What follows belongs to an exercise in optimizing a design on an open flow for small area, a short achievable clock period and few clock cycles; a production flow would make more cautious choices.
RTL that was checked went through simulation tests only; none was proved equivalent to the original.
Not every run is shown, and edits may drop behaviour that the tests do not exercise.
Function not checked in runs 3 to 7: the RTL went through the layout flow alone.
Power and IR drop assume default switching activity.

File: flow/design.v
module axi4_mgr # (
  parameter unsigned AXI4_ADDR_WIDTH    = 32,
  parameter unsigned AXI4_DATA_WIDTH    = 64,
  parameter unsigned AXI_XSIZE         = (AXI4_DATA_WIDTH / 8),
  parameter unsigned DATA_COUNT_WIDTH  =  8
) (
  input  logic                         clk_i,
  input  logic                         rstn_i,
  input  logic [                2-1:0] req_i,
  input  logic [  AXI4_ADDR_WIDTH-1:0] axi_wr_addr_i,
  input  logic [  AXI4_ADDR_WIDTH-1:0] axi_rd_addr_i,
  input  logic                         wr_fifo_gnt_i,
  input  logic                         rd_fifo_req_i,
  input  logic [  AXI4_DATA_WIDTH-1:0] wr_fifo_data_i,
  input  logic [ DATA_COUNT_WIDTH-1:0] wr_data_count_i,
  input  logic [ DATA_COUNT_WIDTH-1:0] rd_data_count_i,
  output logic [                2-1:0] busy_o,    
  output logic [                2-1:0] wr_err_o,  
  output logic [                2-1:0] rd_err_o,  
  output logic                         wr_fifo_req_o,
  output logic                         rd_fifo_gnt_o,
  output logic [  AXI4_DATA_WIDTH-1:0] rd_fifo_data_o,
  output logic [  AXI4_ADDR_WIDTH-1:0] m_axi_aw_addr,
  output logic [                8-1:0] m_axi_aw_len,
  output logic [                3-1:0] m_axi_aw_size,
  output logic [                2-1:0] m_axi_aw_burst,
  output logic                         m_axi_aw_valid,
  input  logic                         m_axi_aw_ready,
  output logic [  AXI4_DATA_WIDTH-1:0] m_axi_w_data,
  output logic [AXI4_DATA_WIDTH/8-1:0] m_axi_w_strb,
  output logic                         m_axi_w_last,
  output logic                         m_axi_w_valid,
  input  logic                         m_axi_w_ready,
  input  logic [                2-1:0] m_axi_b_resp,
  input  logic                         m_axi_b_valid,
  output logic                         m_axi_b_ready,
  output logic [  AXI4_ADDR_WIDTH-1:0] m_axi_ar_addr,
  output logic [                8-1:0] m_axi_ar_len,
  output logic [                3-1:0] m_axi_ar_size,
  output logic [                2-1:0] m_axi_ar_burst,
  output logic                         m_axi_ar_valid,
  input  logic                         m_axi_ar_ready,
  input  logic [  AXI4_DATA_WIDTH-1:0] m_axi_r_data,
  input  logic [                2-1:0] m_axi_r_resp,
  input  logic                         m_axi_r_last,
  input  logic                         m_axi_r_valid,
  output logic                         m_axi_r_ready
);
  localparam int AW = AXI4_ADDR_WIDTH;
  logic          busy_wr_r, aw_valid_r, w_valid_r;
  logic [AW-1:3] aw_addr_r;
  logic [   7:0] aw_len_r;      
  logic [   1:0] wr_err_r;
  logic          busy_rd_r, ar_valid_r;
  logic [AW-1:3] ar_addr_r;
  logic [   7:0] ar_len_r;
  logic [   1:0] rd_err_r;
  logic wr_start, rd_start, w_hs, r_hs;
  assign wr_start = req_i[0] & ~busy_wr_r & (wr_data_count_i != '0);
  assign rd_start = req_i[1] & ~busy_rd_r & (rd_data_count_i != '0);
  assign w_hs     = w_valid_r & m_axi_w_ready;
  assign r_hs     = m_axi_r_valid & rd_fifo_req_i;
  assign busy_o         = {busy_rd_r, busy_wr_r};
  assign wr_err_o       = wr_err_r;
  assign rd_err_o       = rd_err_r;
  assign m_axi_aw_addr  = {aw_addr_r, 3'b000};
  assign m_axi_aw_len   = aw_len_r;
  assign m_axi_aw_size  = $clog2(AXI_XSIZE);
  assign m_axi_aw_burst = 2'b01;
  assign m_axi_aw_valid = aw_valid_r;
  assign m_axi_w_data   = wr_fifo_data_i;
  assign m_axi_w_strb   = '1;
  assign m_axi_w_last   = (aw_len_r == '0);
  assign m_axi_w_valid  = w_valid_r;
  assign wr_fifo_req_o  = w_hs;
  assign m_axi_b_ready  = 1'b1;
  assign m_axi_ar_addr  = {ar_addr_r, 3'b000};
  assign m_axi_ar_len   = ar_len_r;
  assign m_axi_ar_size  = $clog2(AXI_XSIZE);
  assign m_axi_ar_burst = 2'b01;
  assign m_axi_ar_valid = ar_valid_r;
  assign m_axi_r_ready  = rd_fifo_req_i;
  assign rd_fifo_gnt_o  = r_hs;
  assign rd_fifo_data_o = m_axi_r_data;
  always_ff @(posedge clk_i or negedge rstn_i) begin
    if (~rstn_i) begin
      busy_wr_r  <= 1'b0;
      aw_valid_r <= 1'b0;
      w_valid_r  <= 1'b0;
    end else begin
      if (wr_start) begin
        busy_wr_r  <= 1'b1;
        aw_valid_r <= 1'b1;
      end else if (aw_valid_r) begin
        if (m_axi_aw_ready) begin
          aw_valid_r <= 1'b0;
          w_valid_r  <= 1'b1;
        end
      end else if (w_valid_r) begin
        if (m_axi_w_ready && aw_len_r == '0) w_valid_r <= 1'b0;
      end else if (m_axi_b_valid) begin
        busy_wr_r <= 1'b0;
      end
    end
  end
  always_ff @(posedge clk_i) begin
    if (wr_start) begin
      aw_addr_r <= axi_wr_addr_i[AW-1:3];
      aw_len_r  <= wr_data_count_i - 8'd1;
    end else if (w_hs) begin
      aw_len_r  <= aw_len_r - 8'd1;
    end
  end
  always_ff @(posedge clk_i or negedge rstn_i) begin
    if (~rstn_i) begin
      busy_rd_r  <= 1'b0;
      ar_valid_r <= 1'b0;
    end else begin
      if (rd_start) begin
        busy_rd_r  <= 1'b1;
        ar_valid_r <= 1'b1;
      end else if (ar_valid_r) begin
        if (m_axi_ar_ready) ar_valid_r <= 1'b0;
      end else if (r_hs && m_axi_r_last) begin
        busy_rd_r <= 1'b0;
      end
    end
  end
  always_ff @(posedge clk_i) begin
    if (rd_start) begin
      ar_addr_r <= axi_rd_addr_i[AW-1:3];
      ar_len_r  <= rd_data_count_i - 8'd1;
    end
  end
  always_ff @(posedge clk_i or negedge rstn_i) begin
    if (~rstn_i) begin
      wr_err_r <= '0;
      rd_err_r <= '0;
    end else begin
      if (~busy_wr_r & req_i[0])   wr_err_r <= '0;
      else if (m_axi_b_resp != '0) wr_err_r <= m_axi_b_resp;
      if (~busy_rd_r & req_i[1])   rd_err_r <= '0;
      else if (m_axi_r_resp != '0) rd_err_r <= m_axi_r_resp;
    end
  end
endmodule
File: flow/run.sh
#!/bin/bash
# synth_recipe.tcl (not shown) runs the flow's synth.tcl, then flattens the netlist and writes it again
# the make line also repeats each setting of config.mk as NAME=value (left out here)
make -C /OpenROAD-flow-scripts/flow DESIGN_CONFIG=/design/flow/config.mk WORK_HOME=/design/flow/orfs CLKGATE_MAP_FILE= SYNTH_SCRIPT=/design/flow/synth_recipe.tcl finish
File: flow/config.mk
export PLATFORM = sky130hd
export DESIGN_NAME = axi4_mgr
export DESIGN_NICKNAME = axi4_mgr
export VERILOG_FILES = /design/flow/design.v
export SDC_FILE = /design/flow/constraint.sdc
export NUM_CORES = 4
export LEC_CHECK = 0
export CAP_MARGIN = 20
export CORE_AREA = 10 10 190 190
export DIE_AREA = 0 0 200 200
export SLEW_MARGIN = 20
File: flow/constraint.sdc
create_clock -name core_clock -period 4.5 [get_ports {clk_i}]
set_input_delay 0.9000 -clock core_clock [delete_from_list [all_inputs] [get_ports {clk_i}]]
set_output_delay 0.9000 -clock core_clock [all_outputs]
set_load 0.01 [all_outputs]
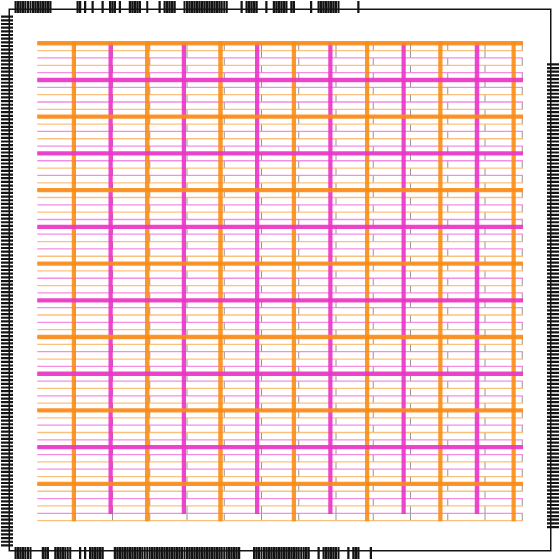
*Floorplan with the power grid, run 1*
Pins as bars on the die edge. Tap cells in gray.
[VSS] orange
[VDD] magenta
tap cells: 435
met4 straps: 13
signal pins: 464

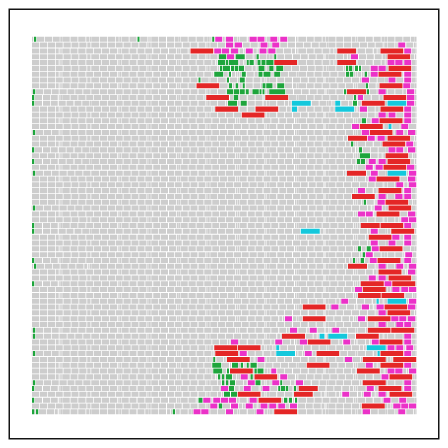
*Cell classes on the final placement, run 1*
Fill, decap, tap and diode cells in gray.
[clock drivers and dummy loads] cyan | cells: 16 | share of their area: 5.1%
[registers] red | cells: 83 | share of their area: 47%
[remaining logic cells] green | cells: 126 | share of their area: 14%
[remaining buffers and delay cells] magenta | cells: 177 | share of their area: 34%

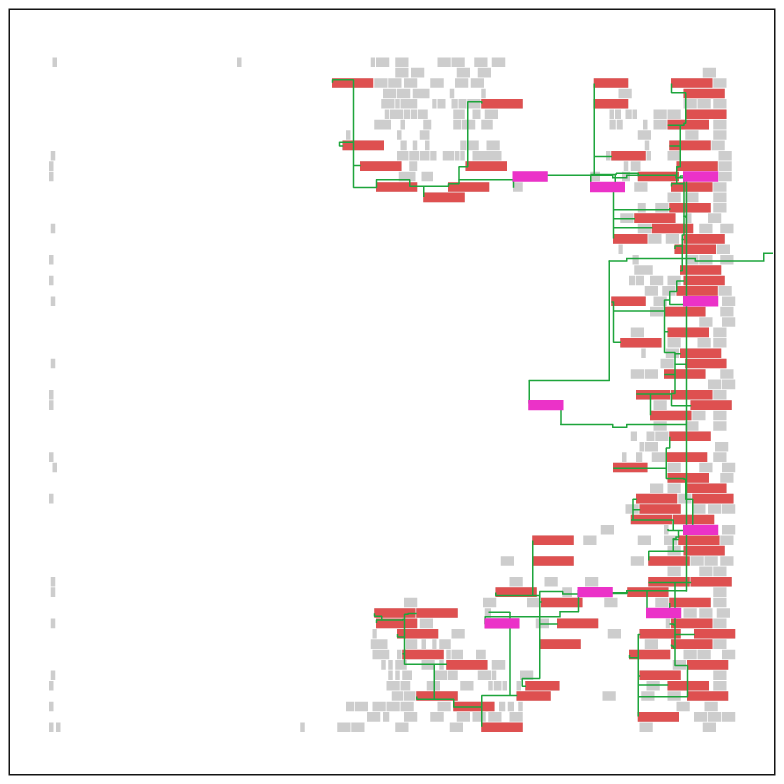
*Clock wires, drivers and flops, run 1*
[clock wires] green | length: 1170 um
[flip-flops] red | count: 83
[clock-net drivers] magenta | count: 9
routed clock nets: 10

==> impl_metrics.ini, run 1 <==
[status]
status = complete, no violations

[detailed_routing]
wire_per_inst_um = 18.2
drc = 0
firstDrtPassIters = 4
num_vias = 2526
avgViaCountPerCell = 3.02
ant_nets = 0
drtIter0Drc = 70
drt-total-wl_um = 15300

[synthesis]
synth_top_cell_area_share_pct = 51.8
yosys_warnings = 1
synthesis.area_mm2 = 0.00429
ys_async_sr_fraction_pct = 10.8
yosysTopAreaCell = edfxtp_1
synthFlopType = edfxtp_1
yosysUniqueCellTypes = 37
ys_ff_latch = 83
synthTopCellsByArea = edfxtp_1 52%, buf_4 27%, dfrtp_1 5.3%, mux2i_1 1.4%, nor2_1 1.2%
synth-edff-count = 74
synth_area_per_cell_um2 = 12.5
ys_seq_area_share_pct = 57.1

[global_route]
grt_overflow = 0
grt_usage_pct = 7.00
grt_pass1_vias = 2689
grt_pass1_wl_um = 19800
grt_max_degree = 32

[layout]
area_delta_synth_final_pct = 34.2
antenna_cells = 0
final_cell_mix = 175 x clkdlybuf4s50_1, 74 x edfxtp_1, 25 x conb_1
finalNonFillerCells = 837
final_common_cell = clkdlybuf4s50_1
layout.nets = 624
drive_gt1_share_pct = 5.97
num-fill-cells = 3444
finish.utilization_pct = 18.1

[clocking]
cts_tree = built
hold_buffers = 0
ctsResizeCount = 0
post_cts_buffers = 0
root_buffer = clkbuf_16
cts_sinks = 83
clkTransAtPathRegs_ns = 0.06
cts_max_path_buffers = 2
insertion_delay_ns = 0.35
htree_levels = 3

[pwr]
switching_share_pct = 29.6
power.switching_mw = 0.777
intPower_mw = 1.85
p_per_area_mw_per_mm2 = 456
peakVddDrop_uv = 256
pwr-share-seq_pct = 43.9
p_total_mw = 2.63
p_comb_share_pct = 30.8
power_frac_clock_pct = 25.4
leakagePower_nw = 1.99

[hold_path]
whs_path_depth = 2
hp-class = register to register
min_to = busy_rd_r
hold_path_startpoint = busy_rd_r

[critical_path]
slowest_delay_ns = 0.57
cp_cell_sequence = clkdlybuf4s50_1 > and2_1 > clkdlybuf4s50_1
critPathRequiredTime_ns = 3.60
start_kind = input port
critical_path_buf_inv_count = 2
worstRegToRegCells = 7
arrival_ns = 2.14
worst_r2r_endpoint = aw_len_r[4]
crit_slowest_cell = clkdlybuf4s50_1
path_delay_family = buffers and inverters
setup.worst_path.end_class = primary output
cp_num_cells = 3
cp_common_cell = clkdlybuf4s50_1
crit_type = input port to primary output

[floorplanning]
dieArea_mm2 = 0.0400
io_pins = 464
rows = 65
start_util_pct = 13.5
die_y_um = 200
die_w_um = 200

[placed_design]
hpwl_um = 13300
io_buffers = 175
dp.cells = 821
place.gp.congestion = 0.768

[sta]
rsz0062_at_grt = no
setup_viol = 0
skew_ns = 0.00816
slew_headroom_pct = 63.0
period_share_pct = 67.6
finalCriticalPeriod_ns = 3.04
worstMarginPinSlew_ns = 0.553
fmax_mhz = 329
finalHoldViolCount = 0
fin_setup_tns_ns = 0
final_max_slew_viol_count = 0

[run]
cap_violations = 0
Testbench counts for the RTL of run 1, summed over its fixed seeds: cycles 38,180.
-- run 1: flip-flops by register name, summed over array words and instances, names as in the netlist --
register,flops
ar_addr_r,29
aw_addr_r,29
ar_len_r,8
aw_len_r,8
rd_err_r,2
wr_err_r,2
ar_valid_r,1
aw_valid_r,1
busy_rd_r,1
busy_wr_r,1
w_valid_r,1
-- run 1: cell type report --
type                            instances  area (um^2)  area share [%]
Multi-Input combinational cell        113          686            11.9
Clock inverter                          5         32.5           0.565
Inverter                               13         48.8           0.847
Clock buffer                           11          233            4.04
Sequential cell                        83         2450            42.5
Tap cell                              435          544            9.45
Timing Repair Buffer                  177         1770            30.7
-- run 1: power groups by stage --
stage | sequential (mW) | clock (mW) | combinational, mW
after global placement | 1.17 | 0 | 0.811
after detailed placement | 1.17 | 0 | 0.821
after CTS | 1.16 | 0.696 | 0.824
after floorplan | 1.23 | 0 | 0.407
after global routing | 1.18 | 0.725 | 0.878
final | 1.15 | 0.667 | 0.808
-- run 1: logic make-up after synthesis --
group           Yosys count  share of synthesized area [%]
simple gates             50                           6.53
fa+ha+maj                 3                          0.875
compound gates           18                           2.74
other cells               2                          0.175
xor+xnor                 11                           2.25
flops                    83                           57.1
mux                       6                           1.40
buf+inv                 171                           29.0
-- run 1: synthesized netlist by cell type, drive strengths merged (2+ instances only) --
library cell	number
nor2	14
xnor2	6
nand2b	4
nor3	4
and2	2
ha	3
nand3b	3
inv	13
mux2i	6
nor4	3
xor2	5
nand2	12
edfxtp	74
conb	2
a21oi	7
a22oi	2
o21ai	5
nor2b	2
buf	158
nand3	3
dfrtp	9
-- run 1: worst max path at each step --
stage                                  start       endpoint  slack (ns)
final                          m_axi_w_ready  wr_fifo_req_o        1.46
after global placement    wr_data_count_i[3]    aw_len_r[6]        1.27
after detailed placement  wr_data_count_i[3]    aw_len_r[4]        1.22
after global routing           m_axi_w_ready  wr_fifo_req_o        1.41
after CTS                      m_axi_w_ready  wr_fifo_req_o        1.43
after floorplan                     req_i[0]    aw_len_r[0]        1.85
-- run 1: through the flow --
stage,instance area (um^2),setup WS [ns],hold WS (ns)
4_1_cts,5760,1.43,0.531
6_report,5760,1.46,0.528
3_5_place_dp,5490,1.22,0.517
5_1_grt,5760,1.41,0.573
3_3_place_gp,5490,1.27,0.506
2_1_floorplan,4380,1.85,0.466
-- run 1: routing by layer --
metal / vias to the layer above / wire [um] / GRT usage, %
met5: - / 0 / 0
met4: 0 / 699 / 4.40
met2: 268 / 7030 / 11.8
met3: 61 / 3300 / 5.94
met1: 1120 / 4220 / 5.27
li1: 1077 / - / -
-- run 1: worst reg2reg max path: stages, from the launching register on --
cell and delay, ns:
dfrtp_1 0.43, nor2b_4 0.34, nand2_2 0.29, mux2i_1 0.28
ha_1 0.18, inv_1 0.07, nor3_1 0.23, xnor2_1 0.09
## Run 2: what changed since run 1
==> flow/flow/run.sh (new file) <==
#!/bin/bash
# Standard ORFS layout, with the port buffers made from the small buf_1 cell
# instead of the delay buffer buffer_ports picks by default.
set -euo pipefail
export BUFFER_PORTS_ARGS="-buffer_cell sky130_fd_sc_hd__buf_1"
bash standard.sh finish > orfs_make.log 2>&1
==> flow/standard.sh (new file) <==
#!/bin/bash
# synth_recipe.tcl (not shown) runs the flow's synth.tcl, then flattens the netlist and writes it again
# the make line also repeats each setting of config.mk as NAME=value (left out here)
make -C /OpenROAD-flow-scripts/flow DESIGN_CONFIG=/design/flow/config.mk WORK_HOME=/design/flow/orfs CLKGATE_MAP_FILE= SYNTH_SCRIPT=/design/flow/synth_recipe.tcl "${@:-finish}"
removed: flow/run.sh
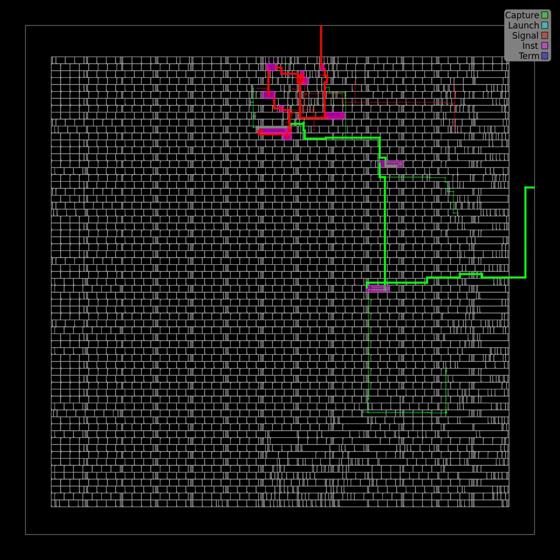
*Critical path on the layout, run 2*
Min Clock Period, post-route: 2.54 ns
setup ws final: 1.96 ns

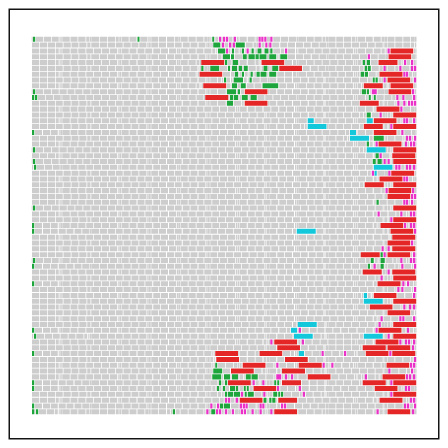
*Cell classes on the final placement, run 2*
Fill, decap, tap and diode cells in gray.
[remaining logic cells] green | cells: 126 | share of their area: 18%
[registers] red | cells: 83 | share of their area: 59%
[clock drivers and dummy loads] cyan | cells: 16 | share of their area: 6.7%
[remaining buffers and delay cells] magenta | cells: 177 | share of their area: 16%

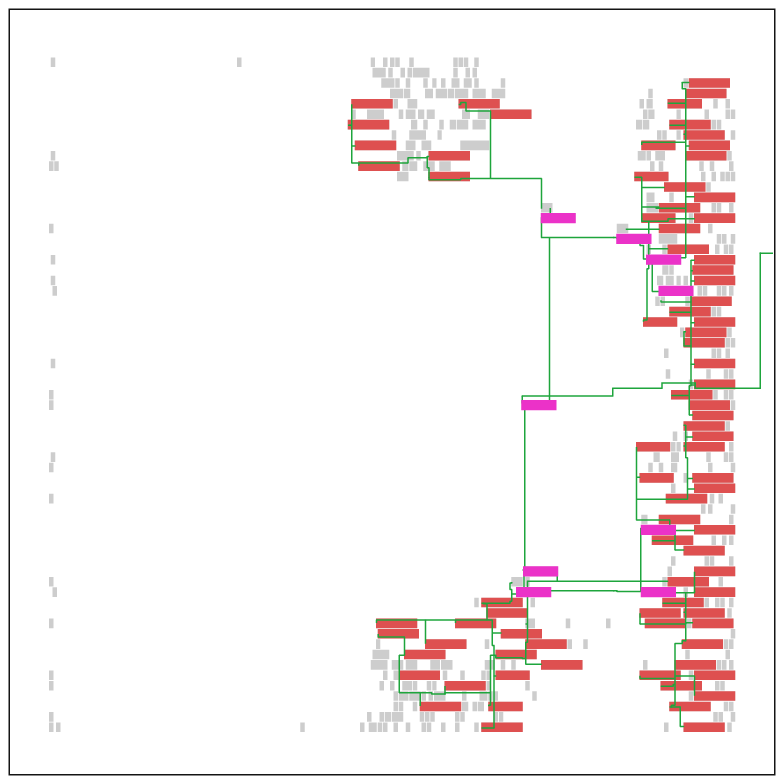
*Clock wires, drivers and flops, run 2*
worst skew pair latency: 0.33 ns
clock-net power: 0.680 mW
power share of the clock group: 28.4%
Layout Skew: 0.00649 ns

==> run 2 against run 1 <==
Effect of this change: setup slack better by 0.50 ns; utilization is 3.4 points lower; sequential power hardly changed; critical path type is now input port to register; critical endpoint is now aw_len_r[4].
==> impl_metrics.ini, run 2 <==
[sta]
worstMarginPinSlew_ns = 0.743
setup_viol = 0
slew_headroom_pct = 50.5
fin_setup_tns_ns = 0
holdWs_ns = 0.518
final_max_slew_viol_count = 0
fmax_mhz = 394
period_share_pct = 56.4
finalHoldViolCount = 0
rsz0062_at_grt = no

[layout]
antenna_cells = 0
final_cell_area_mm2 = 0.00467
drive_gt1_share_pct = 6.22
final_cell_mix = 175 x buf_1, 74 x edfxtp_1, 25 x conb_1
area_delta_synth_final_pct = 8.98
layout.nets = 624
top_regs = ar_addr_r: 29 flops, aw_addr_r: 29 flops
final_common_cell = buf_1
finalNonFillerCells = 837

[detailed_routing]
firstDrtPassIters = 4
wire_per_inst_um = 17.2
drt-total-wl_um = 14400
drc = 0
avgViaCountPerCell = 3.00
drtIter0Drc = 72
ant_nets = 0
num_vias = 2512

[critical_path]
critPathRequiredTime_ns = 4.58
crit_type = input port to register
slowest_delay_ns = 0.38
cp_cell_sequence = buf_1 > nor4_4 > nand2_1 > nand2_2 > mux2i_1 > ha_1 > inv_1 > nor3_1 > xnor2_1
path_delay_family = simple AND/OR/NAND/NOR gates
crit_slowest_cell = nor4_4
worstPathMaxFanout = 11
start_kind = input port
arrival_ns = 2.62
critical_path_buf_inv_count = 2
setup.worst_path.end_class = register

[floorplanning]
dieArea_mm2 = 0.0400
io_pins = 464
coreArea_mm2 = 0.0318
rows = 65
start_util_pct = 13.5
die_y_um = 200
die_w_um = 200

[synthesis]
synth.top_cells.by_count = 156 x buf_4, 74 x edfxtp_1, 14 x nor2_1, 13 x inv_1, 11 x nand2_1
synthTopCellsByArea = edfxtp_1 52%, buf_4 27%, dfrtp_1 5.3%, mux2i_1 1.4%, nor2_1 1.2%
synthFlopType = edfxtp_1
yosys_warnings = 1
ys_async_sr_fraction_pct = 10.8
ys_seq_area_share_pct = 57.1
yosysUniqueCellTypes = 37
synth.most_common_cell = buf_4
synth-edff-count = 74
netlist_instances = 344
synth_area_per_cell_um2 = 12.5
ys_ff_latch = 83
yosysTopAreaCell = edfxtp_1
synthesis.area_mm2 = 0.00429
synth_top_cell_area_share_pct = 51.8

[placed_design]
dpl-instance-area_mm2 = 0.00440
io_buffers = 175
place.gp.congestion = 0.801
hpwl_um = 12600
place_ws_ns = 1.56
dp.cells = 821

[pwr]
p_per_area_mw_per_mm2 = 512
leakagePower_nw = 1.52
peakVddDrop_uv = 138

[clocking]
htree_levels = 3
cts_sinks = 83
cts_buffers = 9
clkTransAtPathRegs_ns = 0.07
post_cts_buffers = 0
ctsResizeCount = 0
root_buffer = clkbuf_16
cts_max_path_buffers = 2
hold_buffers = 0
cts_tree = built

[run]
cap_violations = 0

[global_route]
grt_antenna_before_repair = 0
grt_max_degree = 31
grt_overflow = 0
grt_usage_pct = 6.48
grt_pass1_wl_um = 18300
grt_pass1_vias = 2670

[status]
status = complete, no violations

[hold_path]
hp-class = register to register
==> run 2: where the power goes <==
part	switching (mW)	leakage [nW]	internal (mW)
Clock	0.303	0.134	0.377
Sequential	0.0890	0.795	1.06
Combinational	0.384	0.593	0.180
Total	0.775	1.52	1.62
==> run 2: path summary, 6_finish.rpt <==
path	end	slack, ns	cells past startpoint	start
min in group asynchronous	ar_valid_r	0.60	1	rstn_i
max	aw_len_r[4]	1.96	9	wr_data_count_i[3]
min	busy_rd_r	0.52	2	busy_rd_r
max in group asynchronous	aw_valid_r	3.43	1	rstn_i
min reg2reg	busy_rd_r	0.52	2	busy_rd_r
max reg2reg	aw_len_r[4]	2.33	7	busy_wr_r
==> run 2: area by class of cell <==
class                   instances  area (um^2)
clock buffers                   9          225
clock inverters                 7         51.3
fillers                      3557        27100
inverters                      13         48.8
multi-input cells             113          686
flip-flops and latches         83         2450
well taps                     435          544
repair buffers                177          672
==> run 2: tightest hold or removal path: cells and delay by family, from the launching register on <==
family / cells / cell delay [ns]
and+or+nand+nor: 2 / 0.12
DFF: 1 / 0.37
==> run 2: metrics by stage <==
step | util, % | power, mW
floorplan | - | 1.63
global placement | 13.8 | 1.74
detailed placement | 13.8 | 1.75
CTS | 14.7 | 2.44
global route | 14.7 | 2.54
finish | 14.7 | 2.39
==> run 2: cells by family after synthesis <==
group,Yosys count,synth area share [%]
muxes,6,1.40
adders and majority gates,3,0.875
and+or+nand+nor,50,6.53
xor gates and xnor gates,11,2.25
other,2,0.175
buffers and inverters,171,29.0
DFF,83,57.1
AOI/OAI and AO/OA,18,2.74
==> run 2: per-layer routing <==
layer	track usage (%)	up-vias	wire (um)	part of all wire [%]
li1	-	1073	-	-
met1	4.45	1111	3690	26
met2	11.5	266	6780	47
met3	5.14	62	3200	22
met4	4.60	0	699	4.9
met5	0	-	0	0
## Run 3: what changed since run 2
--- a/flow/design.v
+++ b/flow/design.v
@@ -104,7 +104,7 @@
     end
   end
   always_ff @(posedge clk_i) begin
-    if (wr_start) begin
+    if (~busy_wr_r) begin
       aw_addr_r <= axi_wr_addr_i[AW-1:3];
       aw_len_r  <= wr_data_count_i - 8'd1;
     end else if (w_hs) begin
@@ -127,7 +127,7 @@
     end
   end
   always_ff @(posedge clk_i) begin
-    if (rd_start) begin
+    if (~busy_rd_r) begin
       ar_addr_r <= axi_rd_addr_i[AW-1:3];
       ar_len_r  <= rd_data_count_i - 8'd1;
     end
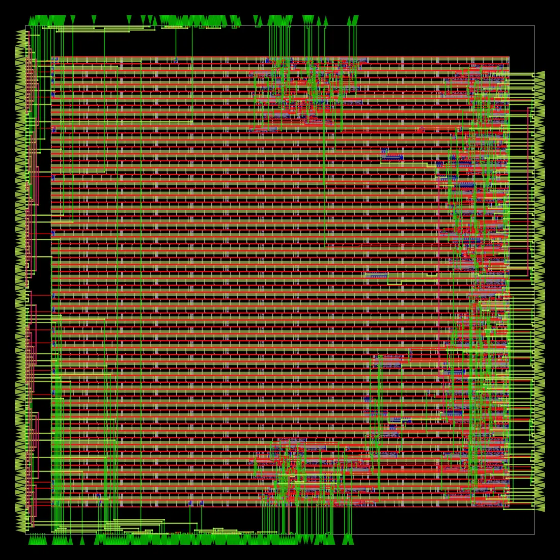
*Wires after detailed routing, run 3*
DR top layer: met4
met3 WL: 3040 um
met2 WL: 7370 um

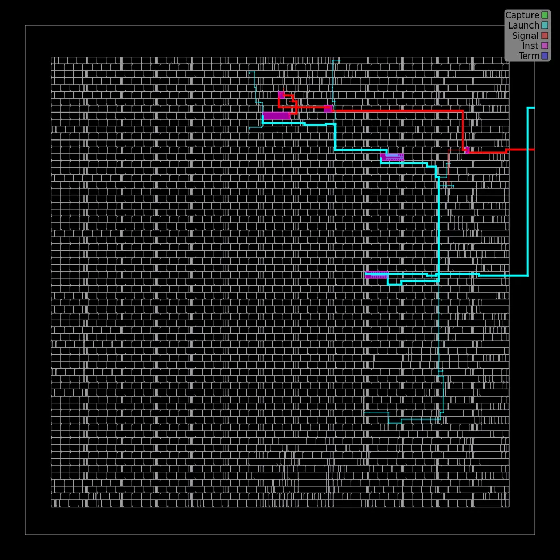
*Critical path on the layout, run 3*
Layout Cells excl Fill: 824
Min Clock Period, post-route: 2.58 ns
fin util: 14.6%
setup ws final: 1.92 ns
setup TNS: 0 ns

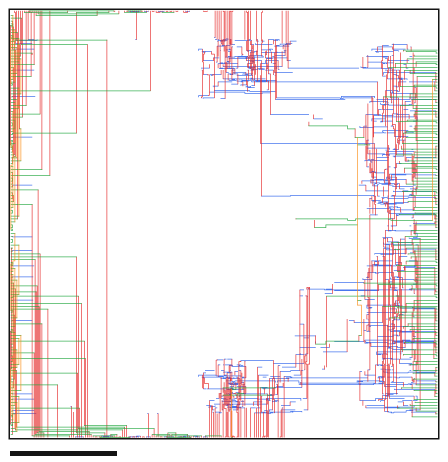
*Signal wires by layer, run 3*
Scale bar: 50 um.
[M3] green | wire length: 3040 um
[M4] orange | wire length: 829 um
[M2] red | wire length: 7370 um
[M1] blue | wire length: 3500 um

==> run 3 against run 2 <==
Effect of this change: critical path type is now register to primary output; setup slack lost 0.038 ns; via count shrank 2.9%; sequential share of layout area grew 0.27 points; first-iteration DRC count shrank 14%; sequential power grew 7%; combinational power grew 4.6%; cell area shrank 0.51%; synthesized cell count shrank 3.5%; register-to-register slack gained 0.16 ns; clock power grew 9.3%; clock skew grew 0.0013 ns; critical path depth shrank 6.
==> impl_metrics.ini, run 3 <==
[clocking]
htree_levels = 3
root_buffer = clkbuf_16
ctsResizeCount = 0
post_cts_buffers = 0
clkTransAtPathRegs_ns = 0.06
cts_sinks = 83

[placed_design]
dpl-instance-area_mm2 = 0.00434
hpwl_um = 13100
io_buffers = 175
place_ws_ns = 2.23
place.gp.congestion = 0.786

[detailed_routing]
wire_per_inst_um = 17.9
num_vias = 2440
ant_nets = 0
drc = 0
drt-met1-wl_um = 3500
drt-total-wl_um = 14700
firstDrtPassIters = 6
avgViaCountPerCell = 2.96

[pwr]
power_frac_clock_pct = 29.0
p_total_mw = 2.56
power.switching_mw = 0.825
leakagePower_nw = 1.51
intPower_mw = 1.74
peakVddDrop_uv = 162
pwr-share-seq_pct = 48.0
p_per_area_mw_per_mm2 = 551
p_comb_share_pct = 23.0

[sta]
skew_ns = 0.00776
slew_headroom_pct = 51.0
finalHoldViolCount = 0
period_share_pct = 57.3
final_max_slew_viol_count = 0
rsz0062_at_grt = no
setup_viol = 0
worstMarginPinSlew_ns = 0.735

[global_route]
grt_usage_pct = 6.59
grt_pass1_vias = 2451
grt_pass1_wl_um = 18300
grt_max_degree = 31
grt_antenna_before_repair = 0
grt_overflow = 0

[layout]
top_regs = ar_addr_r: 29 flops, aw_addr_r: 29 flops
num-fill-cells = 3550
area_delta_synth_final_pct = 9.97
layout.nets = 611
final_cell_mix = 175 x buf_1, 74 x edfxtp_1, 25 x conb_1
drive_gt1_share_pct = 5.66

[critical_path]
crit_type = register to primary output
cp_cell_sequence = nor4_1 > and3b_1 > buf_1
start_kind = register
slowest_delay_ns = 0.41
path_delay_family = simple AND/OR/NAND/NOR gates
setup.worst_path.end_class = primary output

[synthesis]
synth.top_cells.by_count = 156 x buf_4, 74 x edfxtp_1, 10 x inv_1, 9 x dfrtp_1, 9 x xor2_1
ys_seq_area_share_pct = 57.9
synth_top_cell_area_share_pct = 52.5
synthTopCellsByArea = edfxtp_1 53%, buf_4 28%, dfrtp_1 5.3%, xor2_1 1.9%, mux2i_1 1.7%
yosysTopAreaCell = edfxtp_1
synth-edff-count = 74
netlist_instances = 332
synth_area_per_cell_um2 = 12.7
yosysUniqueCellTypes = 31
synthFlopType = edfxtp_1

[floorplanning]
coreArea_mm2 = 0.0318
io_pins = 464
die_y_um = 200
die_w_um = 200
dieArea_mm2 = 0.0400

[status]
status = complete, no violations

[hold_path]
hp-class = register to register
## run 3: routing by layer
layer  up-vias  track usage [%]
met3        71             4.77
met4         0             4.80
met1      1051             4.13
li1       1036                -
met2       282             12.4
met5         -                0
## run 3: final timing paths
check / start / end / slack (ns) / depth (start not counted)
max in group asynchronous: rstn_i / busy_rd_r / 3.57 / 1
worst max register to register: busy_wr_r / aw_len_r[4] / 2.49 / 5
min in group asynchronous: rstn_i / rd_err_r[1] / 0.54 / 1
worst min-delay path: rd_err_r[0] / rd_err_r[0] / 0.53 / 2
worst min register to register: rd_err_r[0] / rd_err_r[0] / 0.53 / 2
worst max-delay path: aw_len_r[6] / m_axi_w_last / 1.92 / 3
## run 3: cell families after synthesis
logic type,share of synthesized area [%]
adders and majority gates,0.888
buffers and inverters,28.8
DFF,57.9
xor gates and xnor gates,3.11
and+or+nand+nor,5.30
muxes,1.66
other,0.178
AOI/OAI and AO/OA,2.22
## run 3: layout make-up
class	count	area, um^2	share of cell area [%]
sequential	83	2450	52.6
timing repair buffer	176	664	14.3
multi-input combinational	104	651	14.0
tap	435	544	11.7
clock buffer	9	225	4.84
clock inverter	7	81.3	1.75
inverter	10	37.5	0.807
## run 3: power groups by stage
stage               logic (mW)  registers [mW]  clock network, mW
floorplan                0.397            1.31                  0
detailed placement       0.607            1.25                  0
global route             0.661            1.25              0.801
CTS                      0.609            1.23              0.776
finish                   0.590            1.23              0.743
global placement         0.601            1.25                  0
## run 3: worst register-to-register path, delay by kind of cell, from the launching register on
| kind | cells | cell delay, ns |
|---|---|---|
| mux | 2 | 0.41 |
| fa+ha+maj | 1 | 0.27 |
| xor+xnor | 1 | 0.14 |
| simple gates | 1 | 0.11 |
| flops | 1 | 0.81 |
## Run 4: what changed since run 3
--- a/flow/design.v
+++ b/flow/design.v
@@ -51,6 +51,7 @@
   logic [AW-1:3] aw_addr_r;
   logic [   7:0] aw_len_r;      
   logic [   1:0] wr_err_r;
+  logic          w_last_r;      
   logic          busy_rd_r, ar_valid_r;
   logic [AW-1:3] ar_addr_r;
   logic [   7:0] ar_len_r;
@@ -70,7 +71,7 @@
   assign m_axi_aw_valid = aw_valid_r;
   assign m_axi_w_data   = wr_fifo_data_i;
   assign m_axi_w_strb   = '1;
-  assign m_axi_w_last   = (aw_len_r == '0);
+  assign m_axi_w_last   = w_last_r;
   assign m_axi_w_valid  = w_valid_r;
   assign wr_fifo_req_o  = w_hs;
   assign m_axi_b_ready  = 1'b1;
@@ -107,8 +108,10 @@
     if (~busy_wr_r) begin
       aw_addr_r <= axi_wr_addr_i[AW-1:3];
       aw_len_r  <= wr_data_count_i - 8'd1;
+      w_last_r  <= (wr_data_count_i == 8'd1);
     end else if (w_hs) begin
       aw_len_r  <= aw_len_r - 8'd1;
+      w_last_r  <= (aw_len_r == 8'd1);
     end
   end
   always_ff @(posedge clk_i or negedge rstn_i) begin
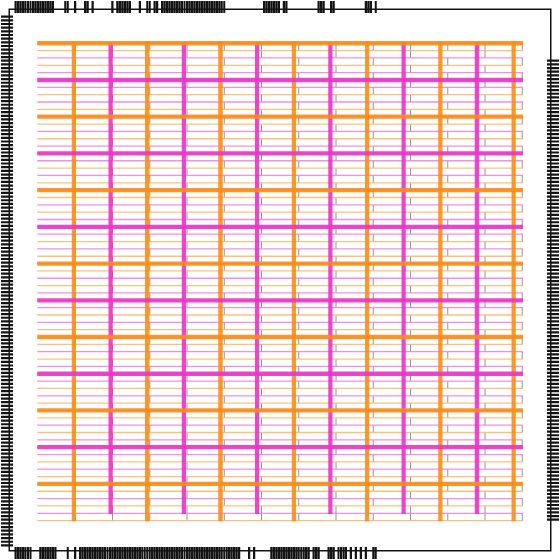
*Floorplan with the power grid, run 4*
Pins as bars on the die edge. Tap cells in gray.
[VSS] orange
[VDD] magenta
met1 rails: 66
met5 straps: 13
met4 straps: 13

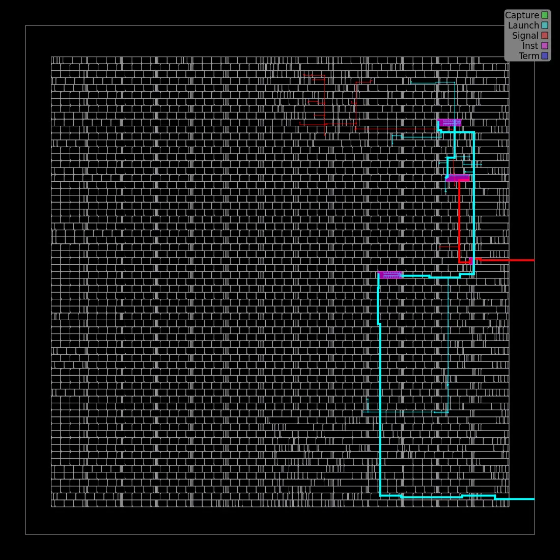
*Critical path on the layout, run 4*
setup ws final: 2.23 ns
fin util: 15.0%
Min Clock Period, post-route: 2.27 ns
Layout Cells excl Fill: 846

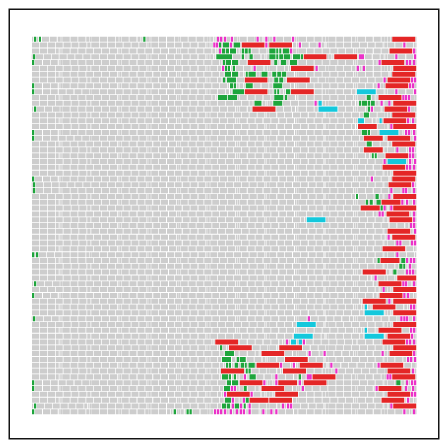
*Cell classes on the final placement, run 4*
Fill, decap, tap and diode cells in gray.
post-layout instance area: 0.00476 mm^2
num rows: 65
core area: 0.0318 mm^2
sequential share of cell area: 52.1%

==> run 4 against run 3 <==
Effect of this change: still clean on timing, DRC and antenna; first-iteration DRC count is 100% higher; clock power is 11% lower; non-clock buffer count is 1 higher; utilization is 0.34 points higher; worst hold slack better by 0.0021 ns; register-to-register slack better by 0.04 ns; clock-buffer cell count is 2 higher; sequential share of layout area is 0.56 points lower.
==> impl_metrics.ini, run 4 <==
[status]
status = complete, no violations

[critical_path]
critical_path_buf_inv_count = 1
crit_type = register to primary output
arrival_ns = 1.37
slowest_delay_ns = 0.79
critPathRequiredTime_ns = 3.60
path_delay_family = flip-flops
setup.worst_path.end_class = primary output
worstPathMaxFanout = 17
start_kind = register
crit_slowest_cell = dfrtp_1
cp_cell_sequence = buf_1

[placed_design]
place_ws_ns = 2.22
place.gp.congestion = 0.769
hpwl_um = 13700
dp.cells = 830
io_buffers = 175

[clocking]
root_buffer = clkbuf_16
cts_max_path_buffers = 2
post_cts_buffers = 0
cts_tree = built
hold_buffers = 0
insertion_delay_ns = 0.34
clkTransAtPathRegs_ns = 0.06
cts_sinks = 84
cts_buffers = 9
htree_levels = 3
ctsResizeCount = 0

[synthesis]
yosysTopAreaCell = edfxtp_1
yosys_warnings = 1
synth.top_cells.by_count = 156 x buf_4, 75 x edfxtp_1, 14 x inv_1, 13 x nand2_1, 13 x nor2_1
ys_seq_area_share_pct = 56.7
synth-edff-count = 75
synth.most_common_cell = buf_4
synth_area_per_cell_um2 = 12.4
ys_ff_latch = 84
netlist_instances = 352
synthTopCellsByArea = edfxtp_1 52%, buf_4 27%, dfrtp_1 5.2%, ha_1 2.3%, xor2_1 2.0%
synthesis.area_mm2 = 0.00437
yosysUniqueCellTypes = 33
ys_async_sr_fraction_pct = 10.7
synthFlopType = edfxtp_1
synth_top_cell_area_share_pct = 51.6

[sta]
period_share_pct = 50.4
skew_ns = 0.00798
setup_viol = 0
slew_headroom_pct = 51.0
rsz0062_at_grt = no
worstMarginPinSlew_ns = 0.736
fmax_mhz = 441
holdWs_ns = 0.531
final_max_slew_viol_count = 0
fin_setup_tns_ns = 0
finalHoldViolCount = 0

[layout]
drive_gt1_share_pct = 4.14
final_cell_mix = 175 x buf_1, 75 x edfxtp_1, 25 x conb_1
area_delta_synth_final_pct = 8.94
top_regs = ar_addr_r: 29 flops, aw_addr_r: 29 flops
final_common_cell = buf_1
layout.nets = 638
antenna_cells = 0

[detailed_routing]
avgViaCountPerCell = 3.00
num_vias = 2537
wire_per_inst_um = 18.4
drt-total-wl_um = 15500
routed.top_layer = met4
routed-wl-met2_um = 7080
drt-met1-wl_um = 4070
drc = 0
ant_nets = 0
met3_length_um = 3620
firstDrtPassIters = 4
drtIter0Drc = 125

[global_route]
grt_usage_pct = 6.97
grt_max_degree = 28
grt_antenna_before_repair = 0
grt_pass1_wl_um = 19100
grt_overflow = 0
grt_pass1_vias = 2603

[floorplanning]
start_util_pct = 13.7
dieArea_mm2 = 0.0400
die_y_um = 200
io_pins = 464
die_w_um = 200

[pwr]
leakagePower_nw = 1.57
peakVddDrop_uv = 183
p_per_area_mw_per_mm2 = 518

[hold_path]
hp-class = register to register

[run]
cap_violations = 0
-- run 4: report_power, final --
group	internal, mW	switching, mW
Combinational	0.179	0.395
Clock	0.371	0.290
Sequential	1.12	0.112
-- run 4: layout make-up --
class                   count  area [um^2]
multi-input cells         120          749
flip-flops and latches     84         2480
clock buffers              11          233
fillers                  3541        27000
well taps                 435          544
clock inverters             5         30.0
inverters                  14         52.6
repair buffers            177          672
-- run 4: cells by family (layout without fill, tap and decap cells) --
kind of cell	Yosys count	after routing	share of synthesized area, %
buffers and inverters	171	207	28.1
XOR/XNOR	17	17	3.41
flip-flops	84	84	56.7
other	2	25	0.172
adder cells (fa/ha/maj)	8	8	2.29
AND/OR/NAND/NOR	50	50	5.93
multiplexers	5	5	1.15
AO/OA/AOI/OAI	15	15	2.23
-- run 4: per-stage QoR --
step                      utilization [%]  total power, mW  area [um^2]
after floorplan                         -             1.69         4450
after global placement               14.1             1.83         4500
after detailed placement             14.1             1.84         4500
after CTS                            15.0             2.51         4760
after global routing                 15.0             2.61         4760
final                                15.0             2.47         4760
-- run 4: path summary, 6_finish.rpt --
path | from | end | slack (ns) | cells after the start
min in group asynchronous | rstn_i | ar_valid_r | 0.60 | 1
max in group asynchronous | rstn_i | rd_err_r[0] | 3.44 | 1
max reg2reg | aw_len_r[4] | w_valid_r | 2.53 | 4
min reg2reg | rd_err_r[0] | rd_err_r[0] | 0.53 | 2
min | rd_err_r[0] | rd_err_r[0] | 0.53 | 2
max | busy_wr_r | busy_o[0] | 2.23 | 1
-- run 4: per-layer routing --
metal | vias up | track usage [%]
met1 | 1079 | 4.87
met2 | 278 | 11.7
li1 | 1103 | -
met4 | 0 | 4.96
met3 | 77 | 6.20
met5 | - | 0.764
## Run 5: what changed since run 4
--- a/flow/config.mk
+++ b/flow/config.mk
@@ -8,4 +8,5 @@
 export CAP_MARGIN = 20
 export CORE_AREA = 10 10 190 190
 export DIE_AREA = 0 0 200 200
+export SETUP_SLACK_MARGIN = 2.6
 export SLEW_MARGIN = 20
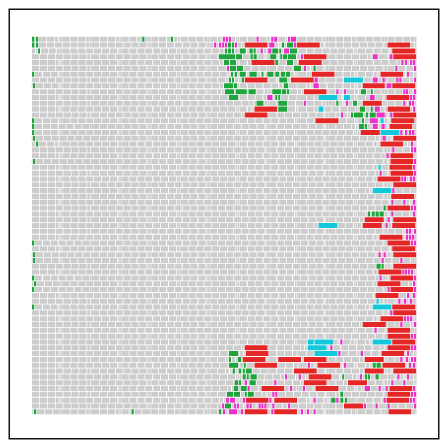
*Cell classes on the final placement, run 5*
Fill, decap, tap and diode cells in gray.
[clock drivers and dummy loads] cyan | cells: 16 | share of their area: 6.7%
[remaining logic cells] green | cells: 134 | share of their area: 19%
[remaining buffers and delay cells] magenta | cells: 188 | share of their area: 18%
[registers] red | cells: 84 | share of their area: 57%

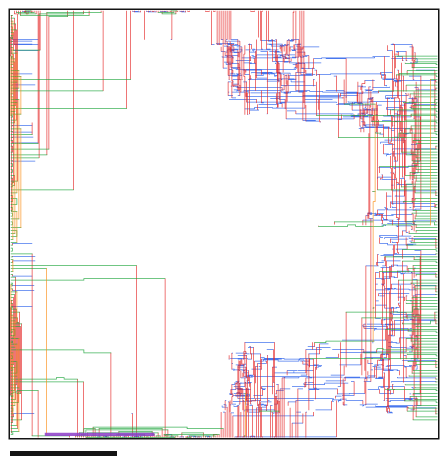
*Signal wires by layer, run 5*
Scale bar: 50 um.
Wirelength per Cell: 16.8 um
Global Route Usage Sum: 6.46%

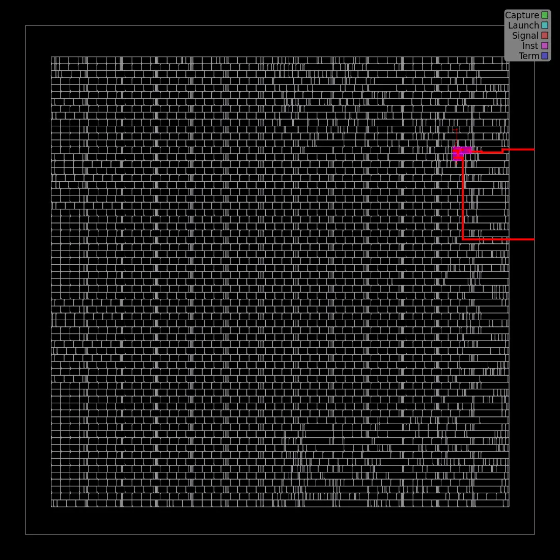
*Critical path on the layout, run 5*
Min Clock Period, post-route: 2.14 ns
fin util: 15.5%
setup ws final: 2.36 ns
Layout Cells excl Fill: 857

==> run 5 against run 4 <==
Effect of this change: clock skew is essentially flat; register-to-register slack better by 0.13 ns; via count grew 2.2%; clock-buffer cell count fell by 1; still clean; sequential cell count unchanged; largest power group unchanged; sequential power barely moved; largest cell class unchanged; first-iteration DRC count fell by 50%; maximum frequency is 6.1% higher; synthesized cell count stayed put; total power increased by 5.4%; worst hold slack lost 0.0083 ns; utilization up 0.52 points.
==> impl_metrics.ini, run 5 <==
[global_route]
grt_pass1_wl_um = 18100
grt_overflow = 0
grt_pass1_vias = 2650
grt_max_degree = 32
grt_antenna_before_repair = 0

[synthesis]
synthesis.area_mm2 = 0.00437
yosysTopAreaCell = edfxtp_1
yosysUniqueCellTypes = 33
synth-edff-count = 75
ys_seq_area_share_pct = 56.7
synthFlopType = edfxtp_1
netlist_instances = 352
ys_ff_latch = 84
yosys_warnings = 1
synthTopCellsByArea = edfxtp_1 52%, buf_4 27%, dfrtp_1 5.2%, ha_1 2.3%, xor2_1 2.0%
ys_async_sr_fraction_pct = 10.7
synth.top_cells.by_count = 156 x buf_4, 75 x edfxtp_1, 14 x inv_1, 13 x nand2_1, 13 x nor2_1

[critical_path]
setup.worst_path.end_class = primary output
startpoint = m_axi_w_ready
arrival_ns = 1.24
cp_cell_sequence = buf_6 > and2_4 > buf_6
worstPathMaxFanout = 2
critPathRequiredTime_ns = 3.60
crit_slowest_cell = and2_4
slowest_delay_ns = 0.13
rr_startpoint = aw_len_r[5]
path_delay_family = buffers and inverters
critical_path_buf_inv_count = 2
start_kind = input port
cp_common_cell = buf_6

[detailed_routing]
num_vias = 2592
drc = 0
drt-total-wl_um = 14400
avgViaCountPerCell = 3.02
drtIter0Drc = 63
firstDrtPassIters = 4
ant_nets = 0

[layout]
final_common_cell = buf_1
antenna_cells = 0
final_cell_area_mm2 = 0.00492
num-fill-cells = 3543
top_regs = ar_addr_r: 29 flops, aw_addr_r: 29 flops
area_delta_synth_final_pct = 12.7
layout.nets = 649
multi_input_area_um2 = 768
final_cell_mix = 165 x buf_1, 75 x edfxtp_1, 25 x conb_1
seq_area_mm2 = 0.00248

[clocking]
cts_buffers = 9
htree_levels = 3
hold_buffers = 0
clkTransAtPathRegs_ns = 0.06
cts_tree = built
root_buffer = clkbuf_16
cts_sinks = 84
insertion_delay_ns = 0.33

[sta]
fmax_mhz = 468
slew_headroom_pct = 56.0
finalHoldViolCount = 0
rsz0062_at_grt = yes
period_share_pct = 47.5
setup_viol = 0
fin_setup_tns_ns = 0
skew_ns = 0.00830
worstMarginPinSlew_ns = 0.659
final_max_slew_viol_count = 0

[pwr]
leakagePower_nw = 1.67
intPower_mw = 1.78
p_comb_share_pct = 25.3
power_frac_clock_pct = 27.9
peakVddDrop_uv = 165
pwr-share-seq_pct = 46.8
power.switching_mw = 0.819
switching_share_pct = 31.5

[placed_design]
dp.cells = 829
dpl-instance-area_mm2 = 0.00449
io_buffers = 175
place.gp.congestion = 0.794
hpwl_um = 12500

[floorplanning]
coreArea_mm2 = 0.0318
start_util_pct = 13.7
io_pins = 464
die_w_um = 200
dieArea_mm2 = 0.0400
rows = 65
die_y_um = 200

[hold_path]
hold_path_startpoint = rd_err_r[0]
hp-class = register to register

[run]
cap_violations = 0

[status]
status = complete, no violations
run 5: final timing paths:
check | slack, ns | endpoint | cells after the start
setup / recovery | 2.36 | wr_fifo_req_o | 3
hold / removal | 0.52 | rd_err_r[0] | 2
setup reg to reg | 2.66 | w_valid_r | 4
hold reg to reg | 0.52 | rd_err_r[0] | 2
max in group asynchronous | 3.49 | busy_wr_r | 1
min in group asynchronous | 0.55 | ar_valid_r | 1
run 5: metal layers:
layer | wire length [um] | track usage (%) | vias to the layer above
met1 | 3690 | 4.44 | 1124
met2 | 6730 | 11.2 | 274
met5 | 49 | 0.892 | -
met3 | 3110 | 4.94 | 64
li1 | - | - | 1128
met4 | 838 | 5.19 | 2
run 5: area by class of cell:
class / count / area share [%]
clock inverters: 6 / 1.30
repair buffers: 188 / 16.0
clock buffers: 10 / 4.65
inverters: 14 / 1.07
well taps: 435 / 11.1
multi-input cells: 120 / 15.6
flip-flops and latches: 84 / 50.4
run 5: power by group through the flow:
stage	Sequential, mW	Combinational, mW	Clock, mW
global placement	1.26	0.584	0
finish	1.22	0.658	0.725
CTS	1.23	0.633	0.747
floorplan	1.32	0.412	0
detailed placement	1.26	0.589	0
global route	1.24	0.734	0.778
run 5: cell families after synthesis:
family,synth area share [%]
XOR/XNOR,3.41
other,0.172
buffers and inverters,28.1
AND/OR/NAND/NOR,5.93
AO/OA/AOI/OAI,2.23
flip-flops,56.7
multiplexers,1.15
adder cells (fa/ha/maj),2.29
run 5: repair_timing:
action,CTS,global route
gates resized for setup,9,11
pin swaps,1,1
endpoints found under the setup margin,7,9
setup buffers,7,5
run 5: tightest hold or removal path: stages, from the launching register on:
cell     delay (ns)
dfrtp_1        0.35
a21oi_1        0.07
nor2_1         0.07
run 5: metrics by stage:
step                      hold WS, ns  power [mW]  utilization, %
after detailed placement        0.517        1.85            14.1
after CTS                       0.530        2.61            15.3
final                           0.523        2.60            15.5
after floorplan                 0.527        1.73               -
after global placement          0.504        1.84            14.1
after global routing            0.568        2.75            15.5
## Run 6: what changed since run 5
--- a/flow/config.mk
+++ b/flow/config.mk
@@ -7,6 +7,6 @@
 export LEC_CHECK = 0
 export CAP_MARGIN = 20
 export CORE_AREA = 10 10 190 190
+export CTS_BUF_LIST = sky130_fd_sc_hd__clkbuf_8
 export DIE_AREA = 0 0 200 200
-export SETUP_SLACK_MARGIN = 2.6
 export SLEW_MARGIN = 20
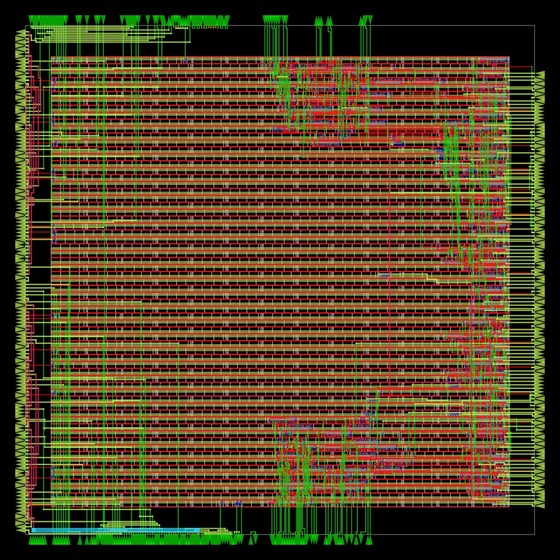
*Wires after detailed routing, run 6*
Wirelength per Cell: 18.3 um
DR top layer: met5
WL met1: 3740 um
met2 WL: 7040 um

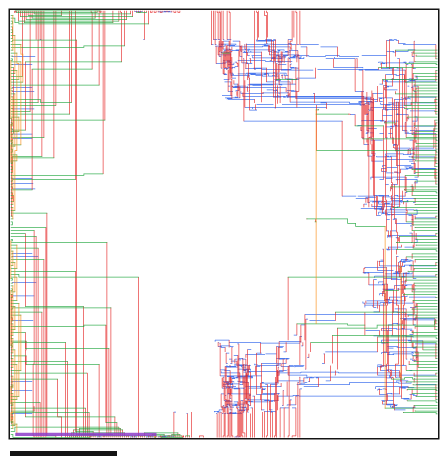
*Signal wires by layer, run 6*
Scale bar: 50 um.
[M5] purple | wire length: 64.4 um
[M3] green | wire length: 3850 um
[M4] orange | wire length: 827 um
[M2] red | wire length: 7040 um
[M1] blue | wire length: 3740 um

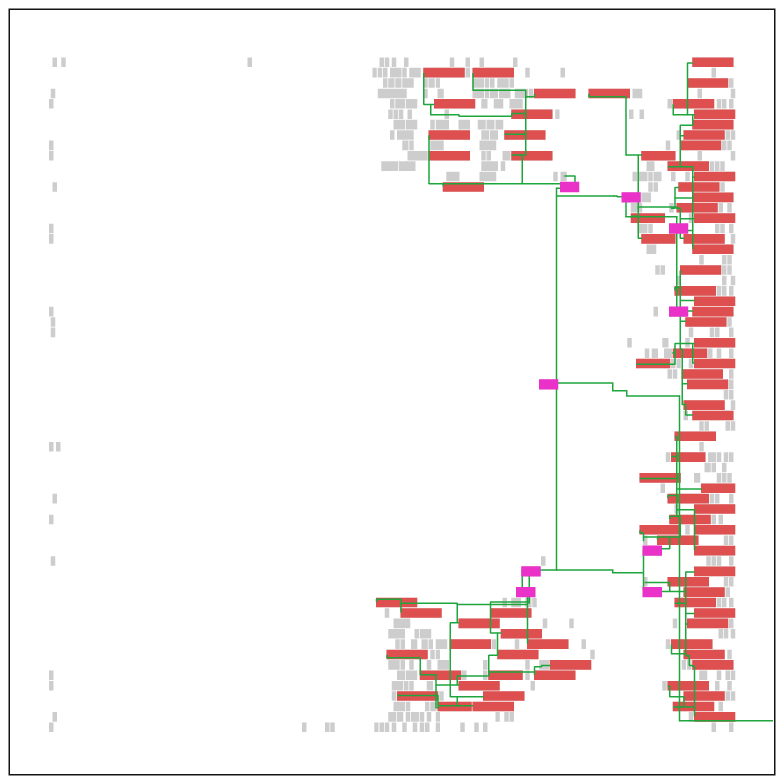
*Clock wires, drivers and flops, run 6*
[clock-net drivers] magenta | count: 9
[flip-flops] red | count: 84
[clock wires] green | length: 1160 um
routed clock nets: 10

==> run 6 against run 5 <==
Effect of this change: clock skew grew 0.0077 ns; synthesized cell count unchanged; sequential power barely moved; non-clock buffer count is 11 lower; area after synthesis unchanged; sequential share of layout area is 2.8 points higher; cell area down 5.4%; die area did not move; cell count down 1.3%; clock power decreased by 37%; combinational power fell by 13%; setup slack worse by 0.15 ns; critical endpoint is now busy_o[0].
==> impl_metrics.ini, run 6 <==
[critical_path]
critPathRequiredTime_ns = 3.60
ff2ff_setup_slack_ns = 2.56
slowest_delay_ns = 0.80
start_kind = register
rr_startpoint = aw_len_r[4]
path_delay_family = flip-flops
critical_path_buf_inv_count = 1
worstPathMaxFanout = 17
cp_cell_sequence = buf_1
setup.worst_path.end_class = primary output
crit_type = register to primary output
crit_slowest_cell = dfrtp_1
arrival_ns = 1.38
worstRegToRegCells = 4

[pwr]
peakVddDrop_uv = 135
pwr-share-seq_pct = 54.4
power_frac_clock_pct = 20.2
power.switching_mw = 0.766
switching_share_pct = 33.9
leakagePower_nw = 1.53
p_comb_share_pct = 25.4
p_per_area_mw_per_mm2 = 485

[synthesis]
synth_area_per_cell_um2 = 12.4
synth.top_cells.by_count = 156 x buf_4, 75 x edfxtp_1, 14 x inv_1, 13 x nand2_1, 13 x nor2_1
synthFlopType = edfxtp_1
synth_top_family_by_area = buffers and inverters
yosys.area_share.simple_pct = 5.93
synth_xor_area_share_pct = 3.41
yosys_warnings = 1
synth-edff-count = 75
muxShareOfSynthArea_pct = 1.15
synthTopCellsByArea = edfxtp_1 52%, buf_4 27%, dfrtp_1 5.2%, ha_1 2.3%, xor2_1 2.0%
synthesis.area_mm2 = 0.00437
yosysUniqueCellTypes = 33
synth.most_common_cell = buf_4
synth_fa_ha_area_share_pct = 2.29
synth_compound_area_share_pct = 2.23
netlist_instances = 352
ys_ff_latch = 84
yosysTopAreaCell = edfxtp_1
synth_top_cell_area_share_pct = 51.6

[hold_path]
hp-class = register to register
hold_path_startpoint = rd_err_r[0]

[placed_design]
io_buffers = 175
place.gp.congestion = 0.769
hpwl_um = 13700

[detailed_routing]
avgViaCountPerCell = 2.99
drc = 0
ant_nets = 0
firstDrtPassIters = 5
drtIter0Drc = 81

[layout]
multi_input_area_um2 = 749
top_regs = ar_addr_r: 29 flops, aw_addr_r: 29 flops
final_common_cell = buf_1
area_delta_synth_final_pct = 6.62
final_cell_mix = 175 x buf_1, 75 x edfxtp_1, 25 x conb_1
seq_area_mm2 = 0.00248
num-fill-cells = 3553
layout.nets = 638
drive_gt1_share_pct = 4.14

[floorplanning]
coreArea_mm2 = 0.0318
io_pins = 464
die_w_um = 200
die_y_um = 200
start_util_pct = 13.7

[sta]
setup_slack_ns = 2.22
setup_viol = 0
finalCriticalPeriod_ns = 2.28
final_max_slew_viol_count = 0
slew_headroom_pct = 48.6
fmax_mhz = 438
holdWs_ns = 0.535
rsz0062_at_grt = no
fin_setup_tns_ns = 0
worstMarginPinSlew_ns = 0.770
finalHoldViolCount = 0

[global_route]
grt_overflow = 0
grt_pass1_vias = 2597
grt_max_degree = 28
grt_antenna_before_repair = 0
grt_pass1_wl_um = 19200

[clocking]
root_buffer = clkbuf_8
cts_buffers = 9
cts_max_path_buffers = 2
clkTransAtPathRegs_ns = 0.08
ctsResizeCount = 0
htree_levels = 3
insertion_delay_ns = 0.36
cts_sinks = 84
post_cts_buffers = 0
hold_buffers = 0
cts_tree = built

[run]
cap_violations = 0

[status]
status = complete, no violations
run 6: kinds of logic after synthesis:
family	count (synthesis)
AO/OA/AOI/OAI	15
XOR/XNOR	17
other	2
adder cells (fa/ha/maj)	8
buffers and inverters	171
multiplexers	5
AND/OR/NAND/NOR	50
flip-flops	84
run 6: worst register-to-register path, stage by stage, from the launching register on:
cell and delay [ns]:
edfxtp_1 0.46, or4_1 0.56, or3_1 0.38, o31ai_1 0.27, o211ai_1 0.12
run 6: metrics by stage:
step / area (um^2) / cells / util (%) / power (mW)
floorplan: 4450 / 375 / - / 1.69
global placement: 4500 / 830 / 14.1 / 1.83
detailed placement: 4500 / 830 / 14.1 / 1.84
CTS: 4660 / 846 / 14.6 / 2.31
global route: 4660 / 846 / 14.6 / 2.40
finish: 4660 / 846 / 14.6 / 2.26
run 6: worst max-delay path by stage:
stage	slack [ns]	endpoint	cells past startpoint	startpoint
3_3_place_gp	2.22	wr_fifo_req_o	3	m_axi_w_ready
5_1_grt	2.10	busy_o[0]	1	busy_wr_r
3_5_place_dp	2.22	wr_fifo_req_o	3	m_axi_w_ready
6_report	2.22	busy_o[0]	1	busy_wr_r
4_1_cts	2.17	busy_o[0]	1	busy_wr_r
2_1_floorplan	2.53	rd_fifo_gnt_o	1	m_axi_r_valid
run 6: final cells by class:
type                       instances  area share [%]
clock buffer                       9            2.66
inverter                          14            1.13
clock inverter                     7           0.806
multi-input combinational        120            16.1
sequential                        84            53.2
tap                              435            11.7
timing repair buffer             177            14.4
run 6: power groups by stage:
stage	Combinational, mW	Clock, mW	Sequential [mW]
2_1_floorplan	0.374	0	1.32
4_1_cts	0.593	0.482	1.23
3_3_place_gp	0.588	0	1.25
3_5_place_dp	0.591	0	1.25
5_1_grt	0.646	0.504	1.25
6_report	0.573	0.455	1.23
run 6: per-layer routing:
metal	track usage [%]	vias up
met4	5.50	2
met3	6.56	78
met1	4.46	1067
met2	11.6	280
met5	1.15	-
li1	-	1100
## Run 7: what changed since run 6
--- a/flow/config.mk
+++ b/flow/config.mk
@@ -7,6 +7,6 @@
 export LEC_CHECK = 0
 export CAP_MARGIN = 20
 export CORE_AREA = 10 10 190 190
-export CTS_BUF_LIST = sky130_fd_sc_hd__clkbuf_8
+export CTS_BUF_LIST = sky130_fd_sc_hd__clkbuf_4 sky130_fd_sc_hd__clkbuf_8
 export DIE_AREA = 0 0 200 200
 export SLEW_MARGIN = 20
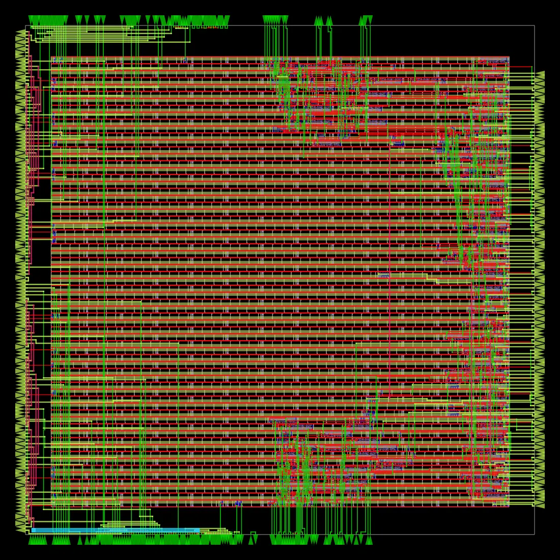
*Wires after detailed routing, run 7*
met2 WL: 7010 um
via count: 2533
Global Route Usage Sum: 6.95%

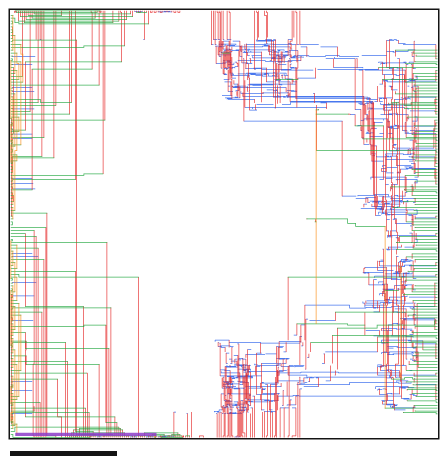
*Signal wires by layer, run 7*
Scale bar: 50 um.
[M2] red | wire length: 7010 um
[M4] orange | wire length: 827 um
[M3] green | wire length: 3860 um
[M5] purple | wire length: 64.4 um
[M1] blue | wire length: 3720 um

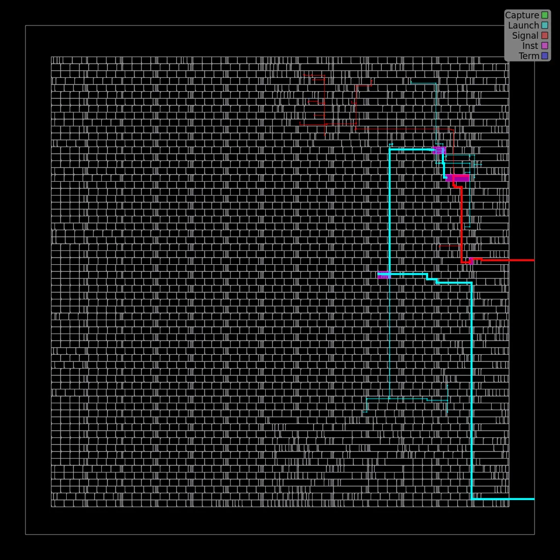
*Critical path on the layout, run 7*
Layout Cells excl Fill: 846
Min Clock Period, post-route: 2.29 ns
fin util: 14.7%
setup ws final: 2.21 ns

==> run 7 against run 6 <==
Effect of this change: maximum frequency about the same; clock power is 4% higher; non-clock buffer count is the same; worst hold slack barely moved; clock skew about the same; total power up 0.73%; critical path type unchanged; critical endpoint unchanged; largest cell class unchanged; highest routed layer unchanged.
==> impl_metrics.ini, run 7 <==
[status]
status = complete, no violations

[clocking]
ctsResizeCount = 0
cts_sinks = 84
post_cts_buffers = 0
htree_levels = 3
root_buffer = clkbuf_8
clkTransAtPathRegs_ns = 0.08
cts_buffers = 9
insertion_delay_ns = 0.36
hold_buffers = 0
cts_tree = built
cts_max_path_buffers = 2

[critical_path]
ff2ff_setup_slack_ns = 2.55
start_kind = register
worstPathMaxFanout = 17
cp_num_cells = 1
crit_end = busy_o[0]
critical_path_buf_inv_count = 1
worst_r2r_endpoint = w_valid_r
slowest_delay_ns = 0.80
crit_slowest_cell = dfrtp_1
path_delay_family = flip-flops
crit_type = register to primary output
critPathRequiredTime_ns = 3.60
setup.worst_path.end_class = primary output
cp_cell_sequence = buf_1
startpoint = busy_wr_r
arrival_ns = 1.39
rr_startpoint = aw_len_r[4]
worstRegToRegCells = 4

[placed_design]
place.gp.congestion = 0.769
io_buffers = 175
dpl-instance-area_mm2 = 0.00450
hpwl_um = 13700

[detailed_routing]
drtIter0Drc = 87
avgViaCountPerCell = 2.99
firstDrtPassIters = 4
ant_nets = 0
drt-total-wl_um = 15500
drc = 0
wire_per_inst_um = 18.3

[layout]
final_common_cell = buf_1
final_cell_area_mm2 = 0.00466
top_regs = ar_addr_r: 29 flops, aw_addr_r: 29 flops
area_delta_synth_final_pct = 6.79
antenna_cells = 0
layout.nets = 638
multi_input_area_um2 = 749
drive_gt1_share_pct = 4.62
seq_area_mm2 = 0.00248
num-fill-cells = 3550
final_cell_mix = 175 x buf_1, 75 x edfxtp_1, 25 x conb_1

[pwr]
peakVddDrop_uv = 135
leakagePower_nw = 1.53
p_per_area_mw_per_mm2 = 487

[sta]
final_max_slew_viol_count = 0
setup_viol = 0
skew_ns = 0.0160
fin_setup_tns_ns = 0
finalHoldViolCount = 0
period_share_pct = 50.8
slew_headroom_pct = 50.0
worstMarginPinSlew_ns = 0.750
fmax_mhz = 438
rsz0062_at_grt = no

[floorplanning]
coreArea_mm2 = 0.0318
die_w_um = 200
die_y_um = 200
rows = 65
dieArea_mm2 = 0.0400
io_pins = 464
start_util_pct = 13.7

[synthesis]
yosys_warnings = 1
yosysUniqueCellTypes = 33
synth.top_cells.by_count = 156 x buf_4, 75 x edfxtp_1, 14 x inv_1, 13 x nand2_1, 13 x nor2_1
yosysTopAreaCell = edfxtp_1
ys_seq_area_share_pct = 56.7
synth_top_cell_area_share_pct = 51.6
synth_area_per_cell_um2 = 12.4
synthesis.area_mm2 = 0.00437
ys_ff_latch = 84
ys_async_sr_fraction_pct = 10.7
synthTopCellsByArea = edfxtp_1 52%, buf_4 27%, dfrtp_1 5.2%, ha_1 2.3%, xor2_1 2.0%
synth-edff-count = 75
netlist_instances = 352
synthFlopType = edfxtp_1
synth.most_common_cell = buf_4

[run]
cap_violations = 0

[hold_path]
hp-class = register to register

[global_route]
grt_pass1_wl_um = 19100
grt_max_degree = 28
grt_overflow = 0
grt_antenna_before_repair = 0
grt_pass1_vias = 2591
## run 7: cell count changes in the layout (fill, tap and decap cells not counted)
| cell | delta |
|---|---|
| clkbuf_4 | +2 |
| inv_1 | -2 |
## run 7: final cells by class
type / instances / share of cell area (%)
clock inverters: 5 / 0.644
flip-flops and latches: 84 / 53.1
repair buffers: 177 / 14.4
inverters: 14 / 1.13
multi-input cells: 120 / 16.1
well taps: 435 / 11.7
clock buffers: 11 / 2.98
## run 7: routing by layer
| metal | vias to the layer above | part of all wire [%] | GRT usage [%] |
|---|---|---|---|
| met1 | 1070 | 24 | 4.46 |
| met3 | 78 | 25 | 6.56 |
| met4 | 2 | 5.3 | 5.50 |
| met5 | - | 0.41 | 1.15 |
| li1 | 1101 | - | - |
| met2 | 282 | 45 | 11.6 |
## run 7: report_power, final
part / switching (mW) / total, mW / internal, mW
sequential: 0.110 / 1.23 / 1.12
combinational: 0.394 / 0.573 / 0.179
clock: 0.261 / 0.471 / 0.210
## run 7: how the worst min path moves through the flow
stage	start	endpoint	slack, ns	cells past startpoint
global placement	wr_err_r[1]	wr_err_r[1]	0.50	2
detailed placement	rd_err_r[0]	rd_err_r[0]	0.52	2
global route	rd_err_r[1]	rd_err_r[1]	0.58	2
floorplan	busy_rd_r	rd_err_r[0]	0.53	2
CTS	rd_err_r[0]	rd_err_r[0]	0.54	2
finish	rd_err_r[0]	rd_err_r[0]	0.53	2
## run 7: cell families after synthesis
group | Yosys count | share of synthesized area [%]
buffers and inverters | 171 | 28.1
flip-flops | 84 | 56.7
AND/OR/NAND/NOR | 50 | 5.93
XOR/XNOR | 17 | 3.41
AO/OA/AOI/OAI | 15 | 2.23
adder cells (fa/ha/maj) | 8 | 2.29
multiplexers | 5 | 1.15
other | 2 | 0.172
## run 7: worst min-delay path: cells and delay by family (launching register included)
family	cells	cell delay (ns)
flip-flops	1	0.35
AND/OR/NAND/NOR	1	0.07
AO/OA/AOI/OAI	1	0.07
## run 7: metrics by stage
step	power [mW]	utilization, %	std cells	setup slack, ns	hold WS (ns)
2_1_floorplan	1.69	-	375	2.53	0.527
3_3_place_gp	1.83	14.1	830	2.22	0.499
3_5_place_dp	1.84	14.1	830	2.22	0.521
4_1_cts	2.32	14.7	846	2.17	0.541
5_1_grt	2.42	14.7	846	2.10	0.579
6_report	2.27	14.7	846	2.21	0.535
## Run 8: what changed since run 7
--- a/flow/design.v
+++ b/flow/design.v
@@ -104,15 +104,15 @@
       end
     end
   end
+  logic [7:0] wcnt_m, wcnt_n;
+  logic       wcnt_d;
+  assign wcnt_m = busy_wr_r ? aw_len_r : wr_data_count_i;
+  assign wcnt_d = ~busy_wr_r | w_hs;
+  assign wcnt_n = wcnt_m - {7'd0, wcnt_d};
   always_ff @(posedge clk_i) begin
-    if (~busy_wr_r) begin
-      aw_addr_r <= axi_wr_addr_i[AW-1:3];
-      aw_len_r  <= wr_data_count_i - 8'd1;
-      w_last_r  <= (wr_data_count_i == 8'd1);
-    end else if (w_hs) begin
-      aw_len_r  <= aw_len_r - 8'd1;
-      w_last_r  <= (aw_len_r == 8'd1);
-    end
+    if (~busy_wr_r) aw_addr_r <= axi_wr_addr_i[AW-1:3];
+    aw_len_r <= wcnt_n;
+    if (wcnt_d) w_last_r <= (wcnt_m == 8'd1);
   end
   always_ff @(posedge clk_i or negedge rstn_i) begin
     if (~rstn_i) begin
==> flow/config.mk (replaced) <==
export PLATFORM = sky130hd
export DESIGN_NAME = axi4_mgr
export DESIGN_NICKNAME = axi4_mgr
export VERILOG_FILES = /design/flow/design.v
export SDC_FILE = /design/flow/constraint.sdc
export NUM_CORES = 4
export LEC_CHECK = 0
export CAP_MARGIN = 20
export CORE_AREA = 5 5 115 115
export CTS_BUF_LIST = sky130_fd_sc_hd__clkbuf_8
export DIE_AREA = 0 0 120 120
export SLEW_MARGIN = 20
==> run 8 against run 7 <==
Effect of this change: the flow now stops in 3_2_place_iop; area after synthesis decreased by 3.0%; synthesized cell count decreased by 4.8%.
==> impl_metrics.ini, run 8 <==
[floorplanning]
rows = 40
start_util_pct = 35.4
die_w_um = 120
die_y_um = 120

[status]
failing_step = 3_2_place_iop
stop_error = [ERROR PPL-0024] Number of IO pins (464) exceeds maximum number of available positions (426). Increase the die perimeter from 480.00um to 631.04um.
status = did not finish

[synthesis]
ys_async_sr_fraction_pct = 10.7
synthTopCellsByArea = edfxtp_1 48%, buf_4 28%, dfrtp_1 5.3%, dfxtp_1 3.8%, xor2_1 2.1%
yosysUniqueCellTypes = 33
netlist_instances = 335
yosysTopAreaCell = edfxtp_1
synth_top_cell_area_share_pct = 47.5
synth_area_per_cell_um2 = 12.6
ys_seq_area_share_pct = 56.6
synthFlopType = edfxtp_1
yosys_warnings = 1
synthesis.area_mm2 = 0.00424
synth-edff-count = 67
synth.top_cells.by_count = 157 x buf_4, 67 x edfxtp_1, 14 x inv_1, 10 x xor2_1, 9 x dfrtp_1
ys_ff_latch = 84
synth.most_common_cell = buf_4
Testbench counts for the RTL of run 8, summed over its fixed seeds: cycles 38,180.
run 8: cells by family after synthesis:
family	synth area share (%)
and+or+nand+nor	5.67
buffers and inverters	29.2
DFF	56.6
other	0.177
muxes	1.89
AOI/OAI and AO/OA	2.30
adders and majority gates	1.48
xor gates and xnor gates	2.69
## Run 9: what changed since run 8
--- a/flow/config.mk
+++ b/flow/config.mk
@@ -5,8 +5,9 @@
 export SDC_FILE = /design/flow/constraint.sdc
 export NUM_CORES = 4
 export LEC_CHECK = 0
+export ABC_AREA = 1
 export CAP_MARGIN = 20
-export CORE_AREA = 5 5 115 115
+export CORE_AREA = 10 10 190 190
 export CTS_BUF_LIST = sky130_fd_sc_hd__clkbuf_8
-export DIE_AREA = 0 0 120 120
+export DIE_AREA = 0 0 200 200
 export SLEW_MARGIN = 20
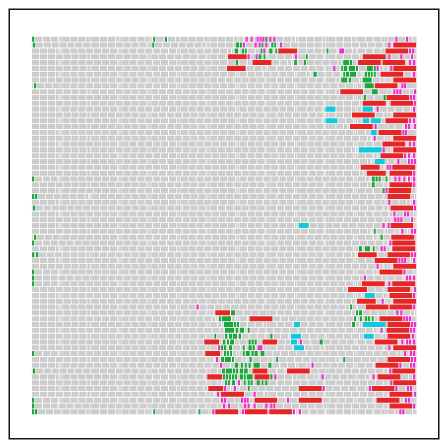
*Cell classes on the final placement, run 9*
Fill, decap, tap and diode cells in gray.
[remaining logic cells] green | cells: 161 | share of their area: 19%
[remaining buffers and delay cells] magenta | cells: 177 | share of their area: 17%
[registers] red | cells: 84 | share of their area: 59%
[clock drivers and dummy loads] cyan | cells: 16 | share of their area: 5.8%

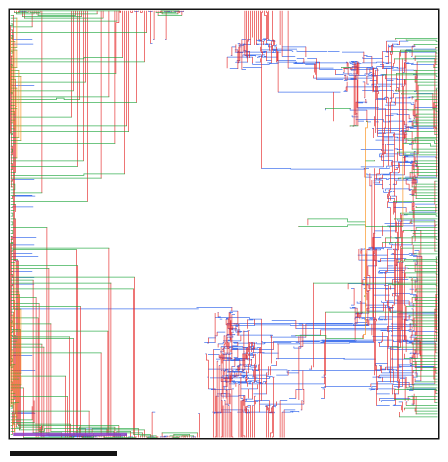
*Signal wires by layer, run 9*
Scale bar: 50 um.
Wirelength per Cell: 19.8 um
via count: 2611
Global Route Usage Sum: 7.73%
Post-Route WL: 17300 um

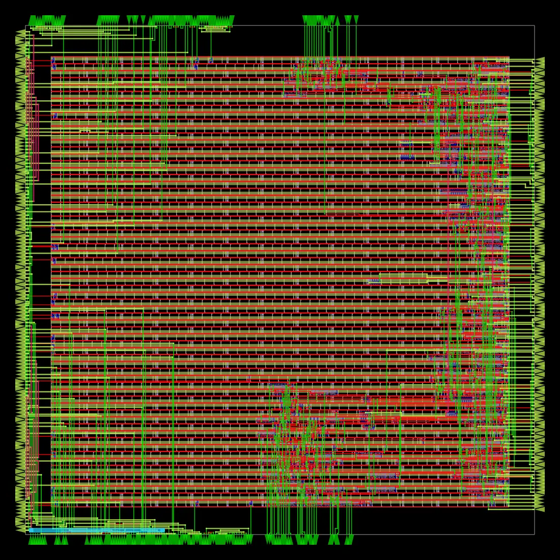
*Wires after detailed routing, run 9*
met3 WL: 4100 um
met2 WL: 8380 um
WL met1: 4120 um

==> run 9 against run 8 <==
Effect of this change: the run now finishes clean; area after synthesis increased by 0.24%; synthesized cell count increased by 13%.
==> impl_metrics.ini, run 9 <==
[hold_path]
whs_path_depth = 2
min_to = wr_err_r[1]
hp-class = register to register
hold_path_startpoint = wr_err_r[1]

[detailed_routing]
drtIter0Drc = 72
firstDrtPassIters = 4
ant_nets = 0
avgViaCountPerCell = 2.99
drc = 0

[pwr]
p_per_area_mw_per_mm2 = 557
p_total_mw = 2.56
leakagePower_nw = 1.61
peakVddDrop_uv = 138

[synthesis]
ys_ff_latch = 84
synthTopCellsByArea = edfxtp_1 47%, buf_4 28%, dfrtp_1 5.3%, dfxtp_1 3.8%, nand2_1 3.4%
synth-edff-count = 67
synth_top_cell_area_share_pct = 47.4
synth_area_per_cell_um2 = 11.2
synthFlopType = edfxtp_1
synthesis.area_mm2 = 0.00425
ys_async_sr_fraction_pct = 10.7
synth.most_common_cell = buf_4
yosysUniqueCellTypes = 23
yosys_warnings = 1
yosysTopAreaCell = edfxtp_1
netlist_instances = 379
synth.top_cells.by_count = 156 x buf_4, 67 x edfxtp_1, 39 x nand2_1, 30 x inv_1, 18 x nor2_1
ys_seq_area_share_pct = 56.5

[floorplanning]
die_w_um = 200
dieArea_mm2 = 0.0400
io_pins = 464
die_y_um = 200
start_util_pct = 13.4
coreArea_mm2 = 0.0318
rows = 65

[critical_path]
crit_type = input port to primary output
setup.worst_path.end_class = primary output
start_kind = input port
worst_r2r_endpoint = aw_len_r[5]
rr_startpoint = busy_wr_r
arrival_ns = 1.40
critPathRequiredTime_ns = 3.60
worstRegToRegCells = 7
ff2ff_setup_slack_ns = 2.60
worstPathMaxFanout = 2

[layout]
num-fill-cells = 3554
layout.nets = 662
drive_gt1_share_pct = 4.79
finish.utilization_pct = 14.5
antenna_cells = 0
final_common_cell = buf_1
final_cell_mix = 175 x buf_1, 67 x edfxtp_1, 39 x nand2_1
area_delta_synth_final_pct = 8.37
top_regs = ar_addr_r: 29 flops, aw_addr_r: 29 flops

[global_route]
grt_pass1_vias = 2609
grt_antenna_before_repair = 0
grt_overflow = 0
grt_max_degree = 38
grt_pass1_wl_um = 21000

[sta]
slew_headroom_pct = 53.9
setup_viol = 0
finalHoldViolCount = 0
finalCriticalPeriod_ns = 2.30
rsz0062_at_grt = no
fmax_mhz = 435
worstMarginPinSlew_ns = 0.691
final_max_slew_viol_count = 0
period_share_pct = 51.1
fin_setup_tns_ns = 0
skew_ns = 0.0114

[clocking]
ctsResizeCount = 0
post_cts_buffers = 0
cts_tree = built
cts_sinks = 84
root_buffer = clkbuf_8
insertion_delay_ns = 0.37
clkTransAtPathRegs_ns = 0.09
hold_buffers = 0
htree_levels = 3
cts_max_path_buffers = 2
cts_buffers = 9

[placed_design]
io_buffers = 175
hpwl_um = 15400
place.gp.congestion = 0.826

[status]
status = complete, no violations

[run]
cap_violations = 0
==> run 9: cell count changes after synthesis, sizes merged, moves of 4 or more <==
| cell | change |
|---|---|
| o21ai | +6 |
| nand2 | +39 |
| mux2i | -8 |
| nand2b | -4 |
| nor3 | -4 |
| nand3 | +10 |
| nor2 | +13 |
| inv | +16 |
| xor2 | -4 |
==> run 9: where the power goes <==
part           switching (mW)  internal [mW]  leakage [nW]
registers               0.107           1.11         0.796
clock network           0.301          0.322         0.117
logic                   0.512          0.205         0.695
total                   0.920           1.64          1.61
==> run 9: cell type report <==
type | instances | area, um^2 | share of cell area (%)
clock buffers | 9 | 124 | 2.69
inverters | 30 | 113 | 2.45
clock inverters | 7 | 111 | 2.42
multi-input cells | 131 | 639 | 13.9
flip-flops and latches | 84 | 2400 | 52.1
well taps | 435 | 544 | 11.8
repair buffers | 177 | 672 | 14.6
==> run 9: through the flow <==
stage	cell area [um^2]	cells	setup slack [ns]	hold WS, ns
4_1_cts	4600	873	2.18	0.546
3_5_place_dp	4370	857	2.18	0.532
2_1_floorplan	4330	402	2.53	0.517
3_3_place_gp	4370	857	2.22	0.517
6_report	4600	873	2.20	0.537
5_1_grt	4600	873	2.13	0.561
==> run 9: how the worst max path moves through the flow <==
stage,end,start,slack (ns),cells past startpoint
finish,wr_fifo_req_o,m_axi_w_ready,2.20,4
global route,wr_fifo_req_o,m_axi_w_ready,2.13,4
CTS,wr_fifo_req_o,m_axi_w_ready,2.18,4
detailed placement,wr_fifo_req_o,m_axi_w_ready,2.18,4
global placement,wr_fifo_req_o,m_axi_w_ready,2.22,4
floorplan,aw_len_r[5],wr_data_count_i[0],2.53,7
==> run 9: worst max-delay path: stages <==
cell     delay, ns
buf_1         0.14
nand2_1       0.12
inv_1         0.07
buf_1         0.17
==> run 9: cell families after synthesis <==
logic type,after synthesis,share of synthesized area (%)
AO/OA/AOI/OAI,16,1.89
XOR/XNOR,10,2.06
adder cells (fa/ha/maj),5,1.47
buffers and inverters,187,30.5
flip-flops,84,56.5
other,2,0.177
AND/OR/NAND/NOR,75,7.43
==> run 9: metal layers <==
layer	routed length [um]	global-route usage (%)	up-vias	share of wire [%]
li1	-	-	1144	-
met1	4120	4.96	1092	24
met2	8380	14.1	322	49
met3	4100	7.17	51	24
met4	608	3.59	2	3.5
met5	51	0.892	-	0.30
## Run 10: what changed since run 9
--- a/flow/config.mk
+++ b/flow/config.mk
@@ -5,7 +5,6 @@
 export SDC_FILE = /design/flow/constraint.sdc
 export NUM_CORES = 4
 export LEC_CHECK = 0
-export ABC_AREA = 1
 export CAP_MARGIN = 20
 export CORE_AREA = 10 10 190 190
 export CTS_BUF_LIST = sky130_fd_sc_hd__clkbuf_8
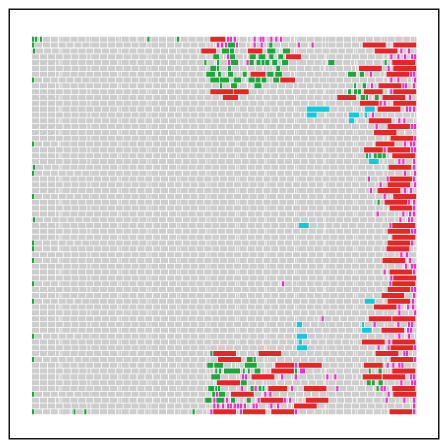
*Cell classes on the final placement, run 10*
Fill, decap, tap and diode cells in gray.
[registers] red | cells: 84 | share of their area: 60%
[remaining logic cells] green | cells: 116 | share of their area: 19%
[clock drivers and dummy loads] cyan | cells: 16 | share of their area: 4.6%
[remaining buffers and delay cells] magenta | cells: 176 | share of their area: 17%

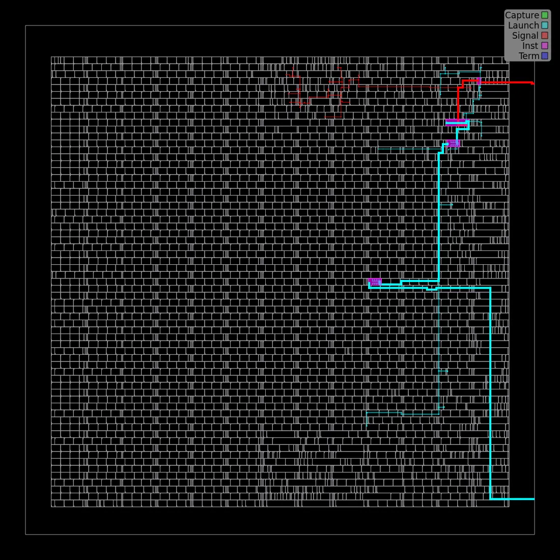
*Critical path on the layout, run 10*
Min Clock Period, post-route: 2.32 ns
setup ws final: 2.18 ns
fin util: 14.3%

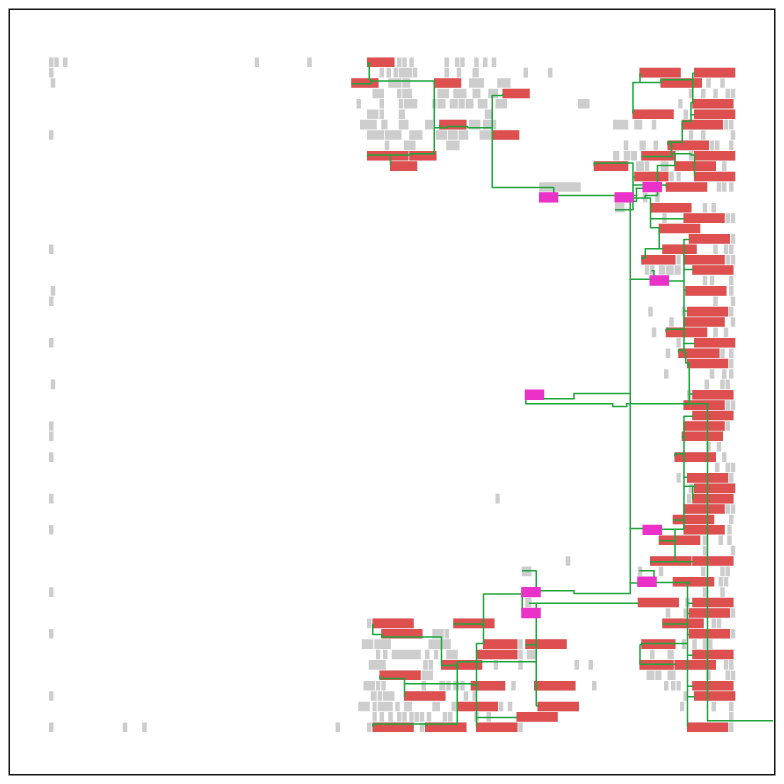
*Clock wires, drivers and flops, run 10*
[clock wires] green | length: 1160 um
[clock-net drivers] magenta | count: 9
[flip-flops] red | count: 84
routed clock nets: 10

==> run 10 against run 9 <==
Effect of this change: sequential cell count did not move; register-to-register slack lost 0.25 ns; critical path depth down 3; critical endpoint is now busy_o[0]; area after synthesis shrank 0.24%; total power shrank 1.3%; highest routed layer is now met4; cell count decreased by 5.3%; largest cell class unchanged; synthesized cell count is 12% lower; non-clock buffer count decreased by 1.
==> impl_metrics.ini, run 10 <==
[global_route]
grt_usage_pct = 7.38
grt_overflow = 0
grt_antenna_before_repair = 0
grt_pass1_wl_um = 19900
grt_pass1_vias = 2527
grt_max_degree = 39

[synthesis]
synthFlopType = edfxtp_1
synth_area_per_cell_um2 = 12.6
synth_top_cell_area_share_pct = 47.5
yosysTopAreaCell = edfxtp_1
synth-edff-count = 67
ys_async_sr_fraction_pct = 10.7
netlist_instances = 335
muxShareOfSynthArea_pct = 1.89
synth.top_cells.by_count = 157 x buf_4, 67 x edfxtp_1, 14 x inv_1, 10 x xor2_1, 9 x dfrtp_1
synthesis.area_mm2 = 0.00424
synth_compound_area_share_pct = 2.30
ys_seq_area_share_pct = 56.6
synth_xor_area_share_pct = 2.69
yosys_warnings = 1
yosysUniqueCellTypes = 33
ys_ff_latch = 84
synthTopCellsByArea = edfxtp_1 48%, buf_4 28%, dfrtp_1 5.3%, dfxtp_1 3.8%, xor2_1 2.1%
synth_fa_ha_area_share_pct = 1.48
synth_top_family_by_area = buffers and inverters
yosys.area_share.simple_pct = 5.67
synth.most_common_cell = buf_4

[placed_design]
dpl-instance-area_mm2 = 0.00435
place.gp.congestion = 0.776
hpwl_um = 14400
io_buffers = 175
dp.cells = 811

[sta]
rsz0062_at_grt = no
worstMarginPinSlew_ns = 0.768
setup_viol = 0
final_max_slew_viol_count = 0
skew_ns = 0.0106
slew_headroom_pct = 48.8
finalHoldViolCount = 0
fmax_mhz = 431
period_share_pct = 51.5
fin_setup_tns_ns = 0
holdWs_ns = 0.522

[detailed_routing]
drtIter0Drc = 91
drt-total-wl_um = 16300
drc = 0
wire_per_inst_um = 19.7
firstDrtPassIters = 4
avgViaCountPerCell = 2.97
num_vias = 2454
ant_nets = 0

[critical_path]
crit_type = register to primary output
crit_slowest_cell = dfrtp_1
slowest_delay_ns = 0.84
worstPathMaxFanout = 18
start_kind = register
arrival_ns = 1.42
cp_cell_sequence = buf_1
path_delay_family = flip-flops
critical_path_buf_inv_count = 1
setup.worst_path.end_class = primary output
critPathRequiredTime_ns = 3.60

[layout]
final_common_cell = buf_1
area_delta_synth_final_pct = 7.00
final_cell_area_mm2 = 0.00453
drive_gt1_share_pct = 5.61
finalNonFillerCells = 827
layout.nets = 616
final_cell_mix = 175 x buf_1, 67 x edfxtp_1, 25 x conb_1
antenna_cells = 0
top_regs = ar_addr_r: 29 flops, aw_addr_r: 29 flops

[pwr]
power.switching_mw = 0.899
power_frac_clock_pct = 20.3
leakagePower_nw = 1.50
switching_share_pct = 35.6
p_comb_share_pct = 28.4
pwr-share-seq_pct = 51.3
p_per_area_mw_per_mm2 = 558
peakVddDrop_uv = 159
intPower_mw = 1.63

[floorplanning]
dieArea_mm2 = 0.0400
start_util_pct = 13.3
rows = 65
die_y_um = 200
io_pins = 464
die_w_um = 200
coreArea_mm2 = 0.0318

[clocking]
hold_buffers = 0
clkTransAtPathRegs_ns = 0.08
cts_tree = built
insertion_delay_ns = 0.35
root_buffer = clkbuf_8
htree_levels = 3
cts_sinks = 84
cts_max_path_buffers = 2
post_cts_buffers = 0
ctsResizeCount = 0
cts_buffers = 9

[status]
status = complete, no violations

[hold_path]
hp-class = register to register

[run]
cap_violations = 0
==> run 10: changes by cell type in the layout (fill, tap and decap cells not counted), sizes merged, moves of 4 or more <==
cell,change
nand2,-39
inv,-14
nor2,-13
nand3,-10
mux2i,+8
o21ai,-6
nand2b,+4
nor3,+4
xor2,+4
==> run 10: path summary, 6_finish.rpt <==
check	from	end	slack [ns]	cells after the start
hold / removal	wr_err_r[0]	wr_err_r[0]	0.52	2
setup reg to reg	busy_wr_r	aw_len_r[4]	2.35	6
setup / recovery	busy_wr_r	busy_o[0]	2.18	1
min in group asynchronous	rstn_i	ar_valid_r	0.59	1
max in group asynchronous	rstn_i	w_valid_r	3.43	1
hold reg to reg	wr_err_r[0]	wr_err_r[0]	0.52	2
==> run 10: metal layers <==
metal  up-vias  GRT usage [%]  routed length (um)
li1       1045              -                   -
met1      1058           5.08                3970
met2       287           13.3                8040
met3        64           5.84                3540
met4         0           4.60                 711
met5         -          0.764                   0
==> run 10: layout make-up <==
cell class	instances	area [um^2]
fill	3576	27300
sequential	84	2400
multi-input combinational	102	688
timing repair buffer	176	664
tap	435	544
clock buffer	9	124
clock inverter	7	61.3
inverter	14	52.6
==> run 10: power groups by stage <==
stage / sequential (mW) / clock, mW / combinational, mW
floorplan: 1.39 / 0 / 0.457
global placement: 1.31 / 0 / 0.732
detailed placement: 1.32 / 0 / 0.737
CTS: 1.30 / 0.543 / 0.738
global route: 1.32 / 0.568 / 0.801
finish: 1.30 / 0.513 / 0.718
==> run 10: through the flow <==
| stage | setup slack (ns) | power, mW | util [%] |
|---|---|---|---|
| 2_1_floorplan | 2.41 | 1.85 | - |
| 3_3_place_gp | 2.16 | 2.04 | 13.7 |
| 3_5_place_dp | 2.13 | 2.05 | 13.7 |
| 4_1_cts | 2.14 | 2.58 | 14.3 |
| 5_1_grt | 2.06 | 2.69 | 14.3 |
| 6_report | 2.18 | 2.53 | 14.3 |
==> run 10: cells by family after synthesis <==
family / Yosys count
adders and majority gates: 5
xor gates and xnor gates: 13
and+or+nand+nor: 36
buffers and inverters: 172
other: 2
muxes: 8
DFF: 84
AOI/OAI and AO/OA: 15
## Run 11: what changed since run 10
--- a/flow/config.mk
+++ b/flow/config.mk
@@ -9,4 +9,5 @@
 export CORE_AREA = 10 10 190 190
 export CTS_BUF_LIST = sky130_fd_sc_hd__clkbuf_8
 export DIE_AREA = 0 0 200 200
+export SETUP_SLACK_MARGIN = 2.3
 export SLEW_MARGIN = 20
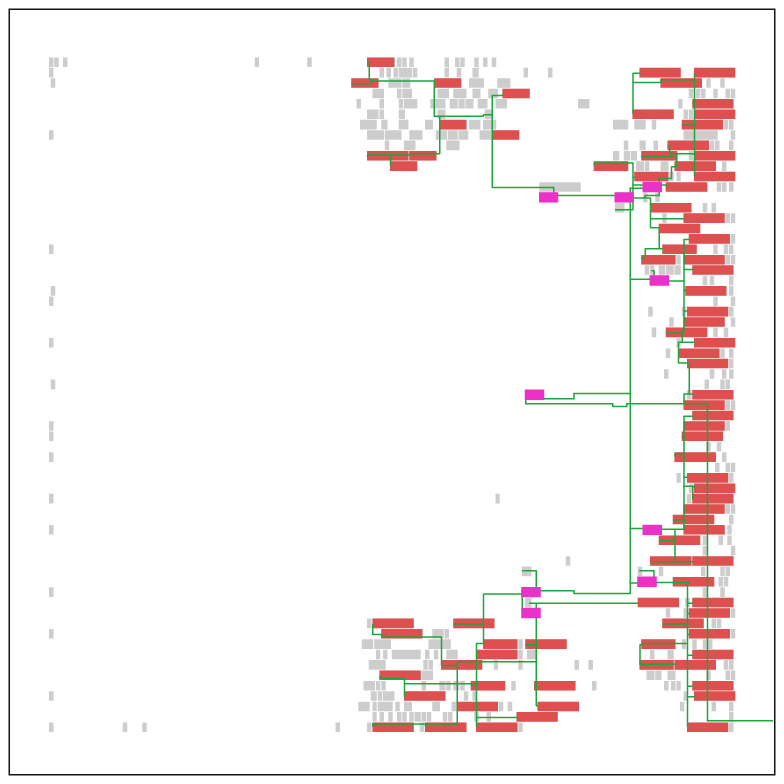
*Clock wires, drivers and flops, run 11*
worst skew pair latency: 0.35 ns
clock-net power: 0.512 mW

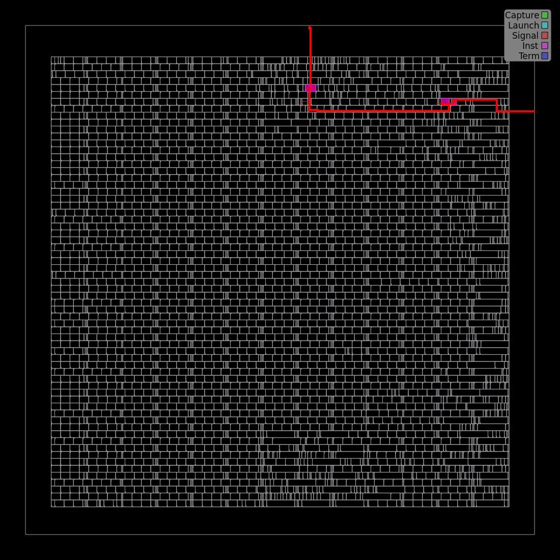
*Critical path on the layout, run 11*
Layout Cells excl Fill: 828
setup ws final: 2.33 ns

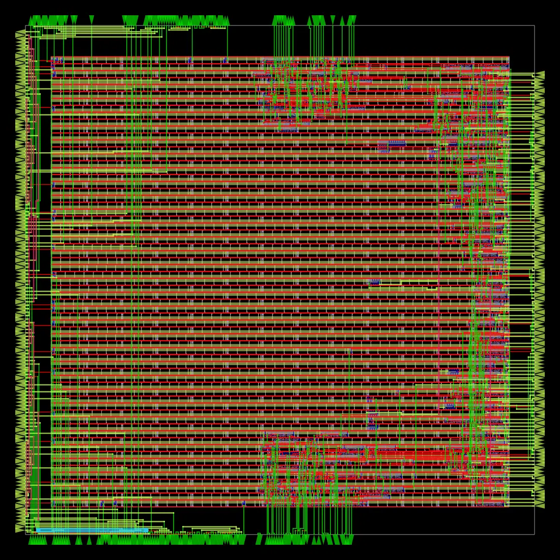
*Wires after detailed routing, run 11*
via count: 2465
Post-Route WL: 16300 um

==> run 11 against run 10 <==
Effect of this change: first-iteration DRC count is 8.8% higher; clock-buffer cell count stayed put; non-clock buffer count rose by 1; critical path type is now input port to primary output.
==> impl_metrics.ini, run 11 <==
[synthesis]
synthTopCellsByArea = edfxtp_1 48%, buf_4 28%, dfrtp_1 5.3%, dfxtp_1 3.8%, xor2_1 2.1%
synthesis.area_mm2 = 0.00424
yosysUniqueCellTypes = 33
synth_top_cell_area_share_pct = 47.5
ys_async_sr_fraction_pct = 10.7
netlist_instances = 335
synth.most_common_cell = buf_4
synth.top_cells.by_count = 157 x buf_4, 67 x edfxtp_1, 14 x inv_1, 10 x xor2_1, 9 x dfrtp_1
yosysTopAreaCell = edfxtp_1
ys_ff_latch = 84
synthFlopType = edfxtp_1
synth-edff-count = 67
synth_area_per_cell_um2 = 12.6

[floorplanning]
die_y_um = 200
io_pins = 464
start_util_pct = 13.3
dieArea_mm2 = 0.0400
die_w_um = 200
coreArea_mm2 = 0.0318

[clocking]
htree_levels = 3
post_cts_buffers = 0
ctsResizeCount = 3
cts_tree = built
clkTransAtPathRegs_ns = 0.07
cts_buffers = 9
cts_max_path_buffers = 2
cts_sinks = 84
root_buffer = clkbuf_8
hold_buffers = 0

[global_route]
grt_pass1_vias = 2527
globalRouteMet1Util_pct = 5.09
gr-usage-met3_pct = 5.84
grt-busiest-layer = met2
grt_max_degree = 39
grt_usage_pct = 7.38
grt_antenna_before_repair = 0
grt_overflow = 0
grtUsageMet2_pct = 13.3

[placed_design]
dp.cells = 811
place_ws_ns = 2.13
io_buffers = 175
dpl-instance-area_mm2 = 0.00435
place.gp.congestion = 0.776
hpwl_um = 14400

[critical_path]
rr_startpoint = busy_wr_r
arrival_ns = 1.27
worstPathMaxFanout = 2
worst_r2r_endpoint = aw_len_r[4]
cp_cell_sequence = buf_1 > and2_4 > buf_6
start_kind = input port
crit_end = wr_fifo_req_o
path_delay_family = buffers and inverters
worstRegToRegCells = 6
critPathRequiredTime_ns = 3.60
startpoint = m_axi_w_ready
crit_type = input port to primary output
slowest_delay_ns = 0.17
crit_slowest_cell = and2_4
setup.worst_path.end_class = primary output
critical_path_buf_inv_count = 2
cp_num_cells = 3

[detailed_routing]
wire_per_inst_um = 19.7
firstDrtPassIters = 4
ant_nets = 0
drtIter0Drc = 99
avgViaCountPerCell = 2.98
drc = 0

[layout]
final_cell_area_mm2 = 0.00457
area_delta_synth_final_pct = 7.89
final_cell_mix = 173 x buf_1, 67 x edfxtp_1, 25 x conb_1
layout.nets = 617
drive_gt1_share_pct = 6.62
final_common_cell = buf_1
antenna_cells = 0
top_regs = ar_addr_r: 29 flops, aw_addr_r: 29 flops

[sta]
fin_setup_tns_ns = 0
period_share_pct = 48.1
fmax_mhz = 462
setup_viol = 0
finalCriticalPeriod_ns = 2.17
rsz0062_at_grt = no
slew_headroom_pct = 49.5
worstMarginPinSlew_ns = 0.758
finalHoldViolCount = 0
final_max_slew_viol_count = 0

[status]
status = complete, no violations

[pwr]
leakagePower_nw = 1.52
intPower_mw = 1.65
pwr-share-seq_pct = 50.7
p_per_area_mw_per_mm2 = 559
p_comb_share_pct = 29.2
switching_share_pct = 35.4
power.switching_mw = 0.904
peakVddDrop_uv = 184
power_frac_clock_pct = 20.1

[run]
cap_violations = 0

[hold_path]
hp-class = register to register
whs_path_depth = 2
==> run 11: layout make-up <==
class / count / area (um^2)
Fill cell: 3568 / 27200
Sequential cell: 84 / 2400
Timing Repair Buffer: 177 / 698
Multi-Input combinational cell: 102 / 691
Tap cell: 435 / 544
Clock buffer: 9 / 124
Clock inverter: 7 / 61.3
Inverter: 14 / 52.6
==> run 11: worst min path at each step <==
stage           startpoint          end  slack (ns)
2_1_floorplan    busy_rd_r  rd_err_r[0]        0.54
3_3_place_gp   wr_err_r[0]  wr_err_r[0]        0.50
3_5_place_dp   wr_err_r[0]  wr_err_r[0]        0.51
4_1_cts        wr_err_r[0]  wr_err_r[0]        0.52
5_1_grt        wr_err_r[0]  wr_err_r[0]        0.57
6_report       wr_err_r[0]  wr_err_r[0]        0.52
==> run 11: cells by family after synthesis <==
kind of cell,Yosys count,synth area share (%)
adders and majority gates,5,1.48
xor gates and xnor gates,13,2.69
buffers and inverters,172,29.2
and+or+nand+nor,36,5.67
DFF,84,56.6
muxes,8,1.89
AOI/OAI and AO/OA,15,2.30
other,2,0.177
==> run 11: metrics by stage <==
stage	power (mW)	utilization (%)	hold slack, ns
5_1_grt	2.72	14.4	0.574
2_1_floorplan	1.85	-	0.537
3_3_place_gp	2.04	13.7	0.500
6_report	2.56	14.4	0.523
4_1_cts	2.58	14.3	0.523
3_5_place_dp	2.05	13.7	0.506
==> run 11: worst reg2reg max path, cell delays in order (launching register included) <==
cell and delay [ns]:
dfrtp_2 0.64, mux2i_1 0.37, ha_1 0.20, ha_1 0.23, nand3b_1 0.11, xor2_1 0.15, mux2i_1 0.08
==> run 11: routing by layer <==
metal | wire length [um] | share of wire, % | vias to the layer above
met5 | 42 | 0.26 | -
met2 | 8090 | 50 | 289
met1 | 4010 | 25 | 1060
li1 | - | - | 1047
met4 | 714 | 4.4 | 2
met3 | 3480 | 21 | 67
==> run 11: power groups by stage <==
stage | sequential [mW] | combinational (mW) | clock, mW
after detailed placement | 1.32 | 0.737 | 0
after CTS | 1.30 | 0.739 | 0.543
after floorplan | 1.39 | 0.457 | 0
after global routing | 1.32 | 0.828 | 0.568
after global placement | 1.31 | 0.732 | 0
final | 1.30 | 0.747 | 0.512
## Run 12: what changed since run 11
--- a/flow/config.mk
+++ b/flow/config.mk
@@ -9,5 +9,5 @@
 export CORE_AREA = 10 10 190 190
 export CTS_BUF_LIST = sky130_fd_sc_hd__clkbuf_8
 export DIE_AREA = 0 0 200 200
-export SETUP_SLACK_MARGIN = 2.3
+export SETUP_SLACK_MARGIN = 2.45
 export SLEW_MARGIN = 20
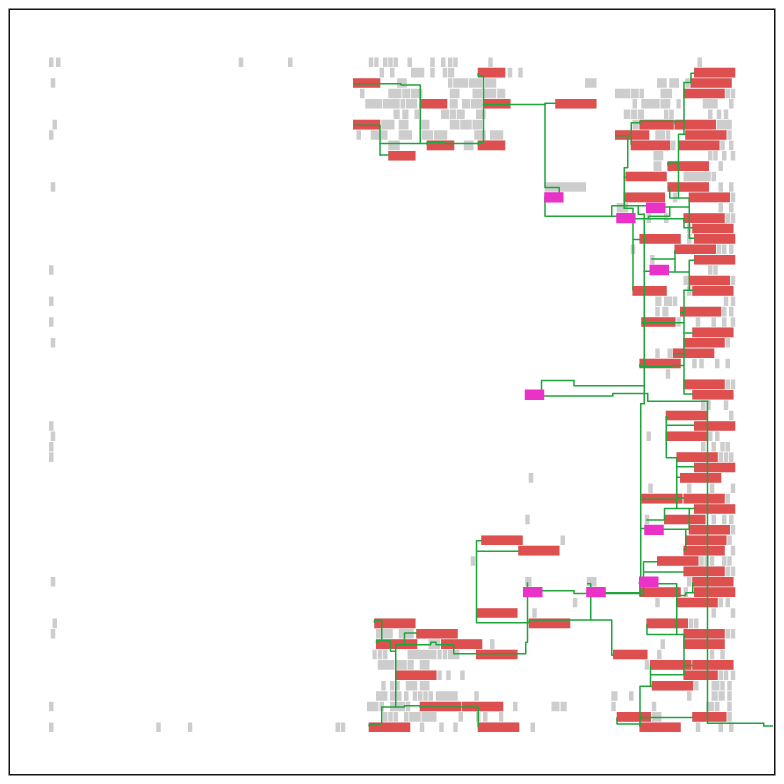
*Clock wires, drivers and flops, run 12*
[flip-flops] red | count: 84
[clock-net drivers] magenta | count: 9
[clock wires] green | length: 1210 um
routed clock nets: 10

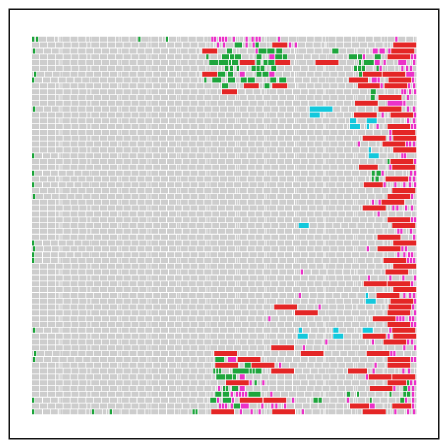
*Cell classes on the final placement, run 12*
Fill, decap, tap and diode cells in gray.
[registers] red | cells: 84 | share of their area: 58%
[remaining buffers and delay cells] magenta | cells: 186 | share of their area: 19%
[clock drivers and dummy loads] cyan | cells: 16 | share of their area: 4.5%
[remaining logic cells] green | cells: 116 | share of their area: 18%

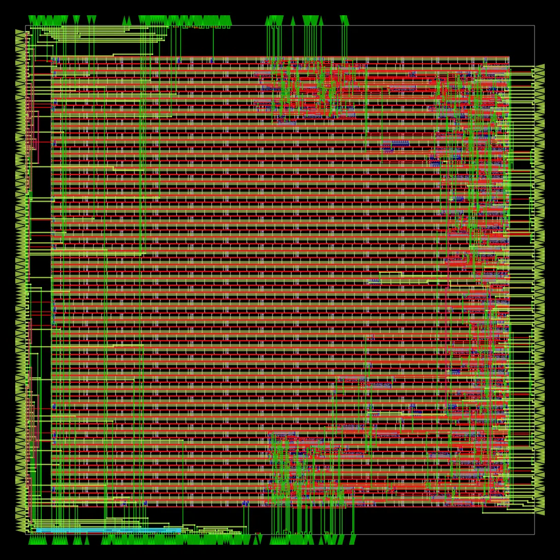
*Wires after detailed routing, run 12*
Post-Route WL: 16300 um
Wirelength per Cell: 19.5 um
via count: 2500

==> run 12 against run 11 <==
Effect of this change: sequential cell count unchanged; via count rose by 1.4%; setup slack gained 0.022 ns; critical endpoint unchanged; combinational power rose by 9.2%; first-iteration DRC count down 37%; clock skew up 0.0054 ns; maximum frequency rose by 1.0%.
==> impl_metrics.ini, run 12 <==
[clocking]
cts_max_path_buffers = 2
root_buffer = clkbuf_8
cts_sinks = 84
cts_buffers = 9
hold_buffers = 0
clkTransAtPathRegs_ns = 0.08
htree_levels = 3
cts_tree = built
insertion_delay_ns = 0.35

[layout]
num-fill-cells = 3567
finish.utilization_pct = 14.7
final_cell_area_mm2 = 0.00467
drive_gt1_share_pct = 9.95
finalNonFillerCells = 837
area_delta_synth_final_pct = 10.3
antenna_cells = 0
final_common_cell = buf_1
final_cell_mix = 171 x buf_1, 67 x edfxtp_1, 25 x conb_1
multi_input_area_um2 = 701
layout.nets = 626
top_regs = ar_addr_r: 29 flops, aw_addr_r: 29 flops
seq_area_mm2 = 0.00240

[run]
cap_violations = 0

[critical_path]
crit_end = wr_fifo_req_o
setup.worst_path.end_class = primary output
rr_startpoint = busy_wr_r
arrival_ns = 1.24
critPathRequiredTime_ns = 3.60
startpoint = m_axi_w_ready
ff2ff_setup_slack_ns = 2.70
crit_slowest_cell = and2_4
start_kind = input port
worstPathMaxFanout = 2
cp_common_cell = buf_6
cp_cell_sequence = buf_6 > and2_4 > buf_6
crit_type = input port to primary output
worstRegToRegCells = 7
worst_r2r_endpoint = aw_len_r[4]
slowest_delay_ns = 0.13

[sta]
setup_viol = 0
final_max_slew_viol_count = 0
holdWs_ns = 0.530
fmax_mhz = 467
skew_ns = 0.0156
rsz0062_at_grt = yes
finalHoldViolCount = 0
slew_headroom_pct = 56.1
finalCriticalPeriod_ns = 2.14
period_share_pct = 47.6
setup_slack_ns = 2.36
fin_setup_tns_ns = 0
worstMarginPinSlew_ns = 0.658

[placed_design]
dp.cells = 811
place.gp.congestion = 0.825
hpwl_um = 14200
place_ws_ns = 2.18
io_buffers = 175
dpl-instance-area_mm2 = 0.00435

[floorplanning]
coreArea_mm2 = 0.0318
io_pins = 464
die_w_um = 200
rows = 65
die_y_um = 200
start_util_pct = 13.3
dieArea_mm2 = 0.0400

[global_route]
grt_pass1_wl_um = 19800
grt_pass1_vias = 2497
grt_usage_pct = 7.32
grt_overflow = 0
grt_antenna_before_repair = 0
grt_max_degree = 38

[synthesis]
yosysUniqueCellTypes = 33
synth.most_common_cell = buf_4
synth_area_per_cell_um2 = 12.6
yosys_warnings = 1
ys_ff_latch = 84
synth.top_cells.by_count = 157 x buf_4, 67 x edfxtp_1, 14 x inv_1, 10 x xor2_1, 9 x dfrtp_1
yosysTopAreaCell = edfxtp_1
netlist_instances = 335
synthTopCellsByArea = edfxtp_1 48%, buf_4 28%, dfrtp_1 5.3%, dfxtp_1 3.8%, xor2_1 2.1%
synthesis.area_mm2 = 0.00424
synth_top_cell_area_share_pct = 47.5
ys_seq_area_share_pct = 56.6
ys_async_sr_fraction_pct = 10.7
synthFlopType = edfxtp_1
synth-edff-count = 67

[pwr]
p_per_area_mw_per_mm2 = 558
leakagePower_nw = 1.58
peakVddDrop_uv = 167
p_total_mw = 2.61

[hold_path]
hp-class = register to register
hold_path_startpoint = wr_err_r[0]

[status]
status = complete, no violations

[detailed_routing]
drc = 0
drtIter0Drc = 62
ant_nets = 0
firstDrtPassIters = 4
avgViaCountPerCell = 2.99
-- run 12: cell counts after synthesis --
Identical to the previous run, type by type.
-- run 12: timing repair --
item                                    CTS  global route
endpoints found under the setup margin    5            34
setup buffers                             3             7
resized for setup                        10             3
hold endpoints to repair                  0             0
-- run 12: area by class of cell --
class                   count  area share (%)
multi-input cells         102            15.0
clock buffers               9            2.65
clock inverters             7            1.34
well taps                 435            11.7
repair buffers            186            16.7
inverters                  14            1.21
flip-flops and latches     84            51.4
-- run 12: routing by layer --
| layer | track usage (%) | share of wire [%] | wire [um] |
|---|---|---|---|
| met3 | 6.48 | 22 | 3660 |
| met5 | 1.02 | 0.34 | 55 |
| met2 | 12.7 | 48 | 7790 |
| met1 | 5.11 | 26 | 4190 |
| met4 | 4.21 | 3.8 | 618 |
-- run 12: worst min-delay path by stage --
stage	to	slack (ns)	cells after the start
floorplan	rd_err_r[0]	0.54	2
global placement	wr_err_r[0]	0.51	2
detailed placement	wr_err_r[0]	0.52	2
CTS	wr_err_r[0]	0.53	2
global route	ar_valid_r	0.56	1
finish	wr_err_r[0]	0.53	2
-- run 12: power by group --
| group | total (mW) | leakage [nW] | switching, mW | internal, mW |
|---|---|---|---|---|
| Clock | 0.516 | 0.103 | 0.265 | 0.251 |
| Sequential | 1.27 | 0.816 | 0.115 | 1.16 |
| Combinational | 0.816 | 0.658 | 0.531 | 0.285 |
-- run 12: kinds of logic (layout without fill, tap and decap cells) --
kind of cell	after synthesis	after routing	synth area share, %
AO/OA/AOI/OAI	15	15	2.30
XOR/XNOR	13	13	2.69
adder cells (fa/ha/maj)	5	5	1.48
buffers and inverters	172	216	29.2
flip-flops	84	84	56.6
multiplexers	8	8	1.89
other	2	25	0.177
AND/OR/NAND/NOR	36	36	5.67
-- run 12: worst max-delay path: cells and delay by family --
family                 cells  cell delay [ns]
and+or+nand+nor            1             0.13
buffers and inverters      2             0.21
## Run 13: what changed since run 12
--- a/flow/config.mk
+++ b/flow/config.mk
@@ -9,5 +9,5 @@
 export CORE_AREA = 10 10 190 190
 export CTS_BUF_LIST = sky130_fd_sc_hd__clkbuf_8
 export DIE_AREA = 0 0 200 200
-export SETUP_SLACK_MARGIN = 2.45
+export SETUP_SLACK_MARGIN = 2.6
 export SLEW_MARGIN = 20
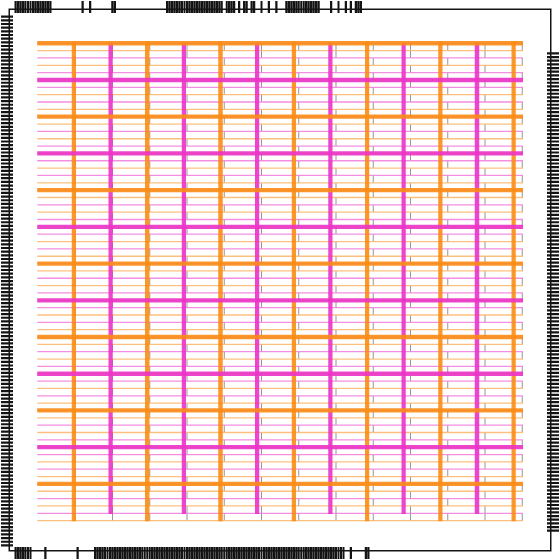
*Floorplan with the power grid, run 13*
Pins as bars on the die edge. Tap cells in gray.
Die Ht: 200 um
VDD IR max: 175 uV
die width: 200 um

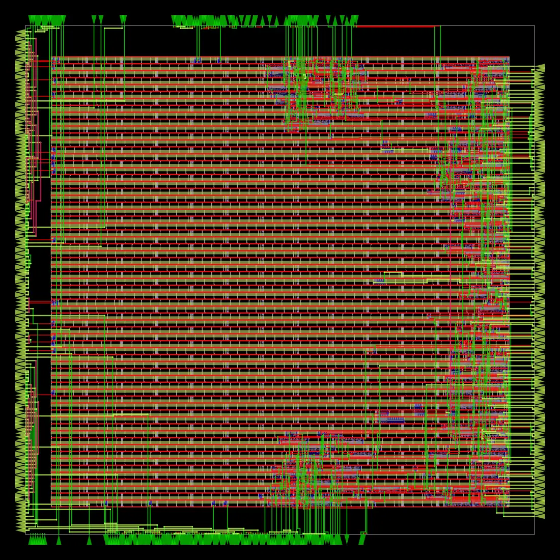
*Wires after detailed routing, run 13*
Global Route Usage Sum: 5.98%
Post-Route WL: 13800 um
met3 WL: 2690 um

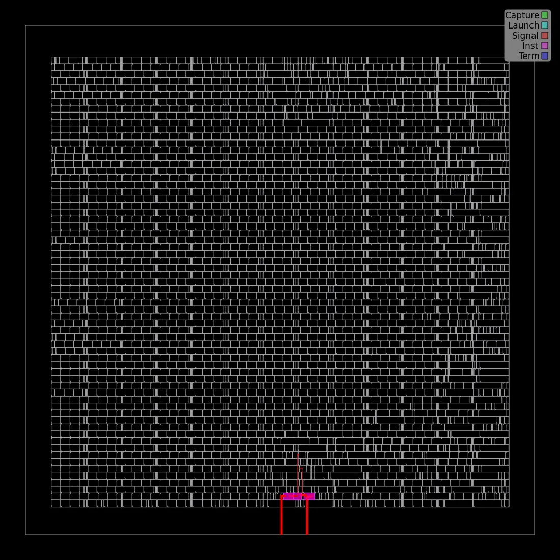
*Critical path on the layout, run 13*
fin util: 14.9%
setup ws final: 2.34 ns
Layout Cells excl Fill: 834
Min Clock Period, post-route: 2.16 ns

==> run 13 against run 12 <==
Effect of this change: die area stayed put; wire length fell by 16%; combinational power shrank 2.8%; cell count decreased by 0.36%; still clean; clock-buffer cell count rose by 2; setup slack got worse by 0.014 ns; cell area up 1.1%; utilization grew 0.17 points; highest routed layer is now met4; synthesized cell count unchanged; sequential cell count is the same.
==> impl_metrics.ini, run 13 <==
[status]
status = complete, no violations

[clocking]
clkTransAtPathRegs_ns = 0.08
htree_levels = 3
cts_tree = built
cts_sinks = 84
root_buffer = clkbuf_8
cts_buffers = 9
cts_max_path_buffers = 2
insertion_delay_ns = 0.35
hold_buffers = 0

[critical_path]
slowest_delay_ns = 0.15
critPathRequiredTime_ns = 3.60
worstRegToRegCells = 6
crit_type = input port to primary output
worstPathMaxFanout = 2
path_delay_family = buffers and inverters
cp_cell_sequence = buf_6 > and2_4 > buf_6
cp_common_cell = buf_6
setup.worst_path.end_class = primary output
worst_r2r_endpoint = aw_len_r[6]
cp_num_cells = 3
crit_end = rd_fifo_gnt_o
startpoint = rd_fifo_req_i
crit_slowest_cell = and2_4
start_kind = input port
critical_path_buf_inv_count = 2
arrival_ns = 1.26
ff2ff_setup_slack_ns = 2.72
rr_startpoint = busy_wr_r

[global_route]
grt_max_degree = 31
grt_antenna_before_repair = 0
grt_pass1_vias = 2527
grt_overflow = 0
grt_pass1_wl_um = 17200

[floorplanning]
dieArea_mm2 = 0.0400
start_util_pct = 13.3
io_pins = 464
coreArea_mm2 = 0.0318
rows = 65

[synthesis]
ys_seq_area_share_pct = 56.6
netlist_instances = 335
yosysUniqueCellTypes = 33
synth_compound_area_share_pct = 2.30
yosys.area_share.simple_pct = 5.67
synth_area_per_cell_um2 = 12.6
ys_async_sr_fraction_pct = 10.7
synth.top_cells.by_count = 157 x buf_4, 67 x edfxtp_1, 14 x inv_1, 10 x xor2_1, 9 x dfrtp_1
muxShareOfSynthArea_pct = 1.89
synth.most_common_cell = buf_4
synth_fa_ha_area_share_pct = 1.48
yosys_warnings = 1
synthesis.area_mm2 = 0.00424
synth-edff-count = 67
synth_top_cell_area_share_pct = 47.5
synth_xor_area_share_pct = 2.69
synth_top_family_by_area = buffers and inverters
yosysTopAreaCell = edfxtp_1
synthFlopType = edfxtp_1
ys_ff_latch = 84
synthTopCellsByArea = edfxtp_1 48%, buf_4 28%, dfrtp_1 5.3%, dfxtp_1 3.8%, xor2_1 2.1%

[placed_design]
place.gp.congestion = 0.796
hpwl_um = 11800
io_buffers = 175
place_ws_ns = 2.23
dpl-instance-area_mm2 = 0.00438

[detailed_routing]
num_vias = 2483
wire_per_inst_um = 16.5
ant_nets = 0
firstDrtPassIters = 4
drtIter0Drc = 50
drc = 0
avgViaCountPerCell = 2.98

[run]
cap_violations = 0

[sta]
holdWs_ns = 0.519
setup_viol = 0
finalHoldViolCount = 0
skew_ns = 0.0117
final_max_slew_viol_count = 0
fin_setup_tns_ns = 0
period_share_pct = 47.9
slew_headroom_pct = 57.5
rsz0062_at_grt = yes
worstMarginPinSlew_ns = 0.638
fmax_mhz = 464

[layout]
area_delta_synth_final_pct = 11.5
drive_gt1_share_pct = 12.5
top_regs = ar_addr_r: 29 flops, aw_addr_r: 29 flops
antenna_cells = 0
final_common_cell = buf_1
num-fill-cells = 3548
final_cell_mix = 164 x buf_1, 67 x edfxtp_1, 25 x conb_1
final_cell_area_mm2 = 0.00472
layout.nets = 623

[pwr]
leakagePower_nw = 1.59
p_per_area_mw_per_mm2 = 562

[hold_path]
hp-class = register to register
## run 13: kinds of logic (layout without fill, tap and decap cells)
group | count (synthesis) | after routing
buf+inv | 172 | 213
flops | 84 | 84
simple gates | 36 | 36
compound gates | 15 | 15
xor+xnor | 13 | 13
mux | 8 | 8
fa+ha+maj | 5 | 5
other cells | 2 | 25
## run 13: per-stage QoR
stage	power, mW	instances	utilization (%)
CTS	2.66	829	14.5
global route	2.82	834	14.9
global placement	2.07	811	13.8
floorplan	1.91	358	-
detailed placement	2.08	811	13.8
finish	2.65	834	14.9
## run 13: worst min-delay path, cell delays in order, from the launching register on
cell	delay, ns
dfrtp_1	0.34
a21oi_1	0.06
nor2_1	0.07
## run 13: layout make-up
class                   instances  area, um^2  share of cell area (%)
multi-input cells             102         744                    15.8
repair buffers                183         769                    16.3
clock inverters                 5        58.8                    1.25
clock buffers                  11         151                    3.21
flip-flops and latches         84        2400                    50.9
inverters                      14        52.6                    1.11
well taps                     435         544                    11.5
## run 13: routing by layer
metal / vias to the layer above / routed length (um) / track usage [%] / part of all wire [%]
met3: 65 / 2690 / 4.02 / 20
met5: - / 0 / 0 / 0
li1: 1061 / - / - / -
met4: 0 / 609 / 3.76 / 4.4
met2: 277 / 6500 / 10.7 / 47
met1: 1080 / 3970 / 4.62 / 29
## run 13: timing repair
action | in CTS | in global routing
endpoints found under the setup margin | 43 | 13
gates resized for setup | 9 | 14
setup buffers | 2 | 4
pin swaps | 0 | 1
## run 13: power by group
group          switching [mW]  internal (mW)
registers               0.143           1.16
clock network           0.272          0.288
logic                   0.512          0.282
## run 13: worst min path at each step
stage | startpoint | end | slack, ns | cells after the start
final | rd_err_r[0] | rd_err_r[0] | 0.52 | 2
after floorplan | busy_rd_r | rd_err_r[0] | 0.54 | 2
after global placement | rd_err_r[0] | rd_err_r[0] | 0.50 | 2
after detailed placement | rd_err_r[0] | rd_err_r[0] | 0.51 | 2
after global routing | rstn_i | busy_rd_r | 0.56 | 1
after CTS | rd_err_r[0] | rd_err_r[0] | 0.53 | 2
## Run 14: what changed since run 13
--- a/flow/config.mk
+++ b/flow/config.mk
@@ -6,8 +6,7 @@
 export NUM_CORES = 4
 export LEC_CHECK = 0
 export CAP_MARGIN = 20
-export CORE_AREA = 10 10 190 190
+export CORE_AREA = 5 5 155 155
 export CTS_BUF_LIST = sky130_fd_sc_hd__clkbuf_8
-export DIE_AREA = 0 0 200 200
-export SETUP_SLACK_MARGIN = 2.6
+export DIE_AREA = 0 0 160 160
 export SLEW_MARGIN = 20
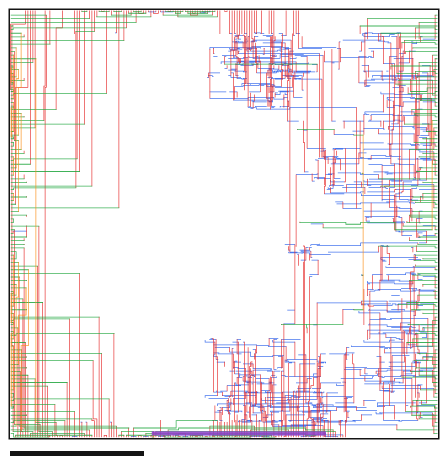
*Signal wires by layer, run 14*
Scale bar: 50 um.
via count: 2433
Wirelength per Cell: 19.8 um
Post-Route WL: 13300 um
Global Route Usage Sum: 9.63%

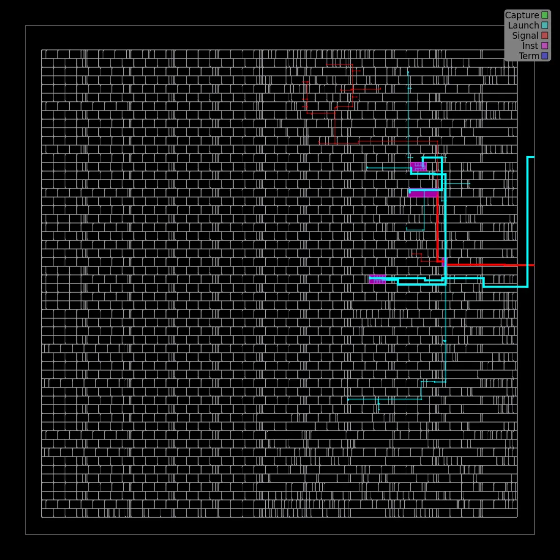
*Critical path on the layout, run 14*
setup ws final: 2.19 ns
fin util: 19.7%
Min Clock Period, post-route: 2.31 ns

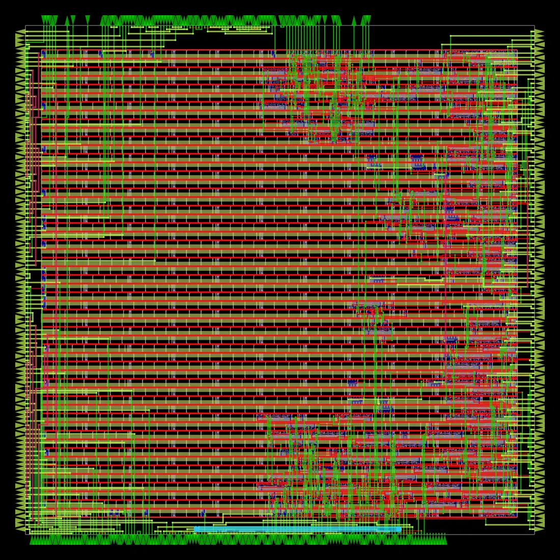
*Wires after detailed routing, run 14*
WL met1: 3530 um
met3 WL: 2780 um
met2 WL: 6290 um

==> run 14 against run 13 <==
Effect of this change: synthesized cell count unchanged; largest power group unchanged; clock-buffer cell count decreased by 2; still clean on timing, DRC and antenna; setup slack got worse by 0.15 ns; cell count fell by 19%; clock skew increased by 0.0019 ns; critical path depth is 2 lower; first-iteration DRC count rose to 2.6 times the previous value.
==> impl_metrics.ini, run 14 <==
[status]
status = complete, no violations

[synthesis]
ys_async_sr_fraction_pct = 10.7
yosys_warnings = 1
synth.most_common_cell = buf_4
synth_area_per_cell_um2 = 12.6
synthTopCellsByArea = edfxtp_1 48%, buf_4 28%, dfrtp_1 5.3%, dfxtp_1 3.8%, xor2_1 2.1%
synth_top_cell_area_share_pct = 47.5
synth.top_cells.by_count = 157 x buf_4, 67 x edfxtp_1, 14 x inv_1, 10 x xor2_1, 9 x dfrtp_1
synthFlopType = edfxtp_1
synth-edff-count = 67
netlist_instances = 335
synthesis.area_mm2 = 0.00424
yosysUniqueCellTypes = 33
ys_ff_latch = 84
ys_seq_area_share_pct = 56.6
yosysTopAreaCell = edfxtp_1

[detailed_routing]
drtIter0Drc = 130
ant_nets = 0
drc = 0
firstDrtPassIters = 4
avgViaCountPerCell = 3.62

[clocking]
cts_tree = built
insertion_delay_ns = 0.35
hold_buffers = 0
ctsResizeCount = 0
cts_max_path_buffers = 2
htree_levels = 3
cts_buffers = 9
clkTransAtPathRegs_ns = 0.09
root_buffer = clkbuf_8
post_cts_buffers = 0
cts_sinks = 84

[hold_path]
hp-class = register to register

[critical_path]
path_delay_family = flip-flops
critPathRequiredTime_ns = 3.60
arrival_ns = 1.41
start_kind = register
critical_path_buf_inv_count = 1
crit_type = register to primary output
crit_slowest_cell = dfrtp_1
slowest_delay_ns = 0.82
worstPathMaxFanout = 18
cp_cell_sequence = buf_1
setup.worst_path.end_class = primary output

[layout]
top_regs = ar_addr_r: 29 flops, aw_addr_r: 29 flops
area_delta_synth_final_pct = 2.36
layout.nets = 616
antenna_cells = 0
num-fill-cells = 2411
final_common_cell = buf_1
final_cell_mix = 175 x buf_1, 67 x edfxtp_1, 25 x conb_1
drive_gt1_share_pct = 6.12

[global_route]
grt_pass1_vias = 2485
grt_pass1_wl_um = 18200
grt_overflow = 0
grt_max_degree = 31
grt_antenna_before_repair = 0

[sta]
period_share_pct = 51.3
finalHoldViolCount = 0
setup_viol = 0
skew_ns = 0.0136
fmax_mhz = 433
final_max_slew_viol_count = 0
slew_headroom_pct = 51.0
fin_setup_tns_ns = 0
rsz0062_at_grt = no
holdWs_ns = 0.525
worstMarginPinSlew_ns = 0.735

[pwr]
leakagePower_nw = 1.49
p_per_area_mw_per_mm2 = 573
p_total_mw = 2.48
peakVddDrop_uv = 138

[placed_design]
place.gp.congestion = 0.772
io_buffers = 175
hpwl_um = 11500

[floorplanning]
die_w_um = 160
start_util_pct = 19.3
dieArea_mm2 = 0.0256
coreArea_mm2 = 0.0220
die_y_um = 160
rows = 54
io_pins = 464

[run]
cap_violations = 0
## run 14: cell type report
class	instances	area, um^2	area share, %
flip-flops and latches	84	2400	55.3
inverters	14	52.6	1.21
multi-input cells	102	688	15.9
well taps	280	350	8.08
clock inverters	7	58.8	1.36
clock buffers	9	124	2.86
repair buffers	176	664	15.3
## run 14: where the power goes
part | switching (mW) | leakage, nW | internal (mW)
clock | 0.288 | 0.0937 | 0.209
combinational | 0.473 | 0.583 | 0.224
sequential | 0.135 | 0.816 | 1.15
## run 14: cell families after synthesis
logic type	after synthesis	share of synthesized area, %
other	2	0.177
adders and majority gates	5	1.48
and+or+nand+nor	36	5.67
xor gates and xnor gates	13	2.69
DFF	84	56.6
muxes	8	1.89
AOI/OAI and AO/OA	15	2.30
buffers and inverters	172	29.2
## run 14: final timing paths
kind	startpoint	end	slack, ns	cells after the start
max	busy_wr_r	busy_o[0]	2.19	1
min	wr_err_r[0]	wr_err_r[0]	0.52	2
max reg2reg	busy_wr_r	aw_len_r[4]	2.39	6
min reg2reg	wr_err_r[0]	wr_err_r[0]	0.52	2
max in group asynchronous	rstn_i	busy_wr_r	3.51	1
min in group asynchronous	rstn_i	ar_valid_r	0.55	1
## run 14: layer usage
layer | track usage [%] | share of wire (%) | vias to the layer above
met5 | 2.08 | 0.47 | -
met4 | 5.24 | 5.0 | 2
met3 | 8.81 | 21 | 51
met2 | 16.0 | 47 | 274
met1 | 7.26 | 26 | 1059
li1 | - | - | 1047
## run 14: through the flow
stage / setup WS, ns / cell area (um^2) / std cells
6_report: 2.19 / 4340 / 672
3_3_place_gp: 2.14 / 4150 / 656
5_1_grt: 2.06 / 4340 / 672
2_1_floorplan: 2.41 / 4320 / 358
4_1_cts: 2.13 / 4340 / 672
3_5_place_dp: 2.11 / 4150 / 656

[what the ideal ports hide]
No port has a modelled driver above. Below, the same layouts with a new extraction and two added sets of constraints.
Step 1, drivers: a clkbuf_16 drives clk_i and a buf_2 each remaining input, both assumed.
Step 2 times the ports against the registers' clock, not the clock port: input delays grow and output delays shrink by t, the midpoint of the rising clock arrivals with the driver on.
Slacks: ideal / step 1 / step 2; pairs: ideal / step 1.
run | shift t [ns] | setup slack, ns | clock arrival spread, ns | worst register clock-pin slew, ns | worst slew at a driven data input, ns
run 1 | 0.382 | 1.459 / 1.396 / 1.215 | 0.009 / 0.009 | 0.06 / 0.06 | 0.14
run 2 | 0.368 | 1.961 / 1.974 / 1.606 | 0.011 / 0.011 | 0.07 / 0.07 | 0.14
run 3 | 0.372 | 1.922 / 1.882 / 2.205 | 0.010 / 0.010 | 0.07 / 0.07 | 0.18
run 4 | 0.381 | 2.231 / 2.182 / 2.182 | 0.012 / 0.013 | 0.07 / 0.07 | 0.19
run 5 | 0.372 | 2.362 / 2.305 / 2.305 | 0.010 / 0.010 | 0.06 / 0.06 | 0.15
run 6 | 0.394 | 2.216 / 2.163 / 2.163 | 0.016 / 0.017 | 0.09 / 0.09 | 0.19
run 7 | 0.394 | 2.215 / 2.164 / 2.164 | 0.016 / 0.017 | 0.09 / 0.09 | 0.19
run 9 | 0.394 | 2.199 / 2.159 / 2.159 | 0.018 / 0.018 | 0.10 / 0.10 | 0.18
run 10 | 0.388 | 2.181 / 2.141 / 2.110 | 0.017 / 0.017 | 0.09 / 0.09 | 0.22
run 11 | 0.388 | 2.335 / 2.285 / 2.186 | 0.016 / 0.017 | 0.09 / 0.09 | 0.22
run 12 | 0.389 | 2.357 / 2.305 / 2.153 | 0.018 / 0.018 | 0.09 / 0.09 | 0.18
run 13 | 0.381 | 2.343 / 2.308 / 2.240 | 0.016 / 0.016 | 0.09 / 0.09 | 0.15
run 14 | 0.371 | 2.190 / 2.158 / 2.127 | 0.014 / 0.014 | 0.09 / 0.09 | 0.16
After both steps every run listed still meets setup and hold. For run 2, which loses most, drivers alone change the setup slack by +0.013 ns; drivers and shift together by -0.355 ns.
